Background: an optimization exercise with open tools, aiming at small area, a short achievable clock period and few clock cycles per item. Do not read the settings as production practice.
The RTL was checked by simulation tests, not by an equivalence proof against the original design.
Not every run is shown, and edits may drop behaviour that the tests do not exercise.
Power figures rest on the tool's default switching activity, not on a simulated workload.

--- flow/design.v: outline only ---
// module booth_kod: 19 lines
// module mul_s1: 4087 lines
// module mul_s2: 1000 lines
// module mul_s3: 995 lines
// module booth_xnor: 3 lines
// module booth_sec: 3 lines
// module gp_hucre: 4 lines
// module g_hucre: 3 lines
// module fa_hucre: 4 lines
// module ha_hucre: 4 lines
// module floating_carpma: 163 lines
module floating_carpma #(
	parameter N_BIT 		= 64,
	parameter EXPONENT 		= 11,
	parameter FRACTION      = 52,
	parameter DURUM_UST_BIT = 105,
	parameter BIAS 			= 1023,
	parameter CS1W          = 530,   
	parameter CS2W          = 207
	)
    (
	input 		clk,
	input 		rst,
	input 		start,
	input 		[N_BIT-1:0] carpan,
	input 		[N_BIT-1:0] carpilan,
	output 		[N_BIT-1:0] sonuc,
	output 		ready,
	output 		done
    );
  // ...
==> flow/run.sh <==
#!/bin/bash
# synth_recipe.tcl (not shown) runs the flow's synth.tcl, then flattens the netlist and writes it again
# the make line also repeats each setting of config.mk as NAME=value (left out here)
make -C /OpenROAD-flow-scripts/flow DESIGN_CONFIG=/design/flow/config.mk WORK_HOME=/design/flow/orfs CLKGATE_MAP_FILE= SYNTH_SCRIPT=/design/flow/synth_recipe.tcl finish
==> flow/config.mk <==
export PLATFORM = sky130hd
export DESIGN_NAME = floating_carpma
export DESIGN_NICKNAME = floating_carpma
export VERILOG_FILES = /design/flow/design.v
export SDC_FILE = /design/flow/constraint.sdc
export NUM_CORES = 4
export LEC_CHECK = 0
export CAP_MARGIN = 20
export CORE_MARGIN = 2
export CORE_UTILIZATION = 55
export SETUP_SLACK_MARGIN = 3.0
export SLEW_MARGIN = 20
export SYNTH_HIERARCHICAL = 1
export SYNTH_MINIMUM_KEEP_SIZE = 0
==> flow/constraint.sdc <==
create_clock -name core_clock -period 6.0 [get_ports {clk}]
set_input_delay 1.2000 -clock core_clock [delete_from_list [all_inputs] [get_ports {clk}]]
set_output_delay 1.2000 -clock core_clock [all_outputs]
set_load 0.01 [all_outputs]
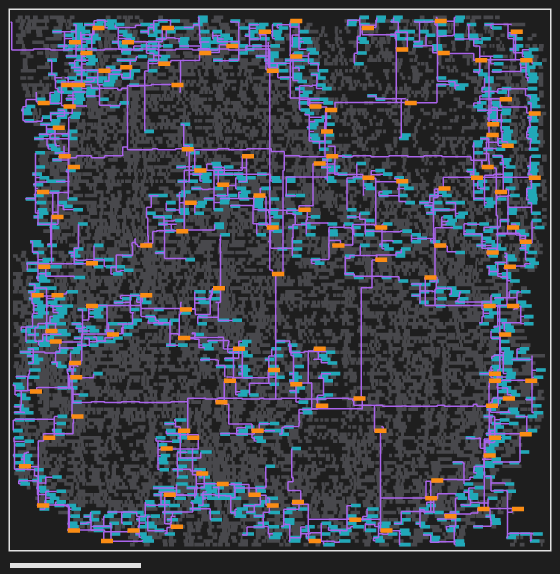
Fig. 1. Clock distribution (run 1).
The bar under the picture is 100 um long.
flip-flops -> cyan  # count 1,110
clock wires -> purple  # length 14,800 um
clock drivers -> orange  # count 130
flops lie = widely spread

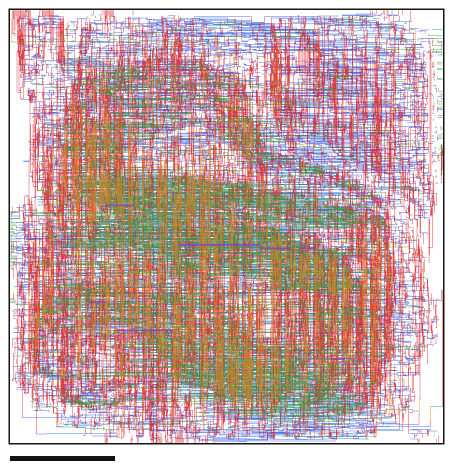
Fig. 2. Metal layers overlaid (run 1).
The bar under the picture is 100 um long.
metal 5 -> purple  # wire length 220 um
metal 2 -> red  # wire length 140 mm
metal 4 -> orange  # wire length 28.3 mm
metal 1 -> blue  # wire length 131 mm
metal 3 -> green  # wire length 53.6 mm

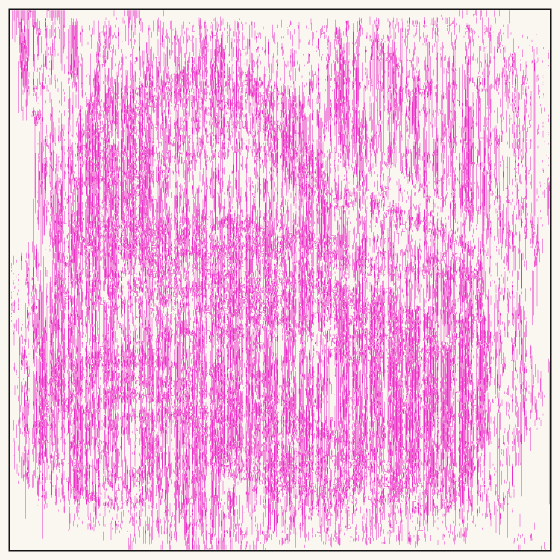
Fig. 3. Signal wires on met2 (run 1).
nets with wire on the layer = 8,390
wire length on this layer = 140 mm
longest straight run = 134 um
main direction = vertical
share of all routed wire = 40%

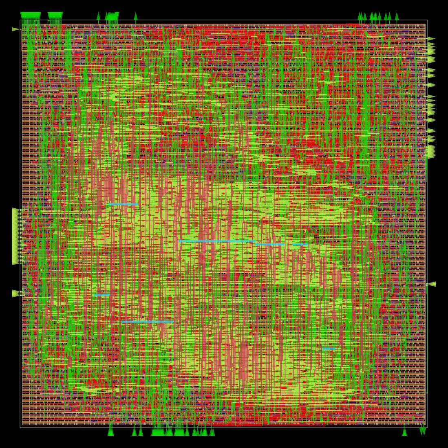
Fig. 4. Wires after detailed routing (run 1).
met2 wire len: 139.9 mm
metal3 WL: 53.60 mm
Routed WL: 352.6 mm

==> flow_summary.json, run 1 <==
{
  "path_depth": 6,
  "grt_first_pass_wirelength_mm": 488.0,
  "slowest_delay_ps": 610,
  "drive_gt1_share_pct": 11.94,
  "hold_violations": 0,
  "viasPerCell": 6.760,
  "cp.required_ps": 6680,
  "cp_slowest_cell": "fa_1",
  "grt.total_usage_pct": 40.32,
  "gp_congestion": 1.000,
  "grt_pass1_vias": 67600,
  "first_iter_violations": 10740,
  "detail-route-antenna-nets": 0,
  "p_leak_nw": 39.01,
  "numCtsBuffers": 130,
  "stdcell_count": 9990,
  "hpwlAfterDp_mm": 233.4,
  "drtPass1Iterations": 12,
  "fin_tns_setup_ps": 0,
  "fin_nets": 9365,
  "largest_reg_flops": 530,
  "crit_path_end_kind": "flop",
  "path_common_cell": "fa_1",
  "worst_pin_slew_ps": 1101,
  "nFillCells": 13830,
  "holdBufCountCts": 0,
  "synth_warnings": 7,
  "syn_area_per_cell_um2": 11.49,
  "hold_depth": 0,
  "r2r_cells": 6,
  "period_share_pct": 50.91,
  "cts_tree": "yes",
  "layout-area-overhead-vs-synth_pct": 6.307,
  "vdd_drop_max_mv": 0.3904,
  "setup_violations": 0,
  "coreArea_um2": 165200,
  "fp.dieArea_um2": 170000,
  "relSlewSlack_pct": 26.58,
  "fp-row-count": 149,
  "cts-root-buf": "clkbuf_16",
  "maxCapViolCount": 0,
  "cp_num_buf_inv": 1,
  "syn_inst": 7979,
  "hold_class": "reg -> reg",
  "via_count": 67530,
  "cts.sinks": 1110,
  "r2r_setup_slack_ps": 2950,
  "grt_overflow_total": 0,
  "fp.dieW_um": 412.3,
  "die_h_um": 412.3,
  "pin_count": 197,
  "antenna_found_initial": 19,
  "min_period_ps": 3055,
  "grt_start_max_net_pins": 59,
  "wl_per_cell_um": 35.29,
  "path_cells": "buf_12 -> xnor2_1 -> o22ai_1 -> fa_1 -> fa_1 -> fa_1",
  "start_kind": "flop",
  "rsz0062_at_grt": "yes",
  "htree_levels": 4,
  "status": "no timing/DRC/antenna violations",
  "numPlacedInstances": 9471,
  "io_buffer_count": 195,
  "clkSlewWorstSetupHoldPaths_ps": 60,
  "arrival_ps": 3740,
  "clock_latency_ps": 810,
  "drc": 0,
  "fin_hold_ws_ps": 317.5
}
Testbench counts for the RTL of run 1, summed over its fixed seeds: cycles 3,232, ops 3,200.
-- run 1: per-layer routing --
| layer | track usage (%) | part of all wire (%) | up-vias |
|---|---|---|---|
| li1 | - | - | 26490 |
| met1 | 51.50 | 37 | 33530 |
| met2 | 56.14 | 40 | 5928 |
| met3 | 18.08 | 15 | 1569 |
| met4 | 23.58 | 8.0 | 14 |
| met5 | 0 | 0.062 | - |
-- run 1: power breakdown --
group          leakage (nW)  internal [mW]  switching (mW)
registers              9.38           11.6            2.05
logic                  27.5           15.1            19.5
clock network          2.13           4.84            3.35
-- run 1: layout by cell type (no fill, tap or decap), types with 14 or more instances in the layout --
cell type        instances
ha_1                   239
dfxtp_4                124
clkbuf_1                25
xnor2_1               1337
fa_1                  1304
nand2_1                 51
a211oi_1                29
clkbuf_8                14
o22ai_1               1458
nor4_1                  32
and3b_1                 23
mux2i_1                 50
nor2_1                  27
clkdlybuf4s50_1        195
xor2_1                  64
inv_1                  208
buf_16                  16
and2_1                 300
nor2_2                  53
dfxtp_1                974
xnor2_2                105
nor2b_1                 62
clkbuf_16              135
buf_6                   58
buf_4                  194
a21o_1                 335
clkinv_2                17
buf_12                 107
a21oi_1                 59
a31o_2                  19
conb_1                  33
-- run 1: repair_timing --
item | in CTS | in global routing
setup endpoints to repair | 453 | 195
buffers inserted | 162 | 111
resized for setup | 139 | 39
-- run 1: metrics by stage --
step | cell area [um^2] | util [%] | setup WS (ps) | total power [mW]
floorplan | 91950 | - | 3010 | 49.30
global placement | 88810 | 53.77 | 2269 | 46.45
detailed placement | 88810 | 53.77 | 2369 | 46.90
CTS | 96020 | 58.13 | 3002 | 55.70
global route | 97430 | 58.99 | 3000 | 60.25
finish | 97460 | 59.00 | 2945 | 56.46
-- run 1: area by class of cell --
| type | count | area (um^2) | area share [%] |
|---|---|---|---|
| Multi-Input combinational cell | 5653 | 59950 | 61.51 |
| Antenna cell | 10 | 25.02 | 0.02568 |
| Sequential cell | 1110 | 22700 | 23.29 |
| Timing Repair Buffer | 583 | 6838 | 7.016 |
| Clock inverter | 63 | 774.5 | 0.7947 |
| Clock buffer | 173 | 3651 | 3.746 |
| Tap cell | 2189 | 2739 | 2.810 |
| Inverter | 209 | 784.5 | 0.8050 |
==> run 2: changes to the inputs <==
--- a/flow/config.mk
+++ b/flow/config.mk
@@ -9,3 +9,4 @@
 export CORE_MARGIN = 2
-export CORE_UTILIZATION = 55
+export CORE_UTILIZATION = 45
+export CTS_BUF_LIST = sky130_fd_sc_hd__clkbuf_8 sky130_fd_sc_hd__clkbuf_4
 export SETUP_SLACK_MARGIN = 3.0
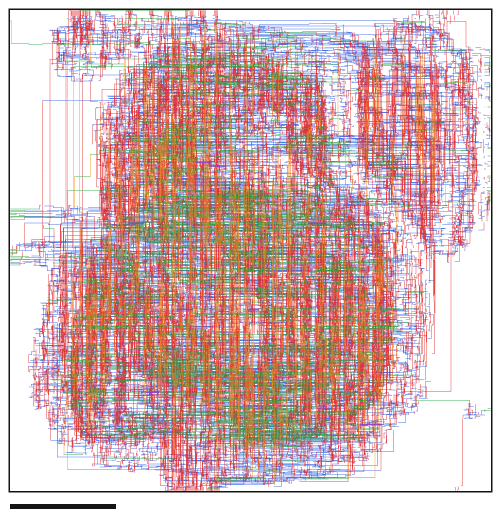
Fig. 5. Metal layers overlaid (run 2).
The bar under the picture is 100 um long.
metal 5 -> purple  # wire length 124 um
metal 2 -> red  # wire length 144 mm
metal 3 -> green  # wire length 43.2 mm
metal 4 -> orange  # wire length 31.2 mm
metal 1 -> blue  # wire length 125 mm

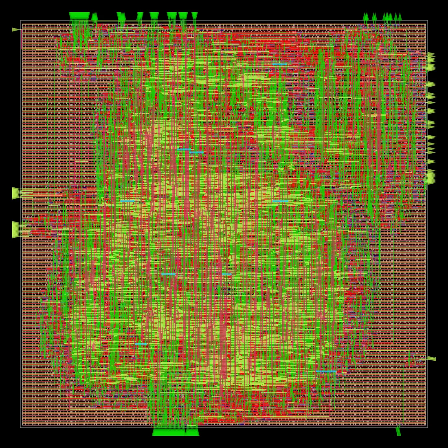
Fig. 6. Wires after detailed routing (run 2).
GR Util All Layers: 32.49%
met2 wire len: 143.8 mm
DR top layer: met5
detail-routed net length per standard cell: 32.57 um

==> flow_summary.json, run 2 <==
{
  "period_share_pct": 51.16,
  "grt_pass1_vias": 67760,
  "viasPerCell": 6.254,
  "holdBufCountCts": 0,
  "hold_violations": 0,
  "fin_nets": 9390,
  "detail-route-antenna-nets": 0,
  "fin_skew_ps": 72.86,
  "cp.required_ps": 6850,
  "layout-area-overhead-vs-synth_pct": 6.132,
  "fin_tns_setup_ps": 0,
  "r2r_setup_slack_ps": 2930,
  "grt_overflow_total": 0,
  "fp.dieW_um": 455.4,
  "hpwlAfterDp_mm": 236.9,
  "die_h_um": 455.4,
  "grt_start_max_net_pins": 59,
  "via_count": 65900,
  "drive_gt1_share_pct": 13.23,
  "vdd_drop_max_mv": 0.4884,
  "worst_pin_slew_ps": 1219,
  "p_per_area_nw_per_um2": 575.8,
  "status": "no timing/DRC/antenna violations",
  "setup_violations": 0,
  "htree_levels": 4,
  "slew_violations": 0,
  "drc": 0,
  "syn_area_um2": 91680,
  "r2r_cells": 6,
  "arrival_ps": 3920,
  "crit_fanout": 21,
  "clkSlewWorstSetupHoldPaths_ps": 70,
  "critical_path_class": "reg -> reg",
  "cts_tree": "yes",
  "p_leak_nw": 38.95,
  "syn_area_per_cell_um2": 11.49,
  "hold_class": "reg -> reg",
  "maxCapViolCount": 0,
  "syn_inst": 7979,
  "numCtsBuffers": 190,
  "rsz0062_at_grt": "no",
  "start_kind": "flop",
  "clock_path_buffers": 3,
  "cts-root-buf": "clkbuf_8",
  "fmax_mhz": 325.8,
  "min_period_ps": 3070,
  "pin_count": 197,
  "mostFrequentLayoutCells": "o22ai_1, xnor2_1, fa_1, dfxtp_1, a21o_1",
  "initial_core_util_pct": 45.31,
  "layout_commonest_cell": "o22ai_1",
  "synth_warnings": 7,
  "final_util_pct": 48.09,
  "crit_path_end_kind": "flop",
  "first_iter_violations": 9283,
  "hold_depth": 0,
  "fp.dieArea_um2": 207400,
  "io_buffer_count": 195,
  "wirelength_mm": 343.2,
  "cts.sinks": 1110,
  "antenna_found_initial": 22,
  "nFillCells": 18250,
  "drtPass1Iterations": 9,
  "fp-row-count": 165,
  "clock_latency_ps": 1040,
  "relSlewSlack_pct": 18.12,
  "coreArea_um2": 202300,
  "gp_congestion": 0.9839,
  "grt_first_pass_wirelength_mm": 483.0,
  "largest_reg_flops": 530
}
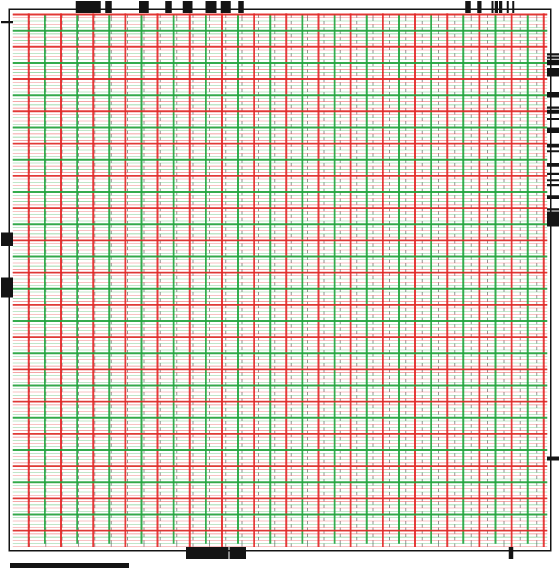
Fig. 7. Floorplan with the power grid (run 2).
The bar under the picture is 100 um long. Pins as bars on the die edge. Tap cells in grey.
VSS -> red
VDD -> green
rows = 165
tap cells = 2,672
met1 rails = 166
met4 straps = 33

## run 2: where the power goes
| part | total, mW | switching (mW) | internal (mW) |
|---|---|---|---|
| logic | 34.8 | 19.7 | 15.1 |
| clock network | 7.83 | 3.42 | 4.41 |
| registers | 13.4 | 1.84 | 11.6 |
| total | 56.0 | 25.0 | 31.1 |
## run 2: metal layers
layer | vias to the layer above | share of wire (%) | GRT usage [%]
met3 | 1430 | 13 | 11.27
met4 | 18 | 9.1 | 24.00
met5 | - | 0.036 | 0.1149
met2 | 5143 | 42 | 47.68
li1 | 26570 | - | -
met1 | 32750 | 36 | 39.43
## run 2: worst max-delay path, stage by stage, from the launching register on
cell and delay [ps]:
dfxtp_4 360, buf_6 210, xnor2_1 510, o22ai_1 260
fa_1 530, fa_1 470, fa_1 540
## run 2: layout make-up
type                    instances  area (um^2)  area share (%)
repair buffers                548         6093           6.263
diodes                          6        15.01         0.01543
well taps                    2672         3343           3.436
flip-flops and latches       1110        22650           23.28
multi-input cells            5653        60050           61.72
clock buffers                 276         3536           3.634
clock inverters                64        823.3          0.8462
inverters                     209        784.5          0.8063
## run 2: per-stage QoR
step                      setup WS, ps  power [mW]  hold WS [ps]  std cells  area (um^2)
after floorplan                   3010       49.30         309.6       8009        91950
after global routing              3004       60.01         322.8      10540        97290
after CTS                         2991       55.70         319.7      10470        96540
final                             2930       56.03         319.5      10540        97300
after global placement           750.4       46.94         309.9       9980        89610
after detailed placement          2353       47.37         312.1       9981        89620
## run 2: repair_timing
action,in CTS,in global routing
pin swaps,0,0
endpoints found under the setup margin,506,118
resized for setup,221,40
setup buffers,150,60
cloned,0,1
==> run 3: too many edits to list; what changed since run 2 <==
flow/design.v: 6286 -> 6262 lines; modules unchanged: 8
  mul_s2: edited, 1000 -> 1202 lines
  mul_s3: edited, 995 -> 776 lines
  floating_carpma: edited, 163 -> 156 lines
==> module floating_carpma as of run 3 <==
module floating_carpma #(
	parameter N_BIT 		= 64,
	parameter EXPONENT 		= 11,
	parameter FRACTION      = 52,
	parameter DURUM_UST_BIT = 105,
	parameter BIAS 			= 1023,
	parameter CS1W          = 530,   
	parameter CS2W          = 207
	)
    (
	input 		clk,
	input 		rst,
	input 		start,
	input 		[N_BIT-1:0] carpan,
	input 		[N_BIT-1:0] carpilan,
	output 		[N_BIT-1:0] sonuc,
	output 		ready,
	output 		done
    );
	wire               isaret  = carpan[N_BIT-1] ^ carpilan[N_BIT-1];
	wire [EXPONENT-1:0] us_a   = carpan[N_BIT-2:FRACTION];
	wire [EXPONENT-1:0] us_b   = carpilan[N_BIT-2:FRACTION];
	wire [FRACTION-1:0] fr_a   = carpan[FRACTION-1:0];
	wire [FRACTION-1:0] fr_b   = carpilan[FRACTION-1:0];
	wire a_us1   = (us_a == {EXPONENT{1'b1}});
	wire b_us1   = (us_b == {EXPONENT{1'b1}});
	wire a_fr0   = (fr_a == {FRACTION{1'b0}});
	wire b_fr0   = (fr_b == {FRACTION{1'b0}});
	wire a_us0   = (us_a == {EXPONENT{1'b0}});
	wire b_us0   = (us_b == {EXPONENT{1'b0}});
	wire [EXPONENT-1:0] us_toplam = us_a + us_b - BIAS[EXPONENT-1:0];
	wire [26:0] bk_one, bk_two;    
	wire [25:0] bk_neg;
	booth_kod u_kod (
		.mb({1'b1, fr_b}),
		.onen(bk_one),
		.twon(bk_two),
		.neg(bk_neg)
	);
	reg [FRACTION-1:0] fa_r;
	reg [26:0]         one_r, two_r;
	reg [25:0]         neg_r;
	reg [EXPONENT-1:0] us0_r;
	reg                is0_r;
	reg                a_us1_r, b_us1_r, a_us0_r, b_us0_r, a_fr0_r, b_fr0_r;
	reg                v0;
	always @(posedge clk) begin
		fa_r   <= fr_a;
		one_r  <= bk_one;
		two_r  <= bk_two;
		neg_r  <= bk_neg;
		us0_r  <= us_toplam;
		is0_r  <= isaret;
		a_us1_r <= a_us1;
		b_us1_r <= b_us1;
		a_us0_r <= a_us0;
		b_us0_r <= b_us0;
		a_fr0_r <= a_fr0;
		b_fr0_r <= b_fr0;
		v0     <= start & ~rst;
	end
	wire a_sifir  = a_us0_r && a_fr0_r;
	wire b_sifir  = b_us0_r && b_fr0_r;
	wire a_sonsuz = a_us1_r && a_fr0_r;
	wire b_sonsuz = b_us1_r && b_fr0_r;
	reg ozel_sifir, ozel_nan, ozel_sonsuz;
	always @(*) begin
		ozel_sifir  = 1'b0;
		ozel_nan    = 1'b0;
		ozel_sonsuz = 1'b0;
		if (a_sifir && b_sifir)                  ozel_sifir  = 1'b1;   
		else if (a_sonsuz && b_sifir)            ozel_nan    = 1'b1;   
		else if (a_sifir && b_sonsuz)            ozel_nan    = 1'b1;   
		else if (a_sonsuz && b_sonsuz)           ozel_sonsuz = 1'b1;   
		else if (a_sonsuz && !b_us1_r)             ozel_sonsuz = 1'b1;   
		else if (b_sonsuz && !a_us1_r)             ozel_sonsuz = 1'b1;   
		else if (a_sifir && !b_us1_r)              ozel_sifir  = 1'b1;   
		else if (b_sifir && !a_us1_r)              ozel_sifir  = 1'b1;   
		else if ((a_us1_r && !a_fr0_r) || (b_us1_r && !b_fr0_r)) ozel_nan = 1'b1;  
	end
	wire [CS1W-1:0] cs1;
	mul_s1 u_s1 (
		.ma({1'b1, fa_r}),
		.onen(one_r),
		.twon(two_r),
		.neg(neg_r),
		.cs(cs1)
	);
	reg [CS1W-1:0]     cs1_r;
	reg [EXPONENT-1:0] us1_r;
	reg                is1_r, sf1_r, nan1_r, inf1_r;
	reg                v1;
	always @(posedge clk) begin
		cs1_r  <= cs1;
		us1_r  <= us0_r;
		is1_r  <= is0_r;
		sf1_r  <= ozel_sifir;
		nan1_r <= ozel_nan;
		inf1_r <= ozel_sonsuz;
		v1     <= v0 & ~rst;
	end
	wire [CS2W-1:0] cs2;
	mul_s2 u_s2 (
		.cs(cs1_r),
		.rw(cs2)
	);
	reg [CS2W-1:0]     cs2_r;
	reg [EXPONENT-1:0] us2_r;
	reg                is2_r, sf2_r, nan2_r, inf2_r;
	reg                v2;
	always @(posedge clk) begin
		cs2_r  <= cs2;
		us2_r  <= us1_r;
		is2_r  <= is1_r;
		sf2_r  <= sf1_r;
		nan2_r <= nan1_r;
		inf2_r <= inf1_r;
		v2     <= v1 & ~rst;
	end
	wire [53:0] phi;    
	mul_s3 u_s3 (
		.rw(cs2_r),
		.phi(phi)
	);
	reg [53:0]         phi_r;
	reg [EXPONENT-1:0] us3_r;
	reg                is3_r, sf3_r, nan3_r, inf3_r;
	reg                v3;
	always @(posedge clk) begin
		phi_r  <= phi;
		us3_r  <= us2_r;
		is3_r  <= is2_r;
		sf3_r  <= sf2_r;
		nan3_r <= nan2_r;
		inf3_r <= inf2_r;
		v3     <= v2 & ~rst;
	end
	wire [EXPONENT-1:0] us_son = phi_r[53] ? us3_r + 1'b1 : us3_r;
	wire [FRACTION-1:0] fr_son = phi_r[53] ? phi_r[52:1] : phi_r[51:0];
	reg [N_BIT-1:0] sonuc_;
	reg             done_;
	always @(posedge clk) begin
		if (nan3_r)
			sonuc_ <= {1'b0, {EXPONENT{1'b1}}, {FRACTION{1'b1}}};
		else if (inf3_r)
			sonuc_ <= {is3_r, {EXPONENT{1'b1}}, {FRACTION{1'b0}}};
		else if (sf3_r)
			sonuc_ <= {N_BIT{1'b0}};
		else
			sonuc_ <= {is3_r, us_son, fr_son};
		done_ <= v3 & ~rst;
	end
	assign sonuc = sonuc_;
	assign ready = 1'b1;
	assign done  = done_;
endmodule
--- a/flow/config.mk
+++ b/flow/config.mk
@@ -9,5 +9,4 @@
 export CORE_MARGIN = 2
 export CORE_UTILIZATION = 45
-export CTS_BUF_LIST = sky130_fd_sc_hd__clkbuf_8 sky130_fd_sc_hd__clkbuf_4
 export SETUP_SLACK_MARGIN = 3.0
 export SLEW_MARGIN = 20
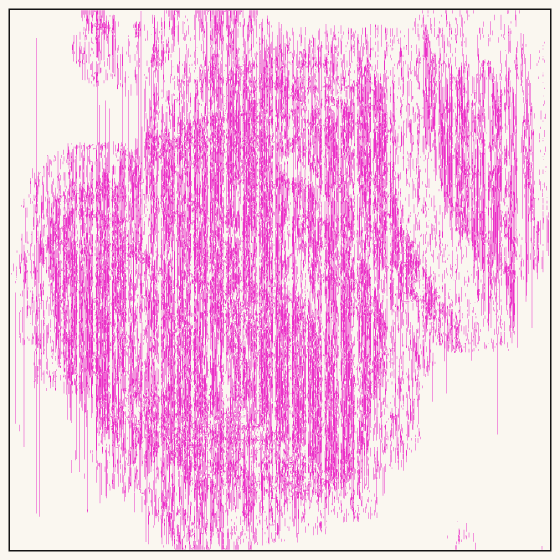
Fig. 8. Signal wires on met2 (run 3).
longest straight run = 395 um
wire length on this layer = 144 mm
main direction = vertical

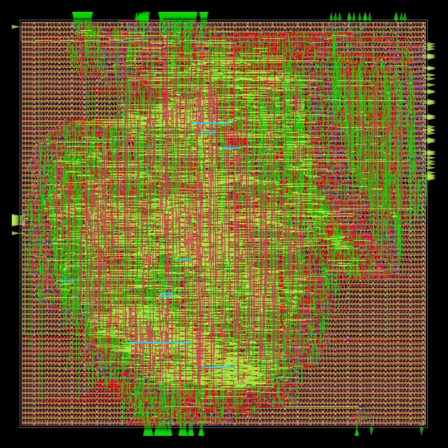
Fig. 9. Wires after detailed routing (run 3).
detail-routed net length per standard cell: 33.32 um
total number of vias: 64,630
met2 wire len: 143.9 mm
GR Util All Layers: 33.05%
Routed WL: 338.8 mm

==> flow_summary.json, run 3 <==
{
  "status": "no timing/DRC/antenna violations",
  "fin_hold_ws_ps": 322.8,
  "nFillCells": 17610,
  "grt_overflow_total": 0,
  "coreArea_um2": 196800,
  "relSlewSlack_pct": 24.89,
  "hold_violations": 0,
  "viasPerCell": 6.356,
  "hold_depth": 0,
  "io_buffer_count": 195,
  "fin_nets": 9104,
  "pre_cts_slack_ps": 2340,
  "hold_class": "reg -> reg",
  "vdd_drop_max_mv": 0.6901,
  "start_kind": "flop",
  "htree_levels": 3,
  "antenna_found_initial": 13,
  "r2r_setup_slack_ps": 2880,
  "mostFrequentLayoutCells": "o22ai_1, fa_1, xnor2_1, dfxtp_1, a21o_1",
  "synth_warnings": 7,
  "fin_ws_ps": 2877,
  "worst_pin_slew_ps": 1118,
  "setup_violations": 0,
  "syn_area_per_cell_um2": 11.58,
  "period_share_pct": 52.06,
  "numCtsBuffers": 117,
  "fmax_mhz": 320.2,
  "cp.required_ps": 6630,
  "seqPwrFrac_pct": 23.1,
  "largest_reg_flops": 530,
  "cp_slowest_cell": "fa_1",
  "maxCapViolCount": 0,
  "r2r_cells": 7,
  "slew_violations": 0,
  "grt_first_pass_wirelength_mm": 476.7,
  "pin_count": 197,
  "cts_tree": "yes",
  "path_common_cell": "fa_1",
  "drtPass1Iterations": 9,
  "final_util_pct": 48.18,
  "cts.sinks": 1054,
  "power_frac_clock_pct": 12.6,
  "switching_power_mw": 26.55,
  "die_h_um": 448.5,
  "path_cells": "buf_12 -> buf_12 -> xnor2_1 -> o22ai_1 -> fa_1 -> fa_1 -> fa_1",
  "layout_commonest_cell": "o22ai_1",
  "fp-row-count": 163,
  "hpwlAfterDp_mm": 228.0,
  "clock_latency_ps": 810,
  "grt_start_max_net_pins": 56,
  "p_sw_share_pct": 45.84,
  "initial_core_util_pct": 45.17,
  "multi_input_area_um2": 58800,
  "stdcell_count": 10170,
  "critical_path_class": "reg -> reg",
  "clkSlewWorstSetupHoldPaths_ps": 60,
  "register_area_um2": 21550,
  "first_iter_violations": 9051,
  "drive_gt1_share_pct": 10.87,
  "min_period_ps": 3123,
  "fin_skew_ps": 79.93,
  "fp.dieArea_um2": 201100,
  "drc": 0,
  "fin_tns_setup_ps": 0,
  "cts-root-buf": "clkbuf_16",
  "clock_path_buffers": 3,
  "crit_fanout": 6,
  "crit_path_end_kind": "flop",
  "gp_congestion": 0.9939,
  "rsz0062_at_grt": "no",
  "syn_area_um2": 88900,
  "p_leak_nw": 37.97,
  "combPwrFrac_pct": 64.4,
  "power.internal_mw": 31.36,
  "slowest_delay_ps": 680,
  "syn_inst": 7677,
  "numPlacedInstances": 9696
}
Testbench counts for the RTL of run 3, summed over its fixed seeds: cycles 3,232, ops 3,200.
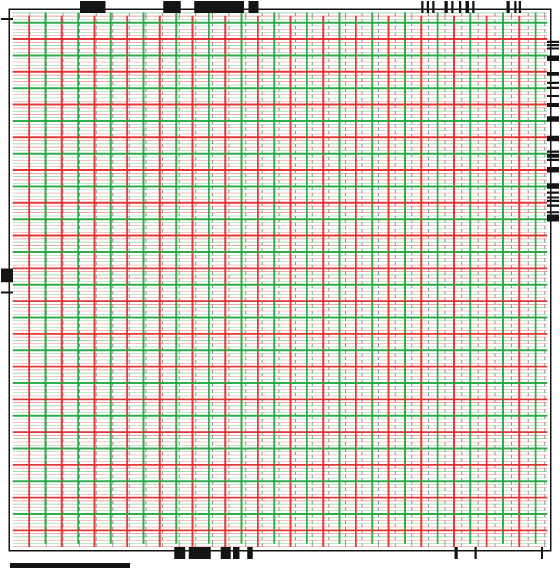
Fig. 10. Floorplan with the power grid (run 3).
The bar under the picture is 100 um long. Pins as bars on the die edge. Tap cells in grey.
VDD -> green
VSS -> red
met4 straps = 32
tap cells = 2,640

## run 3: power by group through the flow
stage | Sequential, mW | Clock, mW | Combinational [mW]
after floorplan | 13.0 | 0 | 37.6
after global placement | 13.8 | 0 | 34.5
after detailed placement | 13.9 | 0 | 35.2
after CTS | 13.4 | 7.39 | 36.3
after global routing | 13.7 | 7.68 | 40.9
final | 13.4 | 7.27 | 37.3
## run 3: worst max-delay path, delay by kind of cell, from the launching register on
kind | cells | cell delay, ps
AO/OA/AOI/OAI | 1 | 210
XOR/XNOR | 1 | 410
adder cells (fa/ha/maj) | 3 | 1650
buffers and inverters | 2 | 320
flip-flops | 1 | 390
## run 3: what timing repair did
item | in CTS | in global routing
endpoints found under the hold margin | 0 | 0
cloned | 0 | 1
resized for setup | 150 | 63
setup endpoints to repair | 463 | 154
pin swaps | 0 | 1
buffers inserted | 145 | 105
hold buffers | 0 | 0
## run 3: cell type report
cell class                      instances  share of cell area [%]
Antenna cell                            5                 0.01319
Clock buffer                          161                   3.487
Clock inverter                         55                  0.5700
Inverter                              208                  0.8233
Multi-Input combinational cell       5477                   62.00
Sequential cell                      1054                   22.73
Tap cell                             2640                   3.483
Timing Repair Buffer                  568                   6.893
## run 3: through the flow
| stage | power (mW) | instance area (um^2) |
|---|---|---|
| detailed placement | 49.04 | 87110 |
| global route | 62.20 | 94820 |
| global placement | 48.28 | 87110 |
| finish | 57.91 | 94830 |
| CTS | 57.11 | 93560 |
| floorplan | 50.61 | 89180 |
## run 3: metal layers
metal  track usage [%]  up-vias  share of wire, %
li1                  -    25650                 -
met1             38.04    32050                34
met2             49.37     5295                42
met3             12.78     1618                14
met4             25.63       19               9.5
met5            0.1443        -             0.064
==> run 4: changes to the inputs <==
--- a/flow/config.mk
+++ b/flow/config.mk
@@ -10,2 +10,3 @@
 export CORE_UTILIZATION = 45
+export CTS_BUF_LIST = sky130_fd_sc_hd__clkbuf_8 sky130_fd_sc_hd__clkbuf_4
 export SETUP_SLACK_MARGIN = 3.0
@@ -14 +15,2 @@
 export SYNTH_MINIMUM_KEEP_SIZE = 0
+export TNS_END_PERCENT = 5
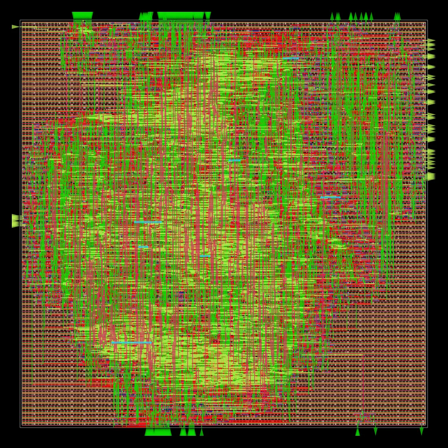
Fig. 11. Wires after detailed routing (run 4).
detail-routed net length per standard cell: 32.36 um
wire length on met1: 117.1 mm
met2 wire len: 144.6 mm
metal3 WL: 41.52 mm

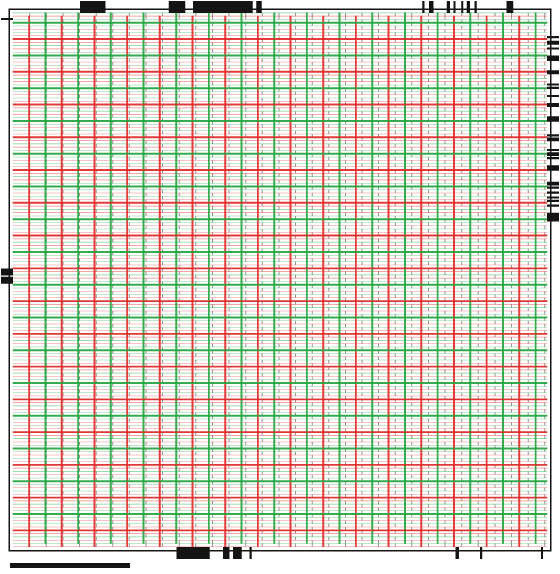
Fig. 12. Floorplan with the power grid (run 4).
The bar under the picture is 100 um long. Pins as bars on the die edge. Tap cells in grey.
VSS -> red
VDD -> green
met4 straps = 32
rows = 163
met1 rails = 164
met5 straps = 32

==> flow_summary.json, run 4 <==
{
  "status": "no timing/DRC/antenna violations",
  "period_share_pct": 53.18,
  "relSlewSlack_pct": 27.41,
  "drc": 0,
  "hpwlAfterDp_mm": 227.5,
  "nFillCells": 17830,
  "syn_area_um2": 88900,
  "fp.dieW_um": 448.5,
  "largest_reg_flops": 530,
  "htree_levels": 4,
  "drtPass1Iterations": 7,
  "syn_inst": 7677,
  "mostFrequentLayoutCells": "o22ai_1, fa_1, xnor2_1, dfxtp_1, a21o_1",
  "grt_overflow_total": 0,
  "io_buffer_count": 195,
  "die_h_um": 448.5,
  "coreArea_um2": 196800,
  "cts-root-buf": "clkbuf_8",
  "worst_pin_slew_ps": 1089,
  "p_per_area_nw_per_um2": 612.7,
  "fin_nets": 9115,
  "fp-row-count": 163,
  "multi_input_area_um2": 58740,
  "hold_violations": 0,
  "min_period_ps": 3191,
  "viasPerCell": 6.278,
  "vdd_drop_max_mv": 0.6670,
  "maxCapViolCount": 0,
  "cts_tree": "yes",
  "wirelength_mm": 331.2,
  "via_count": 64260,
  "critical_path_class": "reg -> reg",
  "arrival_ps": 4030,
  "r2r_setup_slack_ps": 2810,
  "grt_busiest_layer": "met2",
  "initial_core_util_pct": 45.17,
  "layout-area-overhead-vs-synth_pct": 6.062,
  "start_kind": "flop",
  "pin_count": 197,
  "fp.dieArea_um2": 201100,
  "fin_skew_ps": 113.5,
  "clock_latency_ps": 1060,
  "setup_violations": 0,
  "register_area_um2": 21520,
  "syn_area_per_cell_um2": 11.58,
  "grtUsageMet3_pct": 11.91,
  "r2r_cells": 5,
  "grt_first_pass_wirelength_mm": 469.8,
  "fin_ws_ps": 2809,
  "pre_cts_slack_ps": 2328,
  "gp_congestion": 0.9545,
  "rsz0062_at_grt": "yes",
  "crit_fanout": 28,
  "cp.required_ps": 6830,
  "hold_class": "reg -> reg",
  "clock_path_buffers": 3,
  "fmax_mhz": 313.4,
  "detail-route-antenna-nets": 0,
  "grt.total_usage_pct": 32.54,
  "crit_path_end_kind": "flop",
  "clkSlewWorstSetupHoldPaths_ps": 80,
  "fin_tns_setup_ps": 0,
  "slew_violations": 0,
  "antenna_found_initial": 12,
  "synth_warnings": 7,
  "numCtsBuffers": 184,
  "cts.sinks": 1054,
  "grtUsageMet2_pct": 49.88,
  "p_leak_nw": 37.88,
  "first_iter_violations": 8230,
  "grt_pass1_vias": 67560,
  "hold_depth": 0,
  "layout_commonest_cell": "o22ai_1",
  "grt_start_max_net_pins": 56,
  "use_met1_pct": 37.75,
  "drive_gt1_share_pct": 11.88
}
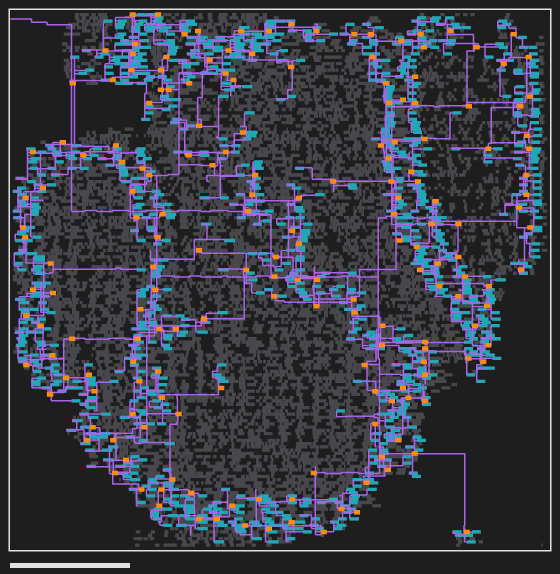
Fig. 13. Clock distribution (run 4).
The bar under the picture is 100 um long.
clock wires -> purple  # length 15,500 um
flip-flops -> cyan  # count 1,054
clock drivers -> orange  # count 184
routed clock nets = 185
flops lie = widely spread

-- run 4: final cells by class --
class / instances / area share, %
flip-flops and latches: 1054 / 22.82
inverters: 208 / 0.8280
repair buffers: 512 / 5.985
clock inverters: 73 / 0.9461
clock buffers: 267 / 3.612
diodes: 5 / 0.01327
well taps: 2640 / 3.503
multi-input cells: 5477 / 62.29
-- run 4: routing by layer --
metal  share of wire (%)  wire length (um)  vias to the layer above
met5               0.041               136                        -
met4                 8.4             27810                       14
met3                  13             41520                     1469
met2                  44            144600                     4951
met1                  35            117100                    32150
li1                    -                 -                    25680
-- run 4: metrics by stage --
| stage | hold slack [ps] | cells | utilization [%] | total power, mW | cell area, um^2 |
|---|---|---|---|---|---|
| after floorplan | 309.6 | 7707 | - | 50.61 | 89150 |
| after global placement | 311.2 | 9695 | 44.24 | 48.22 | 87070 |
| after detailed placement | 312.1 | 9695 | 44.24 | 48.83 | 87070 |
| after CTS | 326.2 | 10140 | 47.43 | 57.25 | 93340 |
| after global routing | 328.5 | 10240 | 47.91 | 62.46 | 94290 |
| final | 324.8 | 10240 | 47.91 | 57.77 | 94290 |
-- run 4: timing repair --
action                     4_1_cts  5_1_grt
resized for setup              121       30
hold buffers                     0        0
pin swaps                        0        0
setup endpoints to repair      522      396
cloned                           0        1
setup buffers                  103       92
-- run 4: power breakdown --
| part | total, mW | switching, mW | internal [mW] |
|---|---|---|---|
| registers | 13.4 | 2.26 | 11.1 |
| clock network | 7.67 | 3.28 | 4.39 |
| logic | 36.7 | 20.7 | 16.0 |
-- run 4: worst max-delay path, stage by stage, from the launching register on --
cell	delay (ps)
dfxtp_4	630
buf_4	430
o22ai_1	200
fa_1	530
fa_1	680
fa_1	490
--- run 5: outline of the changes from run 4 ---
flow/design.v: 6262 -> 6038 lines; modules unchanged: 10
  mul_s3: edited, 776 -> 552 lines
--- a/flow/config.mk
+++ b/flow/config.mk
@@ -14,3 +14,2 @@
 export SYNTH_HIERARCHICAL = 1
 export SYNTH_MINIMUM_KEEP_SIZE = 0
-export TNS_END_PERCENT = 5
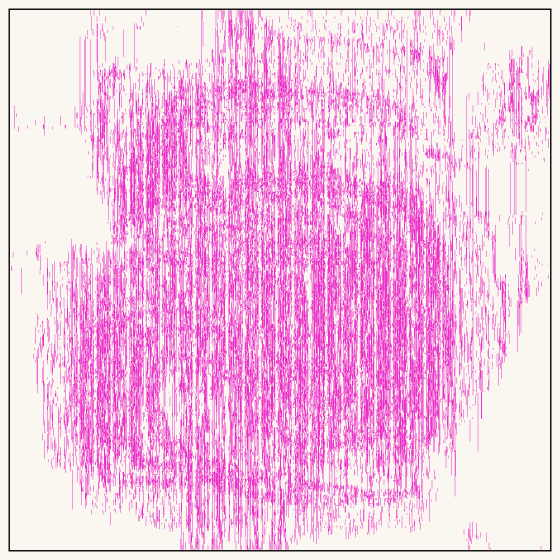
Fig. 14. Signal wires on met2 (run 5).
share of all routed wire = 40%
wire length on this layer = 133 mm
nets with wire on the layer = 8,060

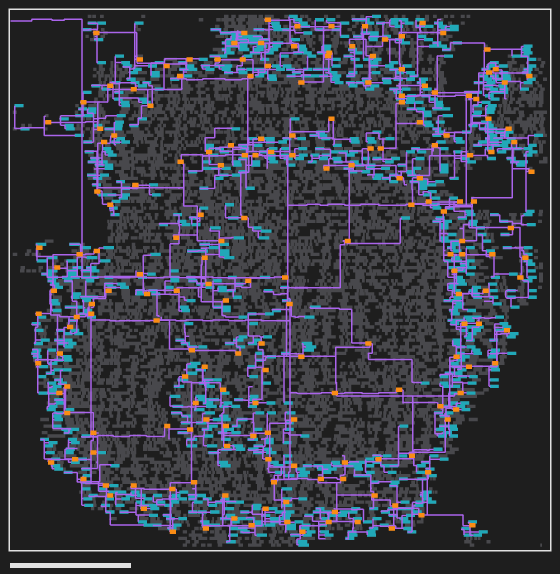
Fig. 15. Clock distribution (run 5).
The bar under the picture is 100 um long.
clock wires -> purple  # length 16,400 um
flip-flops -> cyan  # count 1,054
clock drivers -> orange  # count 190
flops lie = widely spread
routed clock nets = 191

==> flow_summary.json, run 5 <==
{
  "status": "no timing/DRC/antenna violations",
  "rsz0062_at_grt": "yes",
  "hpwlAfterDp_mm": 212.5,
  "synth_warnings": 7,
  "syn_area_um2": 87360,
  "min_period_ps": 3098,
  "nFillCells": 17050,
  "fp.dieW_um": 444.6,
  "grt_overflow_total": 0,
  "cp.required_ps": 6860,
  "fin_nets": 8935,
  "syn_inst": 7453,
  "grt_pass1_vias": 66230,
  "slew_violations": 0,
  "gp_congestion": 1.009,
  "pin_count": 197,
  "drtPass1Iterations": 9,
  "fmax_mhz": 322.7,
  "htree_levels": 4,
  "r2r_cells": 5,
  "p_leak_nw": 37.11,
  "die_h_um": 444.6,
  "fin_tns_setup_ps": 0,
  "fp-row-count": 161,
  "initial_core_util_pct": 45.32,
  "cts-root-buf": "clkbuf_8",
  "mostFrequentLayoutCells": "o22ai_1, fa_1, xnor2_1, dfxtp_1, a21o_1",
  "wl_per_cell_um": 33.32,
  "grt_first_pass_wirelength_mm": 470.2,
  "via_count": 64140,
  "fp.dieArea_um2": 197700,
  "io_buffer_count": 195,
  "arrival_ps": 3950,
  "p_per_area_nw_per_um2": 565.1,
  "path_common_cell": "fa_1",
  "clock_path_buffers": 3,
  "slowest_delay_ps": 660,
  "wirelength_mm": 331.6,
  "antenna_found_initial": 19,
  "largest_reg_flops": 530,
  "coreArea_um2": 192800,
  "detail-route-antenna-nets": 0,
  "drc": 0,
  "start_kind": "flop",
  "worst_pin_slew_ps": 1059,
  "fin_hold_ws_ps": 300.5,
  "crit_path_end_kind": "flop",
  "r2r_setup_slack_ps": 2900,
  "path_cells": "buf_4 -> o22ai_1 -> fa_1 -> fa_1 -> fa_1",
  "cp_slowest_cell": "buf_4",
  "critical_path_class": "reg -> reg",
  "setup_violations": 0,
  "first_iter_violations": 10040,
  "maxCapViolCount": 0,
  "layout-area-overhead-vs-synth_pct": 7.019,
  "period_share_pct": 51.64,
  "crit_fanout": 54,
  "clkSlewWorstSetupHoldPaths_ps": 60,
  "syn_area_per_cell_um2": 11.72,
  "layout_commonest_cell": "o22ai_1",
  "cts.sinks": 1054,
  "relSlewSlack_pct": 29.38,
  "path_depth": 5,
  "fin_skew_ps": 113.6,
  "cp_num_buf_inv": 1,
  "grt_start_max_net_pins": 56,
  "hold_depth": 0,
  "hold_violations": 0,
  "cp_top_family": "adder cells",
  "cts_tree": "yes",
  "vdd_drop_max_mv": 0.4436,
  "drive_gt1_share_pct": 12.94,
  "hold_class": "reg -> reg",
  "clock_latency_ps": 1070,
  "numCtsBuffers": 190,
  "holdBufCountCts": 0,
  "grt.total_usage_pct": 33.05,
  "viasPerCell": 6.445
}
Testbench counts for the RTL of run 5, summed over its fixed seeds: cycles 3,232, ops 3,200.
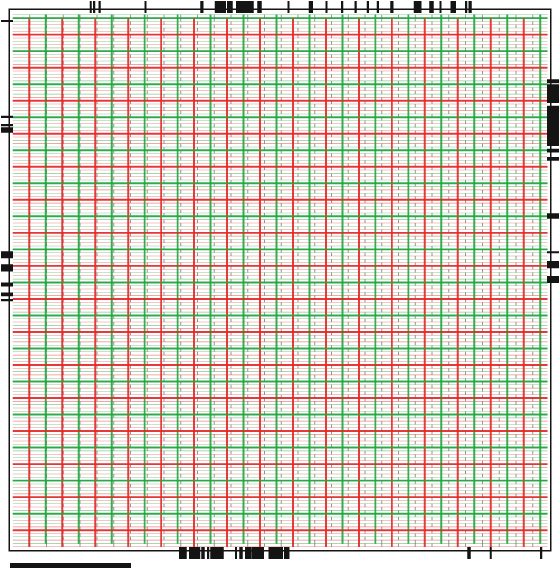
Fig. 16. Floorplan with the power grid (run 5).
The bar under the picture is 100 um long. Pins as bars on the die edge. Tap cells in grey.
VDD -> green
VSS -> red
met1 rails = 162
signal pins = 197
met4 straps = 32

==> run 5: cell count changes in the layout (fill, tap and decap cells not counted), sizes merged, moves of 10 or more <==
cell,delta
a21o,-111
and2,-112
buf,+37
clkbuf,+15
clkdlybuf4s50,-64
diode,+10
dlygate4sd2,+65
==> run 5: area by class of cell <==
| cell class | instances | area [um^2] | area share, % |
|---|---|---|---|
| multi-input cells | 5254 | 57260 | 61.25 |
| flip-flops and latches | 1054 | 21560 | 23.06 |
| repair buffers | 549 | 6274 | 6.710 |
| clock buffers | 282 | 3550 | 3.797 |
| well taps | 2526 | 3161 | 3.381 |
| clock inverters | 64 | 868.3 | 0.9288 |
| inverters | 208 | 780.7 | 0.8351 |
| diodes | 15 | 37.54 | 0.04015 |
==> run 5: where the power goes <==
part / switching (mW) / total (mW) / internal (mW)
Sequential: 2.04 / 13.1 / 11.1
Clock: 3.34 / 7.86 / 4.52
Combinational: 17.3 / 31.8 / 14.6
==> run 5: timing repair <==
item,in CTS,in global routing
pin swaps,0,1
cloned,0,1
setup buffers,158,73
setup endpoints to repair,564,228
resized for setup,212,46
==> run 5: worst reg2reg max path, stage by stage (launching register included) <==
cell and delay (ps):
dfxtp_2 310, buf_4 660, o22ai_1 370, fa_1 540, fa_1 530, fa_1 550
==> run 5: stage by stage <==
stage	cell area (um^2)	setup slack [ps]	power, mW	instances	utilization (%)
floorplan	87640	3010	49.97	7483	-
global placement	85440	2293	43.32	9359	44.32
detailed placement	85440	2357	43.98	9359	44.32
CTS	92520	2953	52.67	9863	47.99
global route	93480	2971	57.90	9947	48.49
finish	93490	2902	52.83	9952	48.50
==> run 5: routing by layer <==
layer	part of all wire, %	wire [um]	track usage [%]	vias to the layer above
li1	-	-	-	24980
met5	0.21	691	1.612	-
met4	9.9	32710	25.77	28
met2	40	133300	46.40	6002
met1	35	114500	38.56	31510
met3	15	50380	15.67	1613
==> run 6: changes to the inputs <==
--- a/flow/config.mk
+++ b/flow/config.mk
@@ -11,2 +11,3 @@
 export CTS_BUF_LIST = sky130_fd_sc_hd__clkbuf_8 sky130_fd_sc_hd__clkbuf_4
+export PLACE_DENSITY = 0.75
 export SETUP_SLACK_MARGIN = 3.0
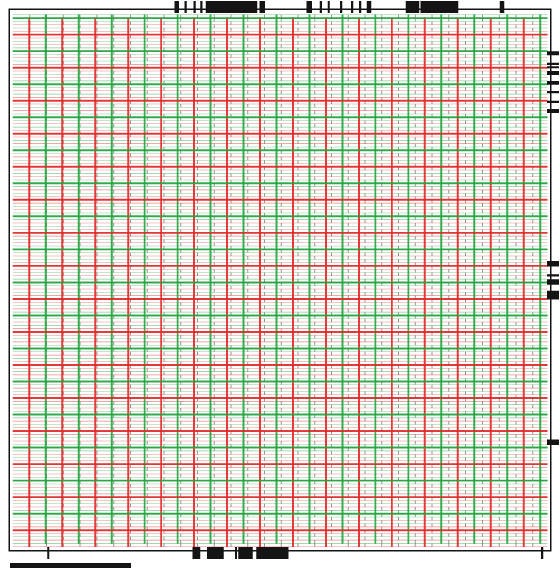
Fig. 17. Floorplan with the power grid (run 6).
The bar under the picture is 100 um long. Pins as bars on the die edge. Tap cells in grey.
VSS -> red
VDD -> green
met4 straps = 32
rows = 161
signal pins = 197
met1 rails = 162
tap cells = 2,526

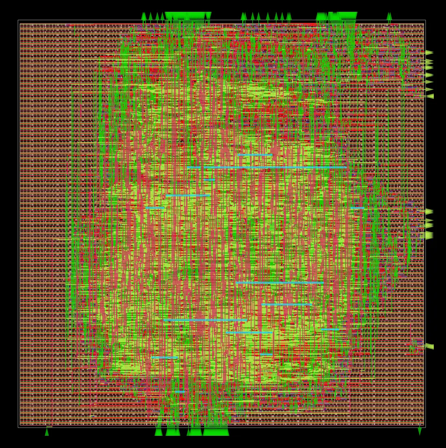
Fig. 18. Wires after detailed routing (run 6).
GR Util All Layers: 33.57%
met2 wire len: 137.8 mm

==> flow_summary.json, run 6 <==
{
  "status": "no timing/DRC/antenna violations",
  "period_share_pct": 52.13,
  "slew_violations": 0,
  "syn_area_per_cell_um2": 11.72,
  "fin_ws_ps": 2872,
  "mostFrequentLayoutCells": "o22ai_1, fa_1, xnor2_1, dfxtp_1, a21o_1",
  "fp.dieArea_um2": 197700,
  "nFillCells": 16660,
  "hold_class": "reg -> reg",
  "rsz0062_at_grt": "yes",
  "worst_pin_slew_ps": 1306,
  "fin_skew_ps": 98.55,
  "viasPerCell": 6.629,
  "htree_levels": 4,
  "coreArea_um2": 192800,
  "use_met1_pct": 36.54,
  "grt_overflow_total": 0,
  "drive_gt1_share_pct": 13.42,
  "initial_core_util_pct": 45.32,
  "crit_fanout": 18,
  "numPlacedInstances": 9360,
  "cp.required_ps": 6900,
  "hold_depth": 0,
  "stdcell_count": 9975,
  "grtUsageMet3_pct": 17.94,
  "clock_path_buffers": 3,
  "wirelength_mm": 342.3,
  "p_per_area_nw_per_um2": 566.9,
  "crit_path_end_kind": "flop",
  "wl_per_cell_um": 34.31,
  "numCtsBuffers": 181,
  "layout_commonest_cell": "o22ai_1",
  "hold_violations": 0,
  "pre_cts_slack_ps": 2067,
  "grt_pass1_vias": 67460,
  "grt_busiest_layer": "met2",
  "synth_warnings": 7,
  "drc": 0,
  "clkSlewWorstSetupHoldPaths_ps": 60,
  "layout-area-overhead-vs-synth_pct": 7.365,
  "hpwlAfterDp_mm": 213.9,
  "via_count": 66120,
  "p_leak_nw": 37.31,
  "grt_start_max_net_pins": 56,
  "relSlewSlack_pct": 12.78,
  "r2r_setup_slack_ps": 2870,
  "cts-root-buf": "clkbuf_8",
  "syn_area_um2": 87360,
  "critical_path_class": "reg -> reg",
  "drtPass1Iterations": 13,
  "largest_reg_flops": 530,
  "fp-row-count": 161,
  "io_buffer_count": 195,
  "detail-route-antenna-nets": 0,
  "maxCapViolCount": 0,
  "holdBufCountCts": 0,
  "antenna_found_initial": 22,
  "setup_violations": 0,
  "cts_tree": "yes",
  "fin_tns_setup_ps": 0,
  "power_mw": 53.17,
  "grt_first_pass_wirelength_mm": 474.5,
  "first_iter_violations": 10780,
  "r2r_cells": 7,
  "pin_count": 197,
  "vdd_drop_max_mv": 0.4871,
  "start_kind": "flop",
  "syn_inst": 7453,
  "cts.sinks": 1054,
  "fp.dieW_um": 444.6,
  "fmax_mhz": 319.7,
  "clock_latency_ps": 1060,
  "gp_congestion": 1.050,
  "fin_nets": 8959,
  "grtUsageMet2_pct": 47.53,
  "arrival_ps": 4030,
  "die_h_um": 444.6,
  "min_period_ps": 3128,
  "final_util_pct": 48.65
}
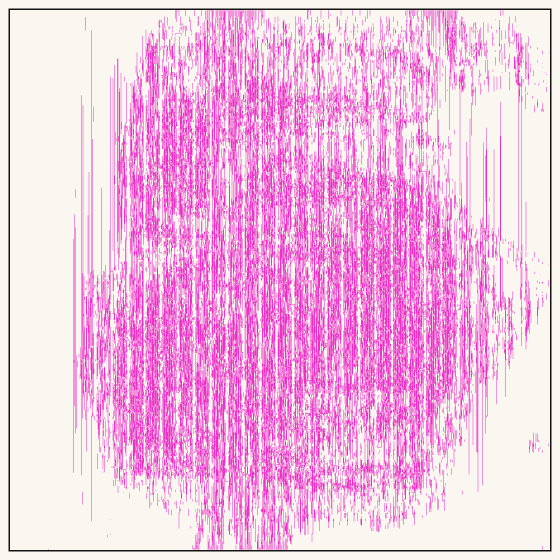
Fig. 19. Signal wires on met2 (run 6).
nets with wire on the layer = 8,215
wire length on this layer = 138 mm
main direction = vertical
share of all routed wire = 40%

run 6: cell count changes in the layout (fill, tap and decap cells not counted), moves of 5 or more:
| cell | change |
|---|---|
| clkinv_2 | +9 |
| buf_12 | -17 |
| buf_6 | +5 |
| clkbuf_4 | -7 |
| xnor2_2 | +8 |
| xnor2_1 | -8 |
| buf_4 | +28 |
| buf_16 | +14 |
| clkbuf_8 | -6 |
run 6: worst max-delay path, stage by stage, from the launching register on:
cell     delay (ps)
dfxtp_4         400
buf_4           180
buf_12          160
xnor2_1         470
o22ai_1         200
fa_1            500
fa_1            570
fa_1            430
run 6: layout make-up:
type / instances / area (um^2) / share of cell area (%)
multi-input combinational: 5253 / 57330 / 61.13
sequential: 1054 / 21550 / 22.98
timing repair buffer: 583 / 6671 / 7.113
clock buffer: 270 / 3428 / 3.655
tap: 2526 / 3161 / 3.370
clock inverter: 67 / 824.5 / 0.8791
inverter: 208 / 788.3 / 0.8404
antenna: 14 / 35.03 / 0.03735
run 6: repair_timing:
item	CTS	global route
gates resized for setup	193	70
buffers inserted	153	105
setup endpoints to repair	527	221
cloned	0	3
run 6: report_power, final:
| group | switching, mW | leakage (nW) | internal, mW | total [mW] |
|---|---|---|---|---|
| clock | 3.32 | 2.24 | 4.29 | 7.61 |
| combinational | 17.7 | 26.2 | 14.8 | 32.4 |
| sequential | 2.02 | 8.89 | 11.1 | 13.1 |
| total | 23.0 | 37.3 | 30.2 | 53.2 |
run 6: per-layer routing:
metal  vias up  routed length [um]
li1      25050                   -
met3      2293               56700
met2      6845              137800
met5         -                 638
met1     31900              108200
met4        30               38890
run 6: per-stage QoR:
step | instance area (um^2) | hold slack (ps)
floorplan | 87640 | 309.6
global placement | 85450 | 309.8
detailed placement | 85460 | 312.1
CTS | 92270 | 325.1
global route | 93760 | 328.9
finish | 93790 | 323.7
==> run 7: changes to the inputs <==
--- a/flow/config.mk
+++ b/flow/config.mk
@@ -11,4 +11,3 @@
 export CTS_BUF_LIST = sky130_fd_sc_hd__clkbuf_8 sky130_fd_sc_hd__clkbuf_4
-export PLACE_DENSITY = 0.75
-export SETUP_SLACK_MARGIN = 3.0
+export SETUP_SLACK_MARGIN = 2.7
 export SLEW_MARGIN = 20
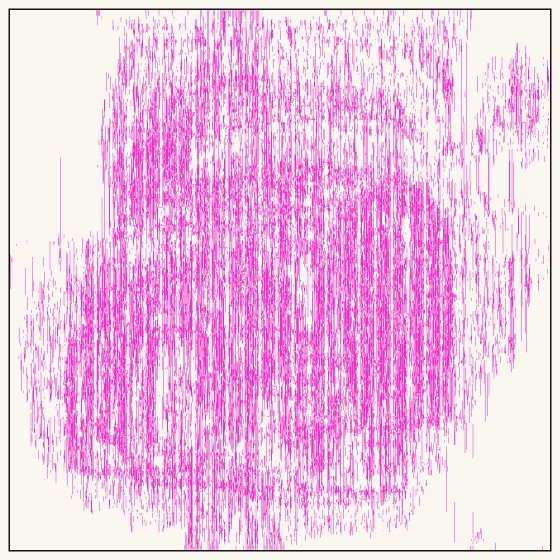
Fig. 20. Signal wires on met2 (run 7).
wire length on this layer = 132 mm
longest straight run = 222 um
share of all routed wire = 42%
main direction = vertical

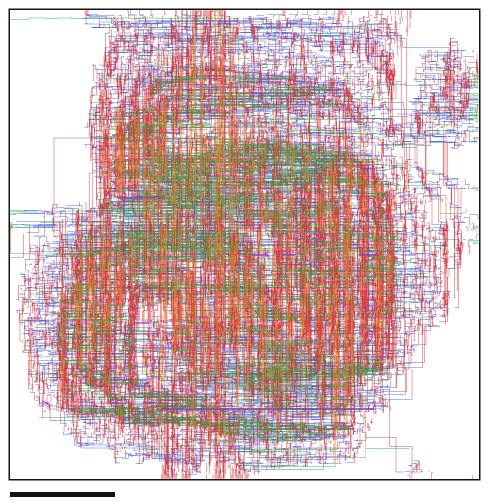
Fig. 21. Metal layers overlaid (run 7).
The bar under the picture is 100 um long.
metal 1 -> blue  # wire length 114 mm
metal 4 -> orange  # wire length 26.5 mm
metal 3 -> green  # wire length 42.0 mm
metal 5 -> purple  # wire length 310 um
metal 2 -> red  # wire length 132 mm

==> flow_summary.json, run 7 <==
{
  "status": "no timing/DRC/antenna violations",
  "maxCapViolCount": 0,
  "grt_first_pass_wirelength_mm": 448.7,
  "initial_core_util_pct": 45.32,
  "critical_path_class": "reg -> reg",
  "hold_class": "reg -> reg",
  "viasPerCell": 6.357,
  "hold_depth": 0,
  "pre_cts_slack_ps": 2237,
  "cts.sinks": 1054,
  "antenna_found_initial": 17,
  "die_h_um": 444.6,
  "vdd_drop_max_mv": 0.4962,
  "clock_latency_ps": 1030,
  "setup_violations": 0,
  "r2r_setup_slack_ps": 2700,
  "via_count": 62150,
  "mostFrequentLayoutCells": "o22ai_1, fa_1, xnor2_1, dfxtp_1, a21o_1",
  "fp.dieW_um": 444.6,
  "cts-root-buf": "clkbuf_8",
  "fmax_mhz": 303.0,
  "layout-area-overhead-vs-synth_pct": 3.827,
  "grt_overflow_total": 0,
  "cp_slowest_cell": "dfxtp_4",
  "crit_fanout": 19,
  "final_util_pct": 47.05,
  "largest_reg_flops": 530,
  "syn_area_per_cell_um2": 11.72,
  "p_per_area_nw_per_um2": 573.7,
  "r2r_cells": 6,
  "path_depth": 6,
  "fin_nets": 8768,
  "drtPass1Iterations": 7,
  "fin_ws_ps": 2700,
  "detail-route-antenna-nets": 0,
  "numCtsBuffers": 185,
  "cp_num_buf_inv": 1,
  "start_kind": "flop",
  "gp_congestion": 0.9746,
  "clkSlewWorstSetupHoldPaths_ps": 60,
  "syn_area_um2": 87360,
  "worst_pin_slew_ps": 1101,
  "slowest_delay_ps": 630,
  "wl_per_cell_um": 32.20,
  "cp_top_family": "adder cells",
  "crit_path_end_kind": "flop",
  "htree_levels": 4,
  "min_period_ps": 3300,
  "hpwlAfterDp_mm": 214.0,
  "period_share_pct": 55.01,
  "path_common_cell": "fa_1",
  "syn_inst": 7453,
  "synth_warnings": 7,
  "rsz0062_at_grt": "yes",
  "relSlewSlack_pct": 26.58,
  "stdcell_count": 9776,
  "fin_skew_ps": 82.26,
  "io_buffer_count": 195,
  "first_iter_violations": 9016,
  "layout_commonest_cell": "o22ai_1",
  "drive_gt1_share_pct": 10.68,
  "cts_tree": "yes",
  "fp-row-count": 161,
  "fin_tns_setup_ps": 0,
  "path_cells": "buf_4 -> xnor2_1 -> o22ai_1 -> fa_1 -> fa_1 -> fa_1",
  "drc": 0,
  "grt.total_usage_pct": 31.26,
  "fp.dieArea_um2": 197700,
  "slew_violations": 0,
  "hold_violations": 0,
  "pin_count": 197,
  "clock_path_buffers": 3,
  "holdBufCountCts": 0,
  "wirelength_mm": 314.8,
  "cp.required_ps": 6840,
  "p_leak_nw": 35.65,
  "grt_start_max_net_pins": 61,
  "coreArea_um2": 192800
}
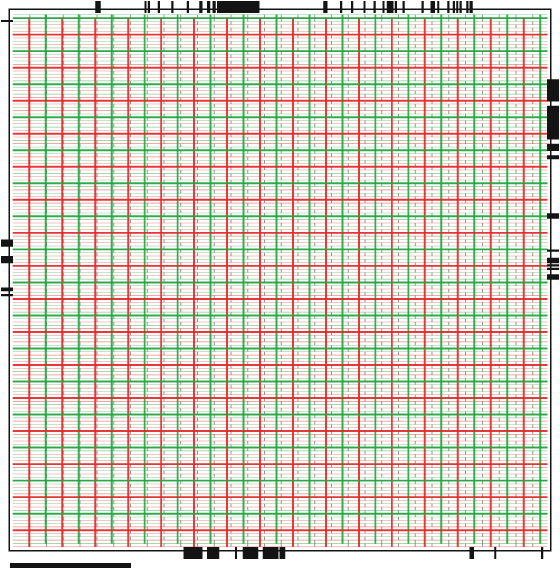
Fig. 22. Floorplan with the power grid (run 7).
The bar under the picture is 100 um long. Pins as bars on the die edge. Tap cells in grey.
VDD -> green
VSS -> red
met5 straps = 32
met4 straps = 32

==> run 7: changes by cell type in the layout (fill, tap and decap cells not counted), sizes merged <==
cell	before	now
buf	386	193
clkdlybuf4s50	129	195
dlygate4sd2	65	0
bufinv	13	7
clkbuf	273	276
clkinv	37	35
diode	14	12
clkinvlp	7	6
inv	218	219
==> run 7: report_power, final <==
part           switching (mW)  leakage [nW]  internal, mW
Sequential               2.40          8.88          11.1
Clock                    3.25          2.15          4.03
Combinational            16.7          24.6          14.5
Total                    22.4          35.6          29.7
==> run 7: timing repair <==
item | 4_1_cts | 5_1_grt
setup buffers | 25 | 50
resized for setup | 42 | 32
setup endpoints to repair | 331 | 133
==> run 7: layer usage <==
layer	GRT usage, %	vias up	share of wire (%)
li1	-	24660	-
met1	38.34	30980	36
met2	45.71	5202	42
met3	11.48	1298	13
met4	21.46	14	8.4
met5	0.1709	-	0.098
==> run 7: layout make-up <==
class,count,area (um^2)
fill,17450,102100
multi-input combinational,5253,57200
sequential,1054,21500
timing repair buffer,388,3970
clock buffer,276,3448
tap,2526,3161
inverter,208,780.7
clock inverter,59,611.8
antenna,12,30.03
==> run 7: worst register-to-register path, delay by kind of cell (launching register included) <==
family	cells	cell delay (ps)
adder cells (fa/ha/maj)	3	1570
XOR/XNOR	1	210
flip-flops	1	630
buffers and inverters	1	450
AO/OA/AOI/OAI	1	270
==> run 7: stage by stage <==
step / cell area [um^2] / hold slack [ps] / power, mW
after global routing: 90690 / 327.6 / 57.27
after floorplan: 87480 / 309.6 / 49.98
final: 90700 / 317.8 / 52.03
after global placement: 85370 / 310.2 / 43.72
after CTS: 90070 / 317.5 / 52.38
after detailed placement: 85380 / 312.1 / 44.37
==> run 8: changes to the inputs <==
--- a/flow/config.mk
+++ b/flow/config.mk
@@ -10,4 +10,4 @@
 export CORE_UTILIZATION = 45
-export CTS_BUF_LIST = sky130_fd_sc_hd__clkbuf_8 sky130_fd_sc_hd__clkbuf_4
-export SETUP_SLACK_MARGIN = 2.7
+export CTS_BUF_LIST = sky130_fd_sc_hd__clkbuf_4 sky130_fd_sc_hd__clkbuf_2
+export SETUP_SLACK_MARGIN = 3.0
 export SLEW_MARGIN = 20
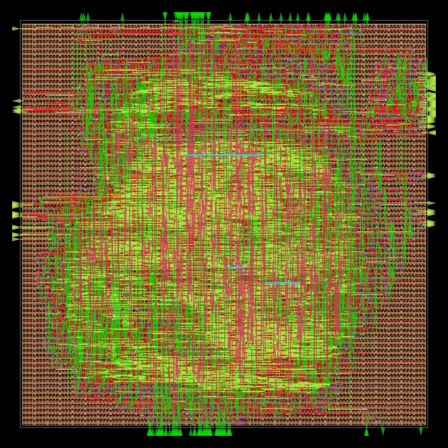
Fig. 23. Wires after detailed routing (run 8).
met2 wire len: 136.3 mm
detail-routed net length per standard cell: 33.52 um
Routed WL: 339.2 mm

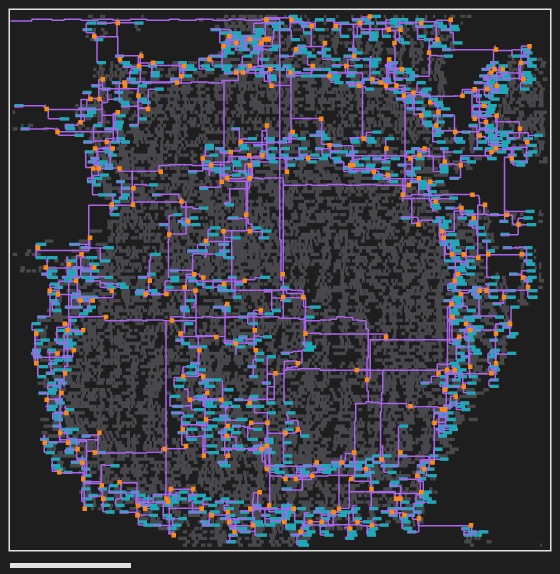
Fig. 24. Clock distribution (run 8).
The bar under the picture is 100 um long.
clock wires -> purple  # length 17,300 um
clock drivers -> orange  # count 312
flip-flops -> cyan  # count 1,054
flops lie = widely spread

==> flow_summary.json, run 8 <==
{
  "status": "no timing/DRC/antenna violations",
  "synth_warnings": 7,
  "seqPwrFrac_pct": 25.4,
  "p_leak_nw": 37.11,
  "layout-area-overhead-vs-synth_pct": 6.490,
  "initial_core_util_pct": 45.32,
  "grt_overflow_total": 0,
  "fp-row-count": 161,
  "worst_pin_slew_ps": 1151,
  "relSlewSlack_pct": 23.01,
  "drc": 0,
  "syn_area_um2": 87360,
  "gp_congestion": 1.009,
  "combPwrFrac_pct": 61.9,
  "maxCapViolCount": 0,
  "first_iter_violations": 10540,
  "cp.required_ps": 7270,
  "setup_violations": 0,
  "p_per_area_nw_per_um2": 556.3,
  "period_share_pct": 51.74,
  "coreArea_um2": 192800,
  "power.internal_mw": 29.09,
  "critical_path_class": "reg -> reg",
  "fin_nets": 9066,
  "vdd_drop_max_mv": 0.4392,
  "power_frac_clock_pct": 12.7,
  "arrival_ps": 4370,
  "rsz0062_at_grt": "yes",
  "register_area_um2": 21600,
  "cts-root-buf": "clkbuf_4",
  "nFillCells": 17200,
  "layout_commonest_cell": "o22ai_1",
  "clock_latency_ps": 1530,
  "hold_class": "in -> reg",
  "hold_violations": 0,
  "final_util_pct": 48.26,
  "r2r_cells": 4,
  "power_mw": 51.76,
  "fp.dieArea_um2": 197700,
  "mostFrequentLayoutCells": "o22ai_1, fa_1, xnor2_1, dfxtp_1, clkbuf_4",
  "min_period_ps": 3105,
  "p_sw_share_pct": 43.79,
  "syn_inst": 7453,
  "multi_input_area_um2": 57280,
  "fp.dieW_um": 444.6,
  "r2r_setup_slack_ps": 2900,
  "antenna_found_initial": 17,
  "grt_start_max_net_pins": 56,
  "start_kind": "flop",
  "grt.total_usage_pct": 33.29,
  "via_count": 65600,
  "clock_path_buffers": 4,
  "hpwlAfterDp_mm": 212.5,
  "viasPerCell": 6.482,
  "crit_path_end_kind": "flop",
  "htree_levels": 5,
  "holdBufCountCts": 0,
  "fin_tns_setup_ps": 0,
  "die_h_um": 444.6,
  "fmax_mhz": 322.1,
  "grt_pass1_vias": 67430,
  "drive_gt1_share_pct": 15.35,
  "largest_reg_flops": 530,
  "pin_count": 197,
  "slew_violations": 0,
  "hold_depth": 1,
  "syn_area_per_cell_um2": 11.72,
  "cts.sinks": 1054,
  "cts_tree": "yes",
  "pre_cts_slack_ps": 2357,
  "crit_fanout": 54,
  "numCtsBuffers": 312,
  "fin_skew_ps": 189.4,
  "drtPass1Iterations": 10,
  "grt_first_pass_wirelength_mm": 473.4,
  "io_buffer_count": 195,
  "clkSlewWorstSetupHoldPaths_ps": 80,
  "fin_ws_ps": 2895,
  "detail-route-antenna-nets": 0,
  "switching_power_mw": 22.66
}
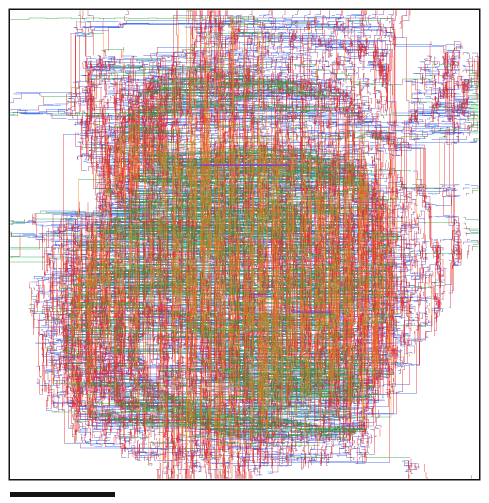
Fig. 25. Metal layers overlaid (run 8).
The bar under the picture is 100 um long.
metal 5 -> purple  # wire length 135 um
metal 4 -> orange  # wire length 33.7 mm
metal 1 -> blue  # wire length 117 mm
metal 2 -> red  # wire length 136 mm
metal 3 -> green  # wire length 52.2 mm

==> run 8: area by class of cell <==
class	instances	share of cell area [%]
multi-input cells	5254	61.58
flip-flops and latches	1054	23.22
repair buffers	558	7.104
well taps	2526	3.397
clock buffers	416	3.357
inverters	208	0.8393
clock inverters	81	0.4452
diodes	24	0.06456
==> run 8: per-layer routing <==
layer  routed length [um]  up-vias  global-route usage [%]
li1                     -    25390                       -
met1               117000    32130                   39.06
met2               136300     6228                   46.90
met3                52170     1847                   15.56
met4                33710        7                   25.75
met5                  135        -                  0.3419
==> run 8: critical path, stage by stage (launching register included) <==
cell	delay [ps]
dfxtp_4	990
o22ai_1	230
fa_1	540
fa_1	620
fa_1	430
==> run 8: repair_timing <==
action,CTS,global route
hold endpoints to repair,0,0
setup endpoints to repair,566,252
gates resized for setup,444,86
setup buffers,184,56
gates cloned,0,1
pin swaps,0,1
==> run 8: power groups by stage <==
| stage | combinational [mW] | sequential, mW | clock [mW] |
|---|---|---|---|
| 6_report | 32.0 | 13.1 | 6.57 |
| 5_1_grt | 36.2 | 13.5 | 7.15 |
| 3_5_place_dp | 30.3 | 13.7 | 0 |
| 4_1_cts | 31.5 | 13.2 | 6.76 |
| 2_1_floorplan | 37.0 | 13.0 | 0 |
| 3_3_place_gp | 29.7 | 13.6 | 0 |
==> run 8: per-stage QoR <==
stage	hold WS, ps	cell area [um^2]	cells
after floorplan	309.6	87640	7483
after global placement	309.9	85440	9359
after detailed placement	312.1	85440	9359
after CTS	120.4	91850	10040
after global routing	171.5	92990	10110
final	214.7	93030	10120
==> run 9: too many edits to list; what changed since run 8 <==
flow/design.v: 6038 -> 6038 lines; modules unchanged: 9
  mul_s1: edited, 4087 -> 4087 lines
  booth_xnor: edited, 3 -> 3 lines
==> module booth_xnor as of run 9 <==
module booth_xnor (input [51:0] ma, input neg, output [51:0] axn);
	assign axn = ~(ma ^ {52{neg}});
endmodule
--- a/flow/config.mk
+++ b/flow/config.mk
@@ -9,5 +9,5 @@
 export CORE_MARGIN = 2
 export CORE_UTILIZATION = 45
-export CTS_BUF_LIST = sky130_fd_sc_hd__clkbuf_4 sky130_fd_sc_hd__clkbuf_2
+export CTS_BUF_LIST = sky130_fd_sc_hd__clkbuf_8 sky130_fd_sc_hd__clkbuf_4
 export SETUP_SLACK_MARGIN = 3.0
 export SLEW_MARGIN = 20
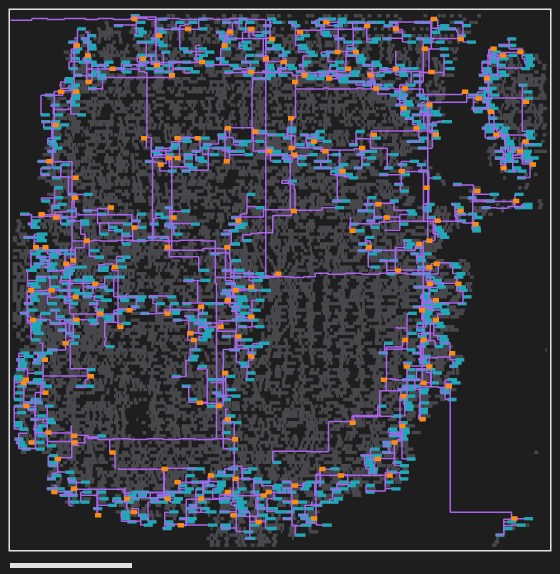
Fig. 26. Clock distribution (run 9).
The bar under the picture is 100 um long.
clock drivers -> orange  # count 190
clock wires -> purple  # length 15,800 um
flip-flops -> cyan  # count 1,054
flops lie = widely spread

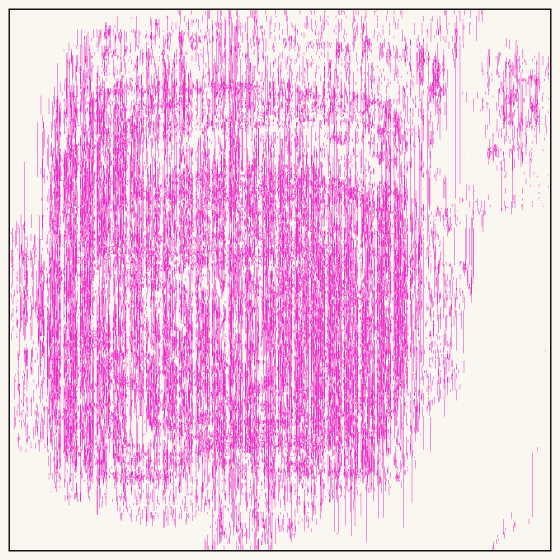
Fig. 27. Signal wires on met2 (run 9).
main direction = vertical
nets with wire on the layer = 8,059
longest straight run = 139 um
share of all routed wire = 40%

==> flow_summary.json, run 9 <==
{
  "status": "no timing/DRC/antenna violations",
  "maxCapViolCount": 0,
  "mostFrequentLayoutCells": "o22ai_1, fa_1, xnor2_1, dfxtp_1, a21o_1",
  "viasPerCell": 6.403,
  "syn_area_um2": 87110,
  "p_per_area_nw_per_um2": 569.3,
  "via_count": 63420,
  "synth_warnings": 7,
  "period_share_pct": 52.66,
  "r2r_setup_slack_ps": 2840,
  "arrival_ps": 3960,
  "fp.dieArea_um2": 197100,
  "numCtsBuffers": 190,
  "multi_input_area_um2": 56920,
  "cts.sinks": 1054,
  "fin_skew_ps": 78.68,
  "fp.dieW_um": 444.0,
  "clock_path_buffers": 3,
  "gp_congestion": 0.9978,
  "grt_pass1_vias": 65430,
  "antenna_found_initial": 12,
  "initial_core_util_pct": 45.28,
  "grt.total_usage_pct": 31.76,
  "largest_reg_flops": 530,
  "hold_depth": 0,
  "grt_first_pass_wirelength_mm": 454.1,
  "coreArea_um2": 192400,
  "numPlacedInstances": 9310,
  "htree_levels": 4,
  "hpwlAfterDp_mm": 210.5,
  "fmax_mhz": 316.5,
  "drive_gt1_share_pct": 13.31,
  "layout_commonest_cell": "o22ai_1",
  "fp-row-count": 161,
  "critical_path_class": "reg -> reg",
  "first_iter_violations": 10150,
  "worst_pin_slew_ps": 1092,
  "drc": 0,
  "syn_area_per_cell_um2": 11.73,
  "start_kind": "flop"
}
Testbench counts for the RTL of run 9, summed over its fixed seeds: cycles 3,232, ops 3,200.
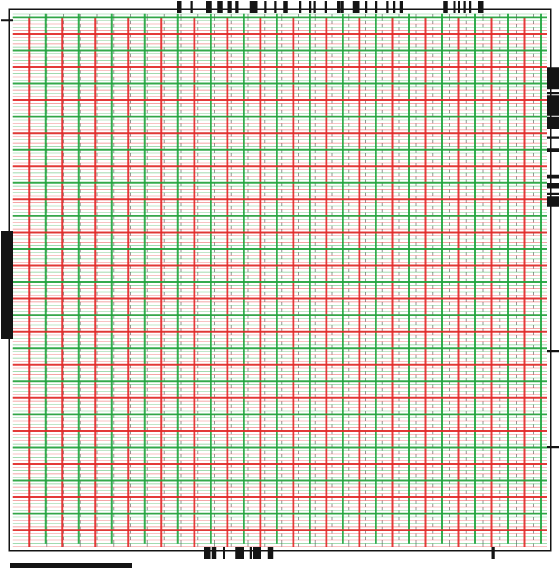
Fig. 28. Floorplan with the power grid (run 9).
The bar under the picture is 100 um long. Pins as bars on the die edge. Tap cells in grey.
VDD -> green
VSS -> red
met1 rails = 162
rows = 161
met5 straps = 32

==> run 9: changes by cell type in the layout (fill, tap and decap cells not counted), sizes merged, moves of 3 or more <==
cell         delta
buf            -66
bufinv         +11
clkbuf        -117
clkinv         -47
clkinvlp        +4
conb           -29
diode          -18
dlygate4sd2    +65
inv             +8
o22ai           -3
xnor2          -27
==> run 9: final cells by class <==
| cell class | instances | share of cell area [%] |
|---|---|---|
| Multi-Input combinational cell | 5197 | 61.11 |
| Clock buffer | 291 | 3.903 |
| Antenna cell | 6 | 0.01612 |
| Sequential cell | 1054 | 23.12 |
| Timing Repair Buffer | 566 | 6.767 |
| Clock inverter | 58 | 0.8663 |
| Tap cell | 2526 | 3.393 |
| Inverter | 207 | 0.8341 |
==> run 9: worst max-delay path: stages, from the launching register on <==
cell and delay (ps):
dfxtp_1 310, a21o_1 280, a21o_1 220, a21o_1 200, a21o_1 220, a21o_1 320
a21o_2 260, clkbuf_8 290, a21o_1 280, xor2_1 470
==> run 9: what timing repair did <==
item                       4_1_cts  5_1_grt
hold buffers                     0        0
resized for setup              196       44
buffers inserted               169       69
setup endpoints to repair      527      135
cloned                           1        1
pin swaps                        0        1
==> run 9: where the power goes <==
group | internal (mW) | total [mW] | switching, mW
logic | 14.6 | 32.0 | 17.4
clock network | 4.53 | 7.86 | 3.33
registers | 11.1 | 13.2 | 2.08
==> run 9: per-stage QoR <==
stage          worst slack, ps  hold slack [ps]  cell area (um^2)  total power, mW  utilization [%]
2_1_floorplan             3014            309.6             87290            49.91                -
3_3_place_gp              2171            310.2             85140            43.80            44.26
3_5_place_dp              2319            312.0             85140            44.67            44.26
4_1_cts                   3001            311.9             92210            53.08            47.93
5_1_grt                   2974            321.2             93150            58.02            48.42
6_report                  2841            307.4             93150            53.04            48.42
==> run 9: per-layer routing <==
| layer | global-route usage (%) | up-vias | wire length (um) |
|---|---|---|---|
| met5 | 1.807 | - | 705 |
| met4 | 22.38 | 21 | 28230 |
| met3 | 13.95 | 1498 | 48650 |
| met2 | 44.72 | 5665 | 129500 |
| met1 | 38.56 | 31340 | 115700 |
| li1 | - | 24900 | - |
## Run 10: large edit since run 9, in outline
flow/design.v: 6038 -> 6171 lines; modules unchanged: 7
  booth_kod: edited, 19 -> 22 lines
  mul_s1: edited, 4087 -> 4197 lines
  satir_xnor27: new, 3 lines
  satir_xor27: new, 3 lines
  satir_xnor26: new, 3 lines
  satir_xor26: new, 3 lines
  floating_carpma: edited, 156 -> 167 lines
  removed: booth_xnor
==> module satir_xor26 as of run 10 <==
module satir_xor26 (input [25:0] a, input n, output [25:0] y);
	assign y = a ^ {26{n}};
endmodule
==> module satir_xnor27 as of run 10 <==
module satir_xnor27 (input [26:0] a, input n, output [26:0] y);
	assign y = ~(a ^ {27{n}});
endmodule
==> module floating_carpma as of run 10 <==
module floating_carpma #(
	parameter N_BIT 		= 64,
	parameter EXPONENT 		= 11,
	parameter FRACTION      = 52,
	parameter DURUM_UST_BIT = 105,
	parameter BIAS 			= 1023,
	parameter CS1W          = 530,   
	parameter CS2W          = 207
	)
    (
	input 		clk,
	input 		rst,
	input 		start,
	input 		[N_BIT-1:0] carpan,
	input 		[N_BIT-1:0] carpilan,
	output 		[N_BIT-1:0] sonuc,
	output 		ready,
	output 		done
    );
	wire               isaret  = carpan[N_BIT-1] ^ carpilan[N_BIT-1];
	wire [EXPONENT-1:0] us_a   = carpan[N_BIT-2:FRACTION];
	wire [EXPONENT-1:0] us_b   = carpilan[N_BIT-2:FRACTION];
	wire [FRACTION-1:0] fr_a   = carpan[FRACTION-1:0];
	wire [FRACTION-1:0] fr_b   = carpilan[FRACTION-1:0];
	wire a_us1   = (us_a == {EXPONENT{1'b1}});
	wire b_us1   = (us_b == {EXPONENT{1'b1}});
	wire a_fr0   = (fr_a == {FRACTION{1'b0}});
	wire b_fr0   = (fr_b == {FRACTION{1'b0}});
	wire a_us0   = (us_a == {EXPONENT{1'b0}});
	wire b_us0   = (us_b == {EXPONENT{1'b0}});
	wire [EXPONENT-1:0] us_toplam = us_a + us_b - BIAS[EXPONENT-1:0];
	wire [26:0] bk_onen, bk_twon, bk_one, bk_two;
	wire [25:0] bk_neg, bk_negn;
	booth_kod u_kod (
		.mb({1'b1, fr_b}),
		.onen(bk_onen),
		.twon(bk_twon),
		.neg(bk_neg),
		.one(bk_one),
		.two(bk_two),
		.negn(bk_negn)
	);
	reg [FRACTION-1:0] fa_r, fan_r;    
	reg [26:0]         onen_r, twon_r, one_r, two_r;
	reg [25:0]         neg_r, negn_r;
	reg [EXPONENT-1:0] us0_r;
	reg                is0_r;
	reg                a_us1_r, b_us1_r, a_us0_r, b_us0_r, a_fr0_r, b_fr0_r;
	reg                v0;
	always @(posedge clk) begin
		fa_r   <= fr_a;
		fan_r  <= ~fr_a;
		onen_r <= bk_onen;
		twon_r <= bk_twon;
		neg_r  <= bk_neg;
		one_r  <= bk_one;
		two_r  <= bk_two;
		negn_r <= bk_negn;
		us0_r  <= us_toplam;
		is0_r  <= isaret;
		a_us1_r <= a_us1;
		b_us1_r <= b_us1;
		a_us0_r <= a_us0;
		b_us0_r <= b_us0;
		a_fr0_r <= a_fr0;
		b_fr0_r <= b_fr0;
		v0     <= start & ~rst;
	end
	wire a_sifir  = a_us0_r && a_fr0_r;
	wire b_sifir  = b_us0_r && b_fr0_r;
	wire a_sonsuz = a_us1_r && a_fr0_r;
	wire b_sonsuz = b_us1_r && b_fr0_r;
	reg ozel_sifir, ozel_nan, ozel_sonsuz;
	always @(*) begin
		ozel_sifir  = 1'b0;
		ozel_nan    = 1'b0;
		ozel_sonsuz = 1'b0;
		if (a_sifir && b_sifir)                  ozel_sifir  = 1'b1;   
		else if (a_sonsuz && b_sifir)            ozel_nan    = 1'b1;   
		else if (a_sifir && b_sonsuz)            ozel_nan    = 1'b1;   
		else if (a_sonsuz && b_sonsuz)           ozel_sonsuz = 1'b1;   
		else if (a_sonsuz && !b_us1_r)             ozel_sonsuz = 1'b1;   
		else if (b_sonsuz && !a_us1_r)             ozel_sonsuz = 1'b1;   
		else if (a_sifir && !b_us1_r)              ozel_sifir  = 1'b1;   
		else if (b_sifir && !a_us1_r)              ozel_sifir  = 1'b1;   
		else if ((a_us1_r && !a_fr0_r) || (b_us1_r && !b_fr0_r)) ozel_nan = 1'b1;  
	end
	wire [CS1W-1:0] cs1;
	mul_s1 u_s1 (
		.ma(fa_r),
		.man(fan_r),
		.onen(onen_r),
		.twon(twon_r),
		.neg(neg_r),
		.one(one_r),
		.two(two_r),
		.negn(negn_r),
		.cs(cs1)
	);
	reg [CS1W-1:0]     cs1_r;
	reg [EXPONENT-1:0] us1_r;
	reg                is1_r, sf1_r, nan1_r, inf1_r;
	reg                v1;
	always @(posedge clk) begin
		cs1_r  <= cs1;
		us1_r  <= us0_r;
		is1_r  <= is0_r;
		sf1_r  <= ozel_sifir;
		nan1_r <= ozel_nan;
		inf1_r <= ozel_sonsuz;
		v1     <= v0 & ~rst;
	end
	wire [CS2W-1:0] cs2;
	mul_s2 u_s2 (
		.cs(cs1_r),
		.rw(cs2)
	);
	reg [CS2W-1:0]     cs2_r;
	reg [EXPONENT-1:0] us2_r;
	reg                is2_r, sf2_r, nan2_r, inf2_r;
	reg                v2;
	always @(posedge clk) begin
		cs2_r  <= cs2;
		us2_r  <= us1_r;
		is2_r  <= is1_r;
		sf2_r  <= sf1_r;
		nan2_r <= nan1_r;
		inf2_r <= inf1_r;
		v2     <= v1 & ~rst;
	end
	wire [53:0] phi;    
	mul_s3 u_s3 (
		.rw(cs2_r),
		.phi(phi)
	);
	reg [53:0]         phi_r;
	reg [EXPONENT-1:0] us3_r;
	reg                is3_r, sf3_r, nan3_r, inf3_r;
	reg                v3;
	always @(posedge clk) begin
		phi_r  <= phi;
		us3_r  <= us2_r;
		is3_r  <= is2_r;
		sf3_r  <= sf2_r;
		nan3_r <= nan2_r;
		inf3_r <= inf2_r;
		v3     <= v2 & ~rst;
	end
	wire [EXPONENT-1:0] us_son = phi_r[53] ? us3_r + 1'b1 : us3_r;
	wire [FRACTION-1:0] fr_son = phi_r[53] ? phi_r[52:1] : phi_r[51:0];
	reg [N_BIT-1:0] sonuc_;
	reg             done_;
	always @(posedge clk) begin
		if (nan3_r)
			sonuc_ <= {1'b0, {EXPONENT{1'b1}}, {FRACTION{1'b1}}};
		else if (inf3_r)
			sonuc_ <= {is3_r, {EXPONENT{1'b1}}, {FRACTION{1'b0}}};
		else if (sf3_r)
			sonuc_ <= {N_BIT{1'b0}};
		else
			sonuc_ <= {is3_r, us_son, fr_son};
		done_ <= v3 & ~rst;
	end
	assign sonuc = sonuc_;
	assign ready = 1'b1;
	assign done  = done_;
endmodule
==> module satir_xor27 as of run 10 <==
module satir_xor27 (input [26:0] a, input n, output [26:0] y);
	assign y = a ^ {27{n}};
endmodule
==> module booth_kod as of run 10 <==
module booth_kod (
	input  [52:0] mb,
	output [26:0] onen,
	output [26:0] twon,
	output [25:0] neg,
	output [26:0] one,
	output [26:0] two,
	output [25:0] negn
);
	assign onen = ~one;
	assign twon = ~two;
	assign negn = ~neg;
	wire [54:0] b = {1'b0, mb, 1'b0};   
	genvar i;
	generate for (i = 0; i < 27; i = i + 1) begin : g
		assign one[i] = b[2*i+1] ^ b[2*i];
		assign two[i] = (b[2*i+2] & ~b[2*i+1] & ~b[2*i]) | (~b[2*i+2] & b[2*i+1] & b[2*i]);
	end endgenerate
	generate for (i = 0; i < 26; i = i + 1) begin : n
		assign neg[i] = b[2*i+2] & ~(b[2*i+1] & b[2*i]);
	end endgenerate
endmodule
==> module satir_xnor26 as of run 10 <==
module satir_xnor26 (input [25:0] a, input n, output [25:0] y);
	assign y = ~(a ^ {26{n}});
endmodule
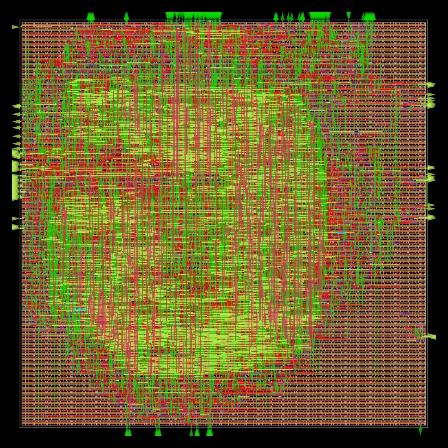
Fig. 29. Wires after detailed routing (run 10).
total number of vias: 63,510
met2 wire len: 136.6 mm
metal3 WL: 43.86 mm
detail-routed net length per standard cell: 32.41 um
Routed WL: 327.1 mm

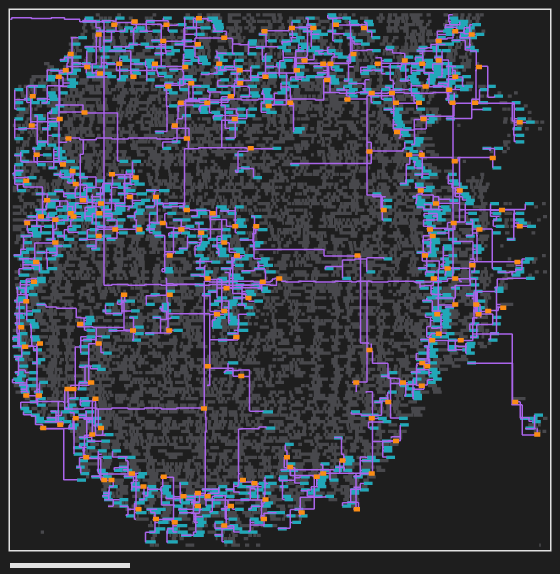
Fig. 30. Clock distribution (run 10).
The bar under the picture is 100 um long.
clock wires -> purple  # length 17,000 um
flip-flops -> cyan  # count 1,186
clock drivers -> orange  # count 204
routed clock nets = 205
flops lie = widely spread

==> flow_summary.json, run 10 <==
{
  "initial_core_util_pct": 45.19,
  "gp_congestion": 1.029,
  "grt_start_max_net_pins": 56,
  "clock_path_buffers": 3,
  "path_common_cell": "fa_1",
  "cts_tree": "yes",
  "synth_warnings": 7,
  "start_kind": "flop",
  "placed_cell_area_um2": 87760,
  "p_sw_share_pct": 42.10,
  "critical_path_class": "reg -> reg",
  "r2r_cells": 5,
  "crit_fanout": 27,
  "grt.total_usage_pct": 31.30,
  "cp.required_ps": 6820,
  "multi_input_area_um2": 56780,
  "combPwrFrac_pct": 57.3,
  "slew_violations": 0,
  "syn_area_um2": 90130,
  "viasPerCell": 6.292,
  "register_area_um2": 24240,
  "coreArea_um2": 199500,
  "power_frac_clock_pct": 16.0,
  "fin_nets": 8925,
  "grt_first_pass_wirelength_mm": 460.7,
  "fin_tns_setup_ps": 0,
  "cp_top_family": "adder cells",
  "fin_skew_ps": 112.2,
  "fmax_mhz": 315.7,
  "maxCapViolCount": 0,
  "crit_path_end_kind": "flop",
  "seqPwrFrac_pct": 26.8,
  "path_depth": 5,
  "path_cells": "clkinvlp_4 -> o22ai_1 -> fa_1 -> fa_1 -> fa_1",
  "worst_pin_slew_ps": 1045,
  "die_h_um": 451.5,
  "hpwlAfterDp_mm": 235.7,
  "htree_levels": 4,
  "layout_commonest_cell": "o22ai_1",
  "detail-route-antenna-nets": 0,
  "switching_power_mw": 22.65,
  "first_iter_violations": 9447,
  "final_util_pct": 46.98,
  "drive_gt1_share_pct": 10.54,
  "period_share_pct": 52.80,
  "p_per_area_nw_per_um2": 574.1,
  "largest_reg_flops": 530,
  "clock_latency_ps": 1050,
  "hold_depth": 0,
  "fp.dieW_um": 451.5,
  "slowest_delay_ps": 600,
  "holdBufCountCts": 0,
  "cts.sinks": 1186,
  "antenna_found_initial": 21,
  "power.internal_mw": 31.15,
  "nFillCells": 18270,
  "fp-row-count": 164,
  "relSlewSlack_pct": 30.28,
  "grt_pass1_vias": 65780,
  "r2r_setup_slack_ps": 2830,
  "cp_num_buf_inv": 1,
  "fin_area_um2": 93690,
  "arrival_ps": 3980,
  "fp.dieArea_um2": 203900,
  "mostFrequentLayoutCells": "o22ai_1, fa_1, dfxtp_1, xor2_1, xnor2_1",
  "syn_area_per_cell_um2": 11.75,
  "cp_slowest_cell": "fa_1",
  "status": "no timing/DRC/antenna violations",
  "numCtsBuffers": 204,
  "rsz0062_at_grt": "yes",
  "drc": 0
}
Testbench counts for the RTL of run 10, summed over its fixed seeds: cycles 3,232, ops 3,200.
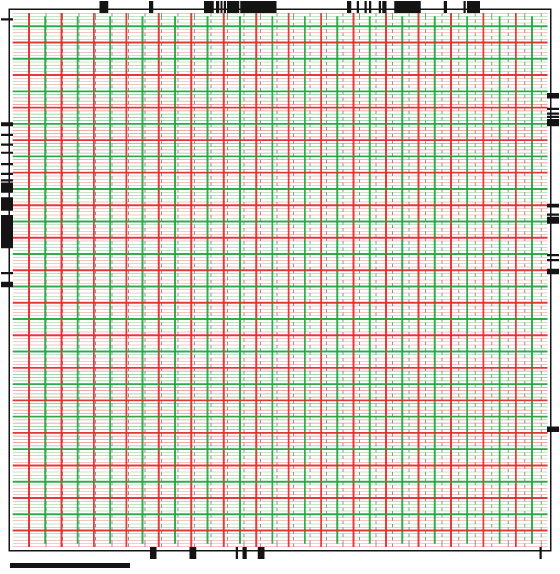
Fig. 31. Floorplan with the power grid (run 10).
The bar under the picture is 100 um long. Pins as bars on the die edge. Tap cells in grey.
VDD -> green
VSS -> red
rows = 164
met1 rails = 165
met5 straps = 32
signal pins = 197
tap cells = 2,656

[run 10: cell types whose count changed in the layout (fill, tap and decap cells not counted), moves of 26 or more]
cell / change
xor2_1: +687
xnor2_1: -582
buf_4: -114
dfxtp_1: +102
xnor2_2: -79
buf_12: -68
clkinvlp_4: +47
nand2b_1: +43
nor2b_1: -26
[run 10: final cells by class]
| type | count | share of cell area [%] |
|---|---|---|
| antenna | 17 | 0.04540 |
| clock buffer | 309 | 4.158 |
| clock inverter | 72 | 1.086 |
| inverter | 266 | 1.218 |
| multi-input combinational | 5250 | 60.60 |
| sequential | 1186 | 25.87 |
| tap | 2656 | 3.547 |
| timing repair buffer | 330 | 3.412 |
| timing repair inverter | 8 | 0.06410 |
[run 10: power groups by stage]
stage / combinational, mW / clock (mW) / sequential (mW)
final: 30.8 / 8.60 / 14.4
after global routing: 35.1 / 9.17 / 14.7
after CTS: 31.0 / 8.82 / 14.4
after detailed placement: 30.8 / 0 / 14.6
after global placement: 30.1 / 0 / 14.5
after floorplan: 36.9 / 0 / 13.8
[run 10: through the flow]
stage | power, mW | worst slack (ps) | hold WS, ps | instances
2_1_floorplan | 50.75 | 3011 | 309.6 | 7672
3_3_place_gp | 44.56 | 2473 | 311.1 | 9663
3_5_place_dp | 45.30 | 2536 | 312.1 | 9664
4_1_cts | 54.24 | 2965 | 311.3 | 10050
5_1_grt | 58.99 | 2833 | 308.0 | 10090
6_report | 53.79 | 2832 | 319.3 | 10090
[run 10: what timing repair did]
item,4_1_cts,5_1_grt
setup endpoints to repair,482,213
hold endpoints to repair,0,0
setup buffers,3,21
cloned,1,7
gates resized for setup,241,56
[run 10: worst register-to-register path, delay by kind of cell, from the launching register on]
kind / cells / cell delay (ps)
flops: 1 / 360
compound gates: 1 / 470
buf+inv: 1 / 480
fa+ha+maj: 3 / 1630
[run 10: routing by layer]
| layer | track usage [%] | share of wire, % | routed length, um | up-vias |
|---|---|---|---|---|
| met5 | 0 | 0.0058 | 19 | - |
| met3 | 11.58 | 13 | 43860 | 1574 |
| met2 | 45.52 | 42 | 136600 | 5305 |
| met1 | 37.70 | 36 | 116800 | 31460 |
| met4 | 23.70 | 9.1 | 29870 | 4 |
| li1 | - | - | - | 25160 |
## Run 11: large edit since run 10, in outline
flow/design.v: 6171 -> 6120 lines; modules unchanged: 13
  mul_s1: edited, 4197 -> 4143 lines
  booth_sec_t: new, 3 lines
==> module booth_sec_t as of run 11 <==
module booth_sec_t (input x1, input x0, input one, input two, output pp);
	assign pp = (one & x1) | (two & x0);
endmodule
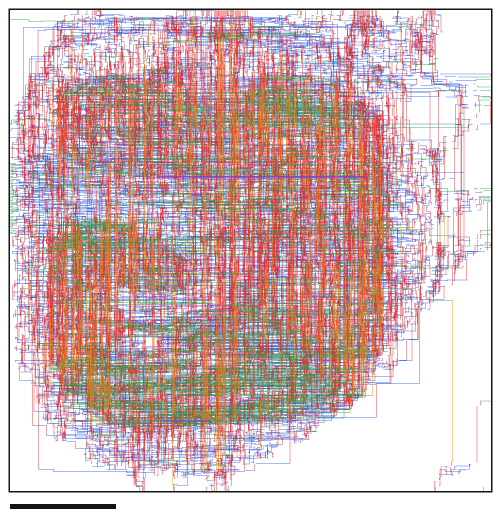
Fig. 32. Metal layers overlaid (run 11).
The bar under the picture is 100 um long.
metal 1 -> blue  # wire length 127 mm
metal 2 -> red  # wire length 142 mm
metal 5 -> purple  # wire length 259 um
metal 4 -> orange  # wire length 30.0 mm
metal 3 -> green  # wire length 44.0 mm

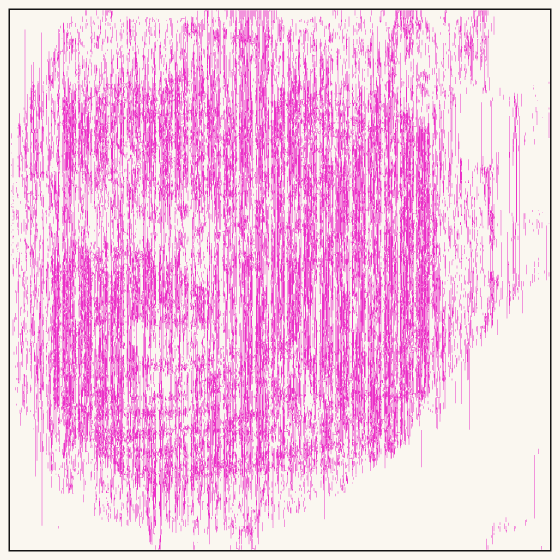
Fig. 33. Signal wires on met2 (run 11).
wire length on this layer = 142 mm
longest straight run = 186 um
share of all routed wire = 41%
main direction = vertical

==> flow_summary.json, run 11 <==
{
  "drc": 0,
  "hpwlAfterDp_mm": 244.0,
  "largest_reg_flops": 530,
  "fp.dieArea_um2": 207500,
  "syn_area_um2": 91740,
  "stdcell_count": 10220,
  "path_common_cell": "fa_1",
  "cp_slowest_cell": "xnor2_1",
  "syn_area_per_cell_um2": 12.05,
  "initial_core_util_pct": 45.35,
  "cp_num_buf_inv": 1,
  "fin_tns_setup_ps": 0,
  "start_kind": "flop",
  "antenna_found_initial": 22,
  "crit_fanout": 29,
  "r2r_cells": 6,
  "r2r_setup_slack_ps": 2940,
  "first_iter_violations": 8535,
  "drive_gt1_share_pct": 11.99,
  "htree_levels": 4,
  "worst_pin_slew_ps": 1040,
  "grt.total_usage_pct": 32.19,
  "period_share_pct": 50.93,
  "detail-route-antenna-nets": 0,
  "synth_warnings": 7,
  "via_count": 64170,
  "fp.dieW_um": 455.5,
  "arrival_ps": 3960,
  "grt_first_pass_wirelength_mm": 480.1,
  "grt_start_max_net_pins": 56,
  "slowest_delay_ps": 600,
  "viasPerCell": 6.279,
  "slew_violations": 0,
  "mostFrequentLayoutCells": "fa_1, dfxtp_1, o22ai_1, xor2_1, a22o_1",
  "p_per_area_nw_per_um2": 558.0,
  "status": "no timing/DRC/antenna violations",
  "critical_path_class": "reg -> reg",
  "numCtsBuffers": 210,
  "maxCapViolCount": 0,
  "cts_tree": "yes",
  "numPlacedInstances": 9671,
  "nFillCells": 18180,
  "crit_path_end_kind": "flop",
  "layout_commonest_cell": "fa_1",
  "die_h_um": 455.5,
  "fin_area_um2": 97230,
  "min_period_ps": 3056,
  "cp.required_ps": 6910,
  "cts.sinks": 1186,
  "relSlewSlack_pct": 30.66,
  "path_depth": 6,
  "cp_top_family": "adder cells",
  "wl_per_cell_um": 33.57,
  "clock_latency_ps": 1060,
  "fp-row-count": 165,
  "hold_depth": 0,
  "fin_nets": 9027,
  "fmax_mhz": 327.2,
  "path_cells": "buf_6 -> xnor2_1 -> o22ai_1 -> fa_1 -> fa_1 -> fa_1",
  "cts-root-buf": "clkbuf_8",
  "rsz0062_at_grt": "no",
  "wirelength_mm": 343.0,
  "gp_congestion": 0.9864,
  "grt_pass1_vias": 66340,
  "clock_path_buffers": 3,
  "fin_skew_ps": 79.22,
  "placed_cell_area_um2": 89740
}
Testbench counts for the RTL of run 11, summed over its fixed seeds: cycles 3,232, ops 3,200.
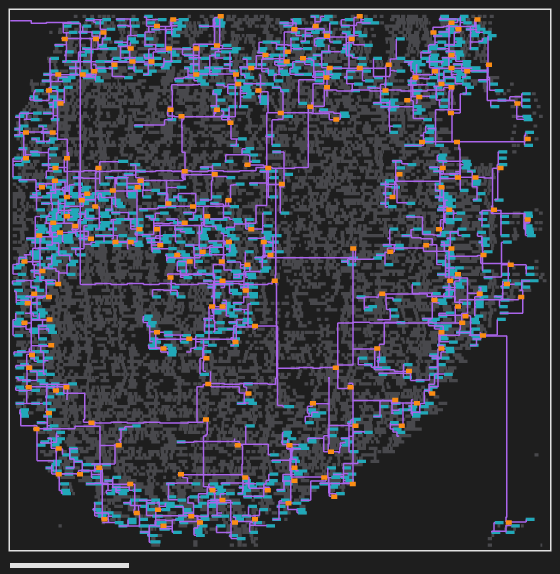
Fig. 34. Clock distribution (run 11).
The bar under the picture is 100 um long.
clock drivers -> orange  # count 210
clock wires -> purple  # length 17,600 um
flip-flops -> cyan  # count 1,186
flops lie = widely spread

-- run 11: where the power goes --
part	internal (mW)	switching [mW]	total (mW)	leakage (nW)
Sequential	12.0	2.21	14.2	10.0
Combinational	14.4	16.8	31.2	28.3
Clock	5.05	3.80	8.85	2.63
Total	31.5	22.8	54.3	40.9
-- run 11: area by class of cell --
type | instances | area, um^2 | area share, %
tap | 2672 | 3343 | 3.439
multi-input combinational | 5250 | 58630 | 60.30
sequential | 1186 | 24210 | 24.90
clock buffer | 317 | 4056 | 4.172
clock inverter | 73 | 991.0 | 1.019
timing repair buffer | 488 | 5147 | 5.294
antenna | 22 | 55.05 | 0.05662
inverter | 212 | 795.8 | 0.8185
-- run 11: worst reg2reg max path: cells and delay by family (launching register included) --
family,cells,cell delay [ps]
adders and majority gates,3,1490
xor gates and xnor gates,1,650
DFF,1,310
buffers and inverters,1,250
AOI/OAI and AO/OA,1,230
-- run 11: metal layers --
layer	share of wire [%]	wire length [um]	track usage (%)
met4	8.7	29980	24.19
met1	37	126600	39.64
met2	41	142200	45.97
met5	0.075	258	0.1607
met3	13	43970	11.75
-- run 11: repair_timing --
action | 4_1_cts | 5_1_grt
endpoints found under the setup margin | 459 | 106
hold buffers | 0 | 0
setup buffers | 23 | 113
pin swaps | 0 | 1
gates resized for setup | 217 | 52
cloned | 0 | 1
-- run 11: stage by stage --
step	total power [mW]	utilization, %	hold WS, ps	setup WS [ps]
2_1_floorplan	50.95	-	309.6	3011
3_3_place_gp	44.78	44.35	310.2	2193
3_5_place_dp	45.50	44.36	312.1	2281
4_1_cts	54.73	47.17	316.4	2953
5_1_grt	59.66	48.05	320.0	2996
6_report	54.26	48.06	318.9	2944
==> run 12: changes to the inputs <==
--- a/flow/config.mk
+++ b/flow/config.mk
@@ -11,3 +11,3 @@
 export CTS_BUF_LIST = sky130_fd_sc_hd__clkbuf_8 sky130_fd_sc_hd__clkbuf_4
-export SETUP_SLACK_MARGIN = 3.0
+export SETUP_SLACK_MARGIN = 3.15
 export SLEW_MARGIN = 20
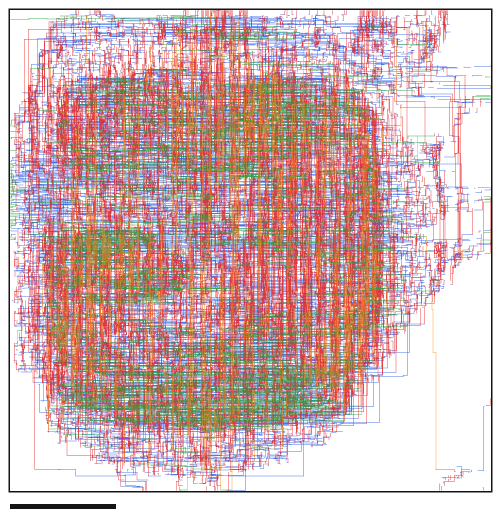
Fig. 35. Metal layers overlaid (run 12).
The bar under the picture is 100 um long.
metal 2 -> red  # wire length 147 mm
metal 5 -> purple  # wire length 38.6 um
metal 1 -> blue  # wire length 129 mm
metal 4 -> orange  # wire length 27.7 mm
metal 3 -> green  # wire length 46.7 mm

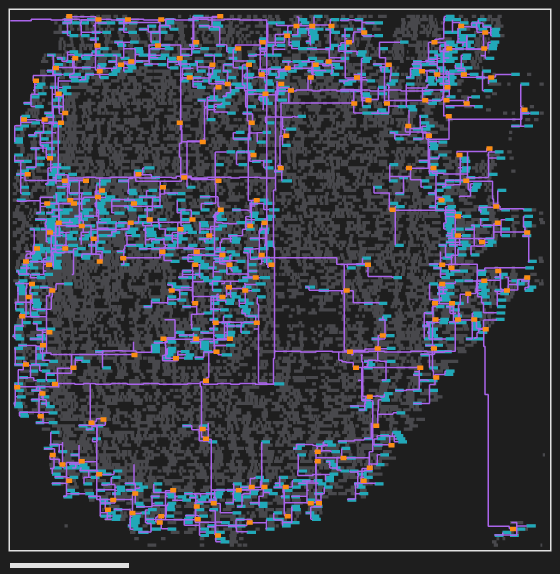
Fig. 36. Clock distribution (run 12).
The bar under the picture is 100 um long.
clock wires -> purple  # length 17,400 um
clock drivers -> orange  # count 209
flip-flops -> cyan  # count 1,186
flops lie = widely spread
routed clock nets = 210

==> flow_summary.json, run 12 <==
{
  "status": "no timing/DRC/antenna violations",
  "fp.dieArea_um2": 207500,
  "start_kind": "flop",
  "relSlewSlack_pct": 30.10,
  "viasPerCell": 6.294,
  "fin_skew_ps": 102.0,
  "initial_core_util_pct": 45.35,
  "via_count": 65300,
  "maxCapViolCount": 0,
  "hold_class": "reg -> reg",
  "r2r_cells": 4,
  "hold_depth": 0,
  "mostFrequentLayoutCells": "fa_1, dfxtp_1, o22ai_1, xor2_1, a22o_1",
  "critical_path_class": "reg -> reg",
  "arrival_ps": 3800,
  "grt_pass1_vias": 66830,
  "fin_nets": 9189,
  "wirelength_mm": 350.8,
  "slowest_delay_ps": 910,
  "fin_tns_setup_ps": 0,
  "crit_fanout": 27,
  "path_cells": "o22ai_1 -> fa_1 -> fa_1 -> fa_1",
  "nFillCells": 17850,
  "htree_levels": 4,
  "grt_overflow_total": 0,
  "layout_commonest_cell": "fa_1",
  "worst_pin_slew_ps": 1048,
  "holdBufCountCts": 0,
  "drive_gt1_share_pct": 14.34,
  "final_util_pct": 49.55,
  "grt.total_usage_pct": 32.66,
  "detail-route-antenna-nets": 0,
  "first_iter_violations": 9518,
  "cts-root-buf": "clkbuf_8",
  "stdcell_count": 10370,
  "crit_path_end_kind": "flop",
  "grt_first_pass_wirelength_mm": 487.1,
  "p_per_area_nw_per_um2": 547.4,
  "fmax_mhz": 340.8,
  "numPlacedInstances": 9675,
  "syn_area_um2": 91740,
  "antenna_found_initial": 22,
  "cts.sinks": 1186,
  "wl_per_cell_um": 33.82,
  "r2r_setup_slack_ps": 3070,
  "rsz0062_at_grt": "yes",
  "die_h_um": 455.5,
  "cp_slowest_cell": "dfxtp_2",
  "period_share_pct": 48.90,
  "synth_warnings": 7,
  "numCtsBuffers": 209,
  "grt_start_max_net_pins": 55,
  "slew_violations": 0,
  "fp-row-count": 165,
  "largest_reg_flops": 530,
  "clock_path_buffers": 3,
  "min_period_ps": 2934,
  "cp.required_ps": 6870,
  "clock_latency_ps": 1060
}
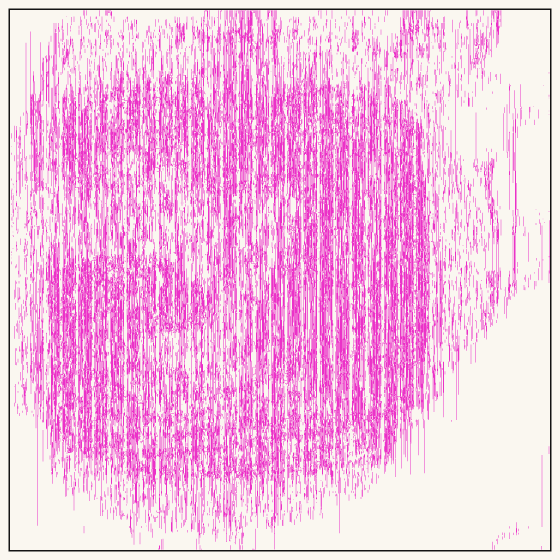
Fig. 37. Signal wires on met2 (run 12).
wire length on this layer = 147 mm
share of all routed wire = 42%
main direction = vertical
longest straight run = 141 um

## run 12: final cells by class
cell class,instances,area (um^2),share of cell area (%)
Multi-Input combinational cell,5250,58790,58.65
Sequential cell,1186,24250,24.19
Timing Repair Buffer,651,7919,7.900
Clock buffer,310,3998,3.988
Tap cell,2672,3343,3.335
Clock inverter,76,1104,1.101
Inverter,212,795.8,0.7939
Antenna cell,17,42.54,0.04244
## run 12: through the flow
| step | hold slack [ps] | power (mW) | instance area (um^2) | worst slack (ps) |
|---|---|---|---|---|
| after floorplan | 309.6 | 50.95 | 91770 | 3156 |
| after global placement | 309.7 | 44.71 | 89750 | 2133 |
| after detailed placement | 312.1 | 45.43 | 89750 | 2161 |
| after CTS | 323.5 | 55.14 | 98380 | 3137 |
| after global routing | 330.5 | 60.09 | 100200 | 3127 |
| final | 312.4 | 54.88 | 100200 | 3066 |
## run 12: layer usage
metal,global-route usage (%),routed length (um),vias up
met3,12.38,46740,1410
met4,21.92,27720,8
li1,-,-,25630
met1,40.23,129300,32980
met2,47.49,147000,5276
met5,0.2067,38,-
## run 12: critical path: cells and delay by family, from the launching register on
| family | cells | cell delay, ps |
|---|---|---|
| fa+ha+maj | 3 | 1550 |
| flops | 1 | 910 |
| compound gates | 1 | 250 |
## run 12: repair_timing
action / CTS / global route
hold endpoints to repair: 0 / 0
setup buffers: 178 / 111
pin swaps: 0 / 1
gates resized for setup: 400 / 79
gates cloned: 0 / 7
endpoints found under the setup margin: 535 / 176
## run 12: report_power, final
group | switching, mW | internal [mW] | leakage, nW
clock | 3.75 | 5.24 | 2.64
sequential | 1.90 | 12.0 | 10.0
combinational | 17.3 | 14.7 | 29.6

==> screenshots <==
Clock distribution.
The bar under the picture is 100 um long.
panel A
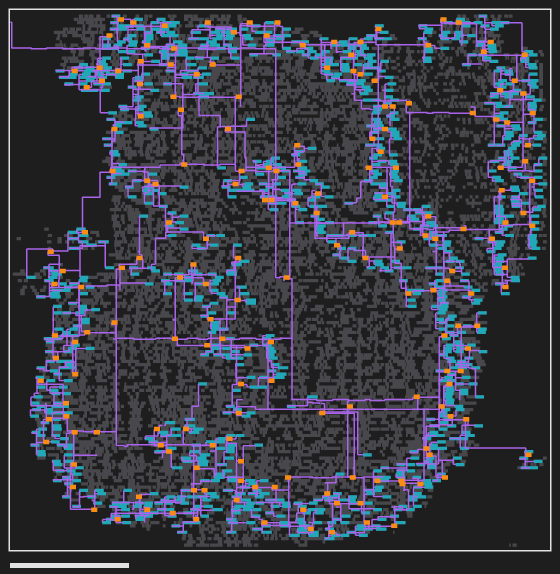
panel B
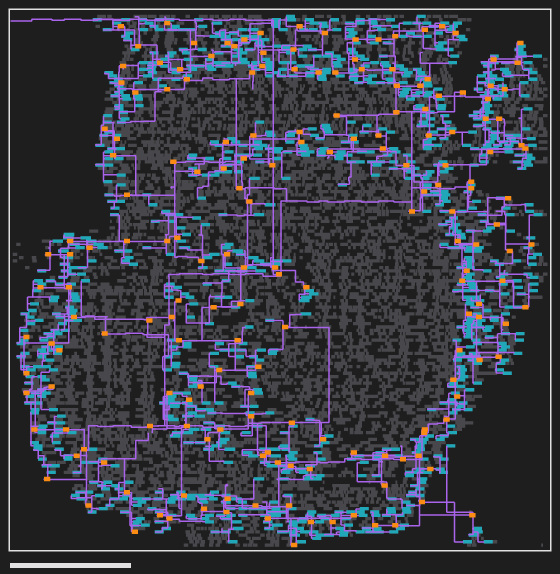
panel C
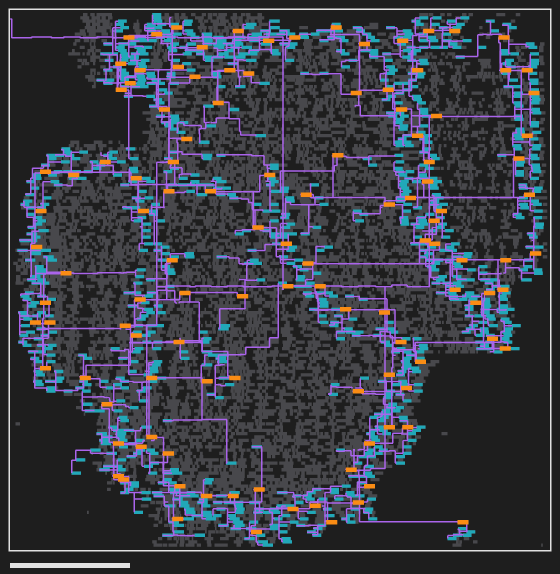
panel D
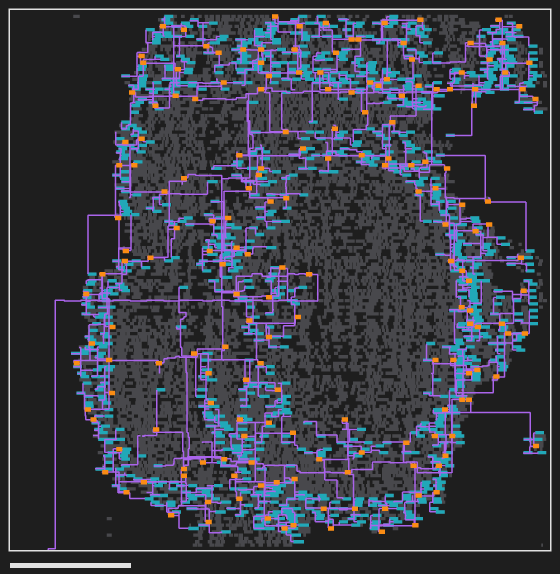
panel C: run 3
panel A: run 2
panel D: run 6
panel B: run 7

Key to panel D:
flip-flops -> cyan  # count 1,054
clock drivers -> orange  # count 181
clock wires -> purple  # length 15,400 um
routed clock nets = 182

[re-timing with driven ports]
How much do the figures lean on ideal ports? The routed layouts below were timed once more, with nothing changed but the port constraints.
Step 1 (the two cells are an assumption about what drives the block):
set clk [get_ports {clk}]
set_driving_cell -lib_cell sky130_fd_sc_hd__clkbuf_16 $clk
set_driving_cell -lib_cell sky130_fd_sc_hd__buf_2 [delete_from_list [all_inputs] $clk]
Step 2 also shifts input and output timing later by t, the mid clock arrival at the registers, as if the neighbouring blocks saw the same clock.
Three values: ideal ports, drivers, drivers and shift; two values: the first two.
| run | t (ns) | slack for setup (ns) | hold slack, ns | latest minus earliest clock arrival (ns) | worst slew at a driven data input, ns |
|---|---|---|---|---|---|
| run 1 | 0.883 | 2.945 / 2.945 / 2.363 | 0.317 / 0.317 / 0.317 | 0.042 / 0.042 | 0.19 |
| run 2 | 1.099 | 2.930 / 2.930 / 2.352 | 0.319 / 0.319 / 0.319 | 0.077 / 0.077 | 0.40 |
| run 3 | 0.876 | 2.877 / 2.877 / 2.135 | 0.323 / 0.323 / 0.323 | 0.086 / 0.086 | 0.35 |
| run 4 | 1.095 | 2.809 / 2.809 / 1.971 | 0.325 / 0.325 / 0.325 | 0.120 / 0.121 | 0.37 |
| run 5 | 1.107 | 2.902 / 2.902 / 2.286 | 0.300 / 0.300 / 0.300 | 0.120 / 0.121 | 0.18 |
| run 6 | 1.101 | 2.872 / 2.872 / 2.298 | 0.324 / 0.324 / 0.324 | 0.105 / 0.105 | 0.05 |
| run 7 | 1.075 | 2.700 / 2.700 / 2.177 | 0.318 / 0.318 / 0.318 | 0.090 / 0.089 | 0.20 |
| run 8 | 1.519 | 2.895 / 2.856 / 2.280 | 0.215 / 0.145 / 0.305 | 0.196 / 0.196 | 0.18 |
| run 9 | 1.056 | 2.841 / 2.841 / 2.320 | 0.307 / 0.307 / 0.307 | 0.096 / 0.096 | 0.30 |
| run 10 | 1.091 | 2.832 / 2.832 / 2.505 | 0.319 / 0.319 / 0.319 | 0.114 / 0.115 | 0.22 |
| run 11 | 1.115 | 2.944 / 2.944 / 2.444 | 0.319 / 0.319 / 0.319 | 0.082 / 0.082 | 0.25 |
| run 12 | 1.100 | 3.066 / 3.066 / 2.437 | 0.312 / 0.312 / 0.312 | 0.103 / 0.102 | 0.23 |
After both steps every run listed still meets setup and hold. For run 4, which loses most, drivers alone change the setup slack by 0.000 ns; drivers and shift together by -0.838 ns.
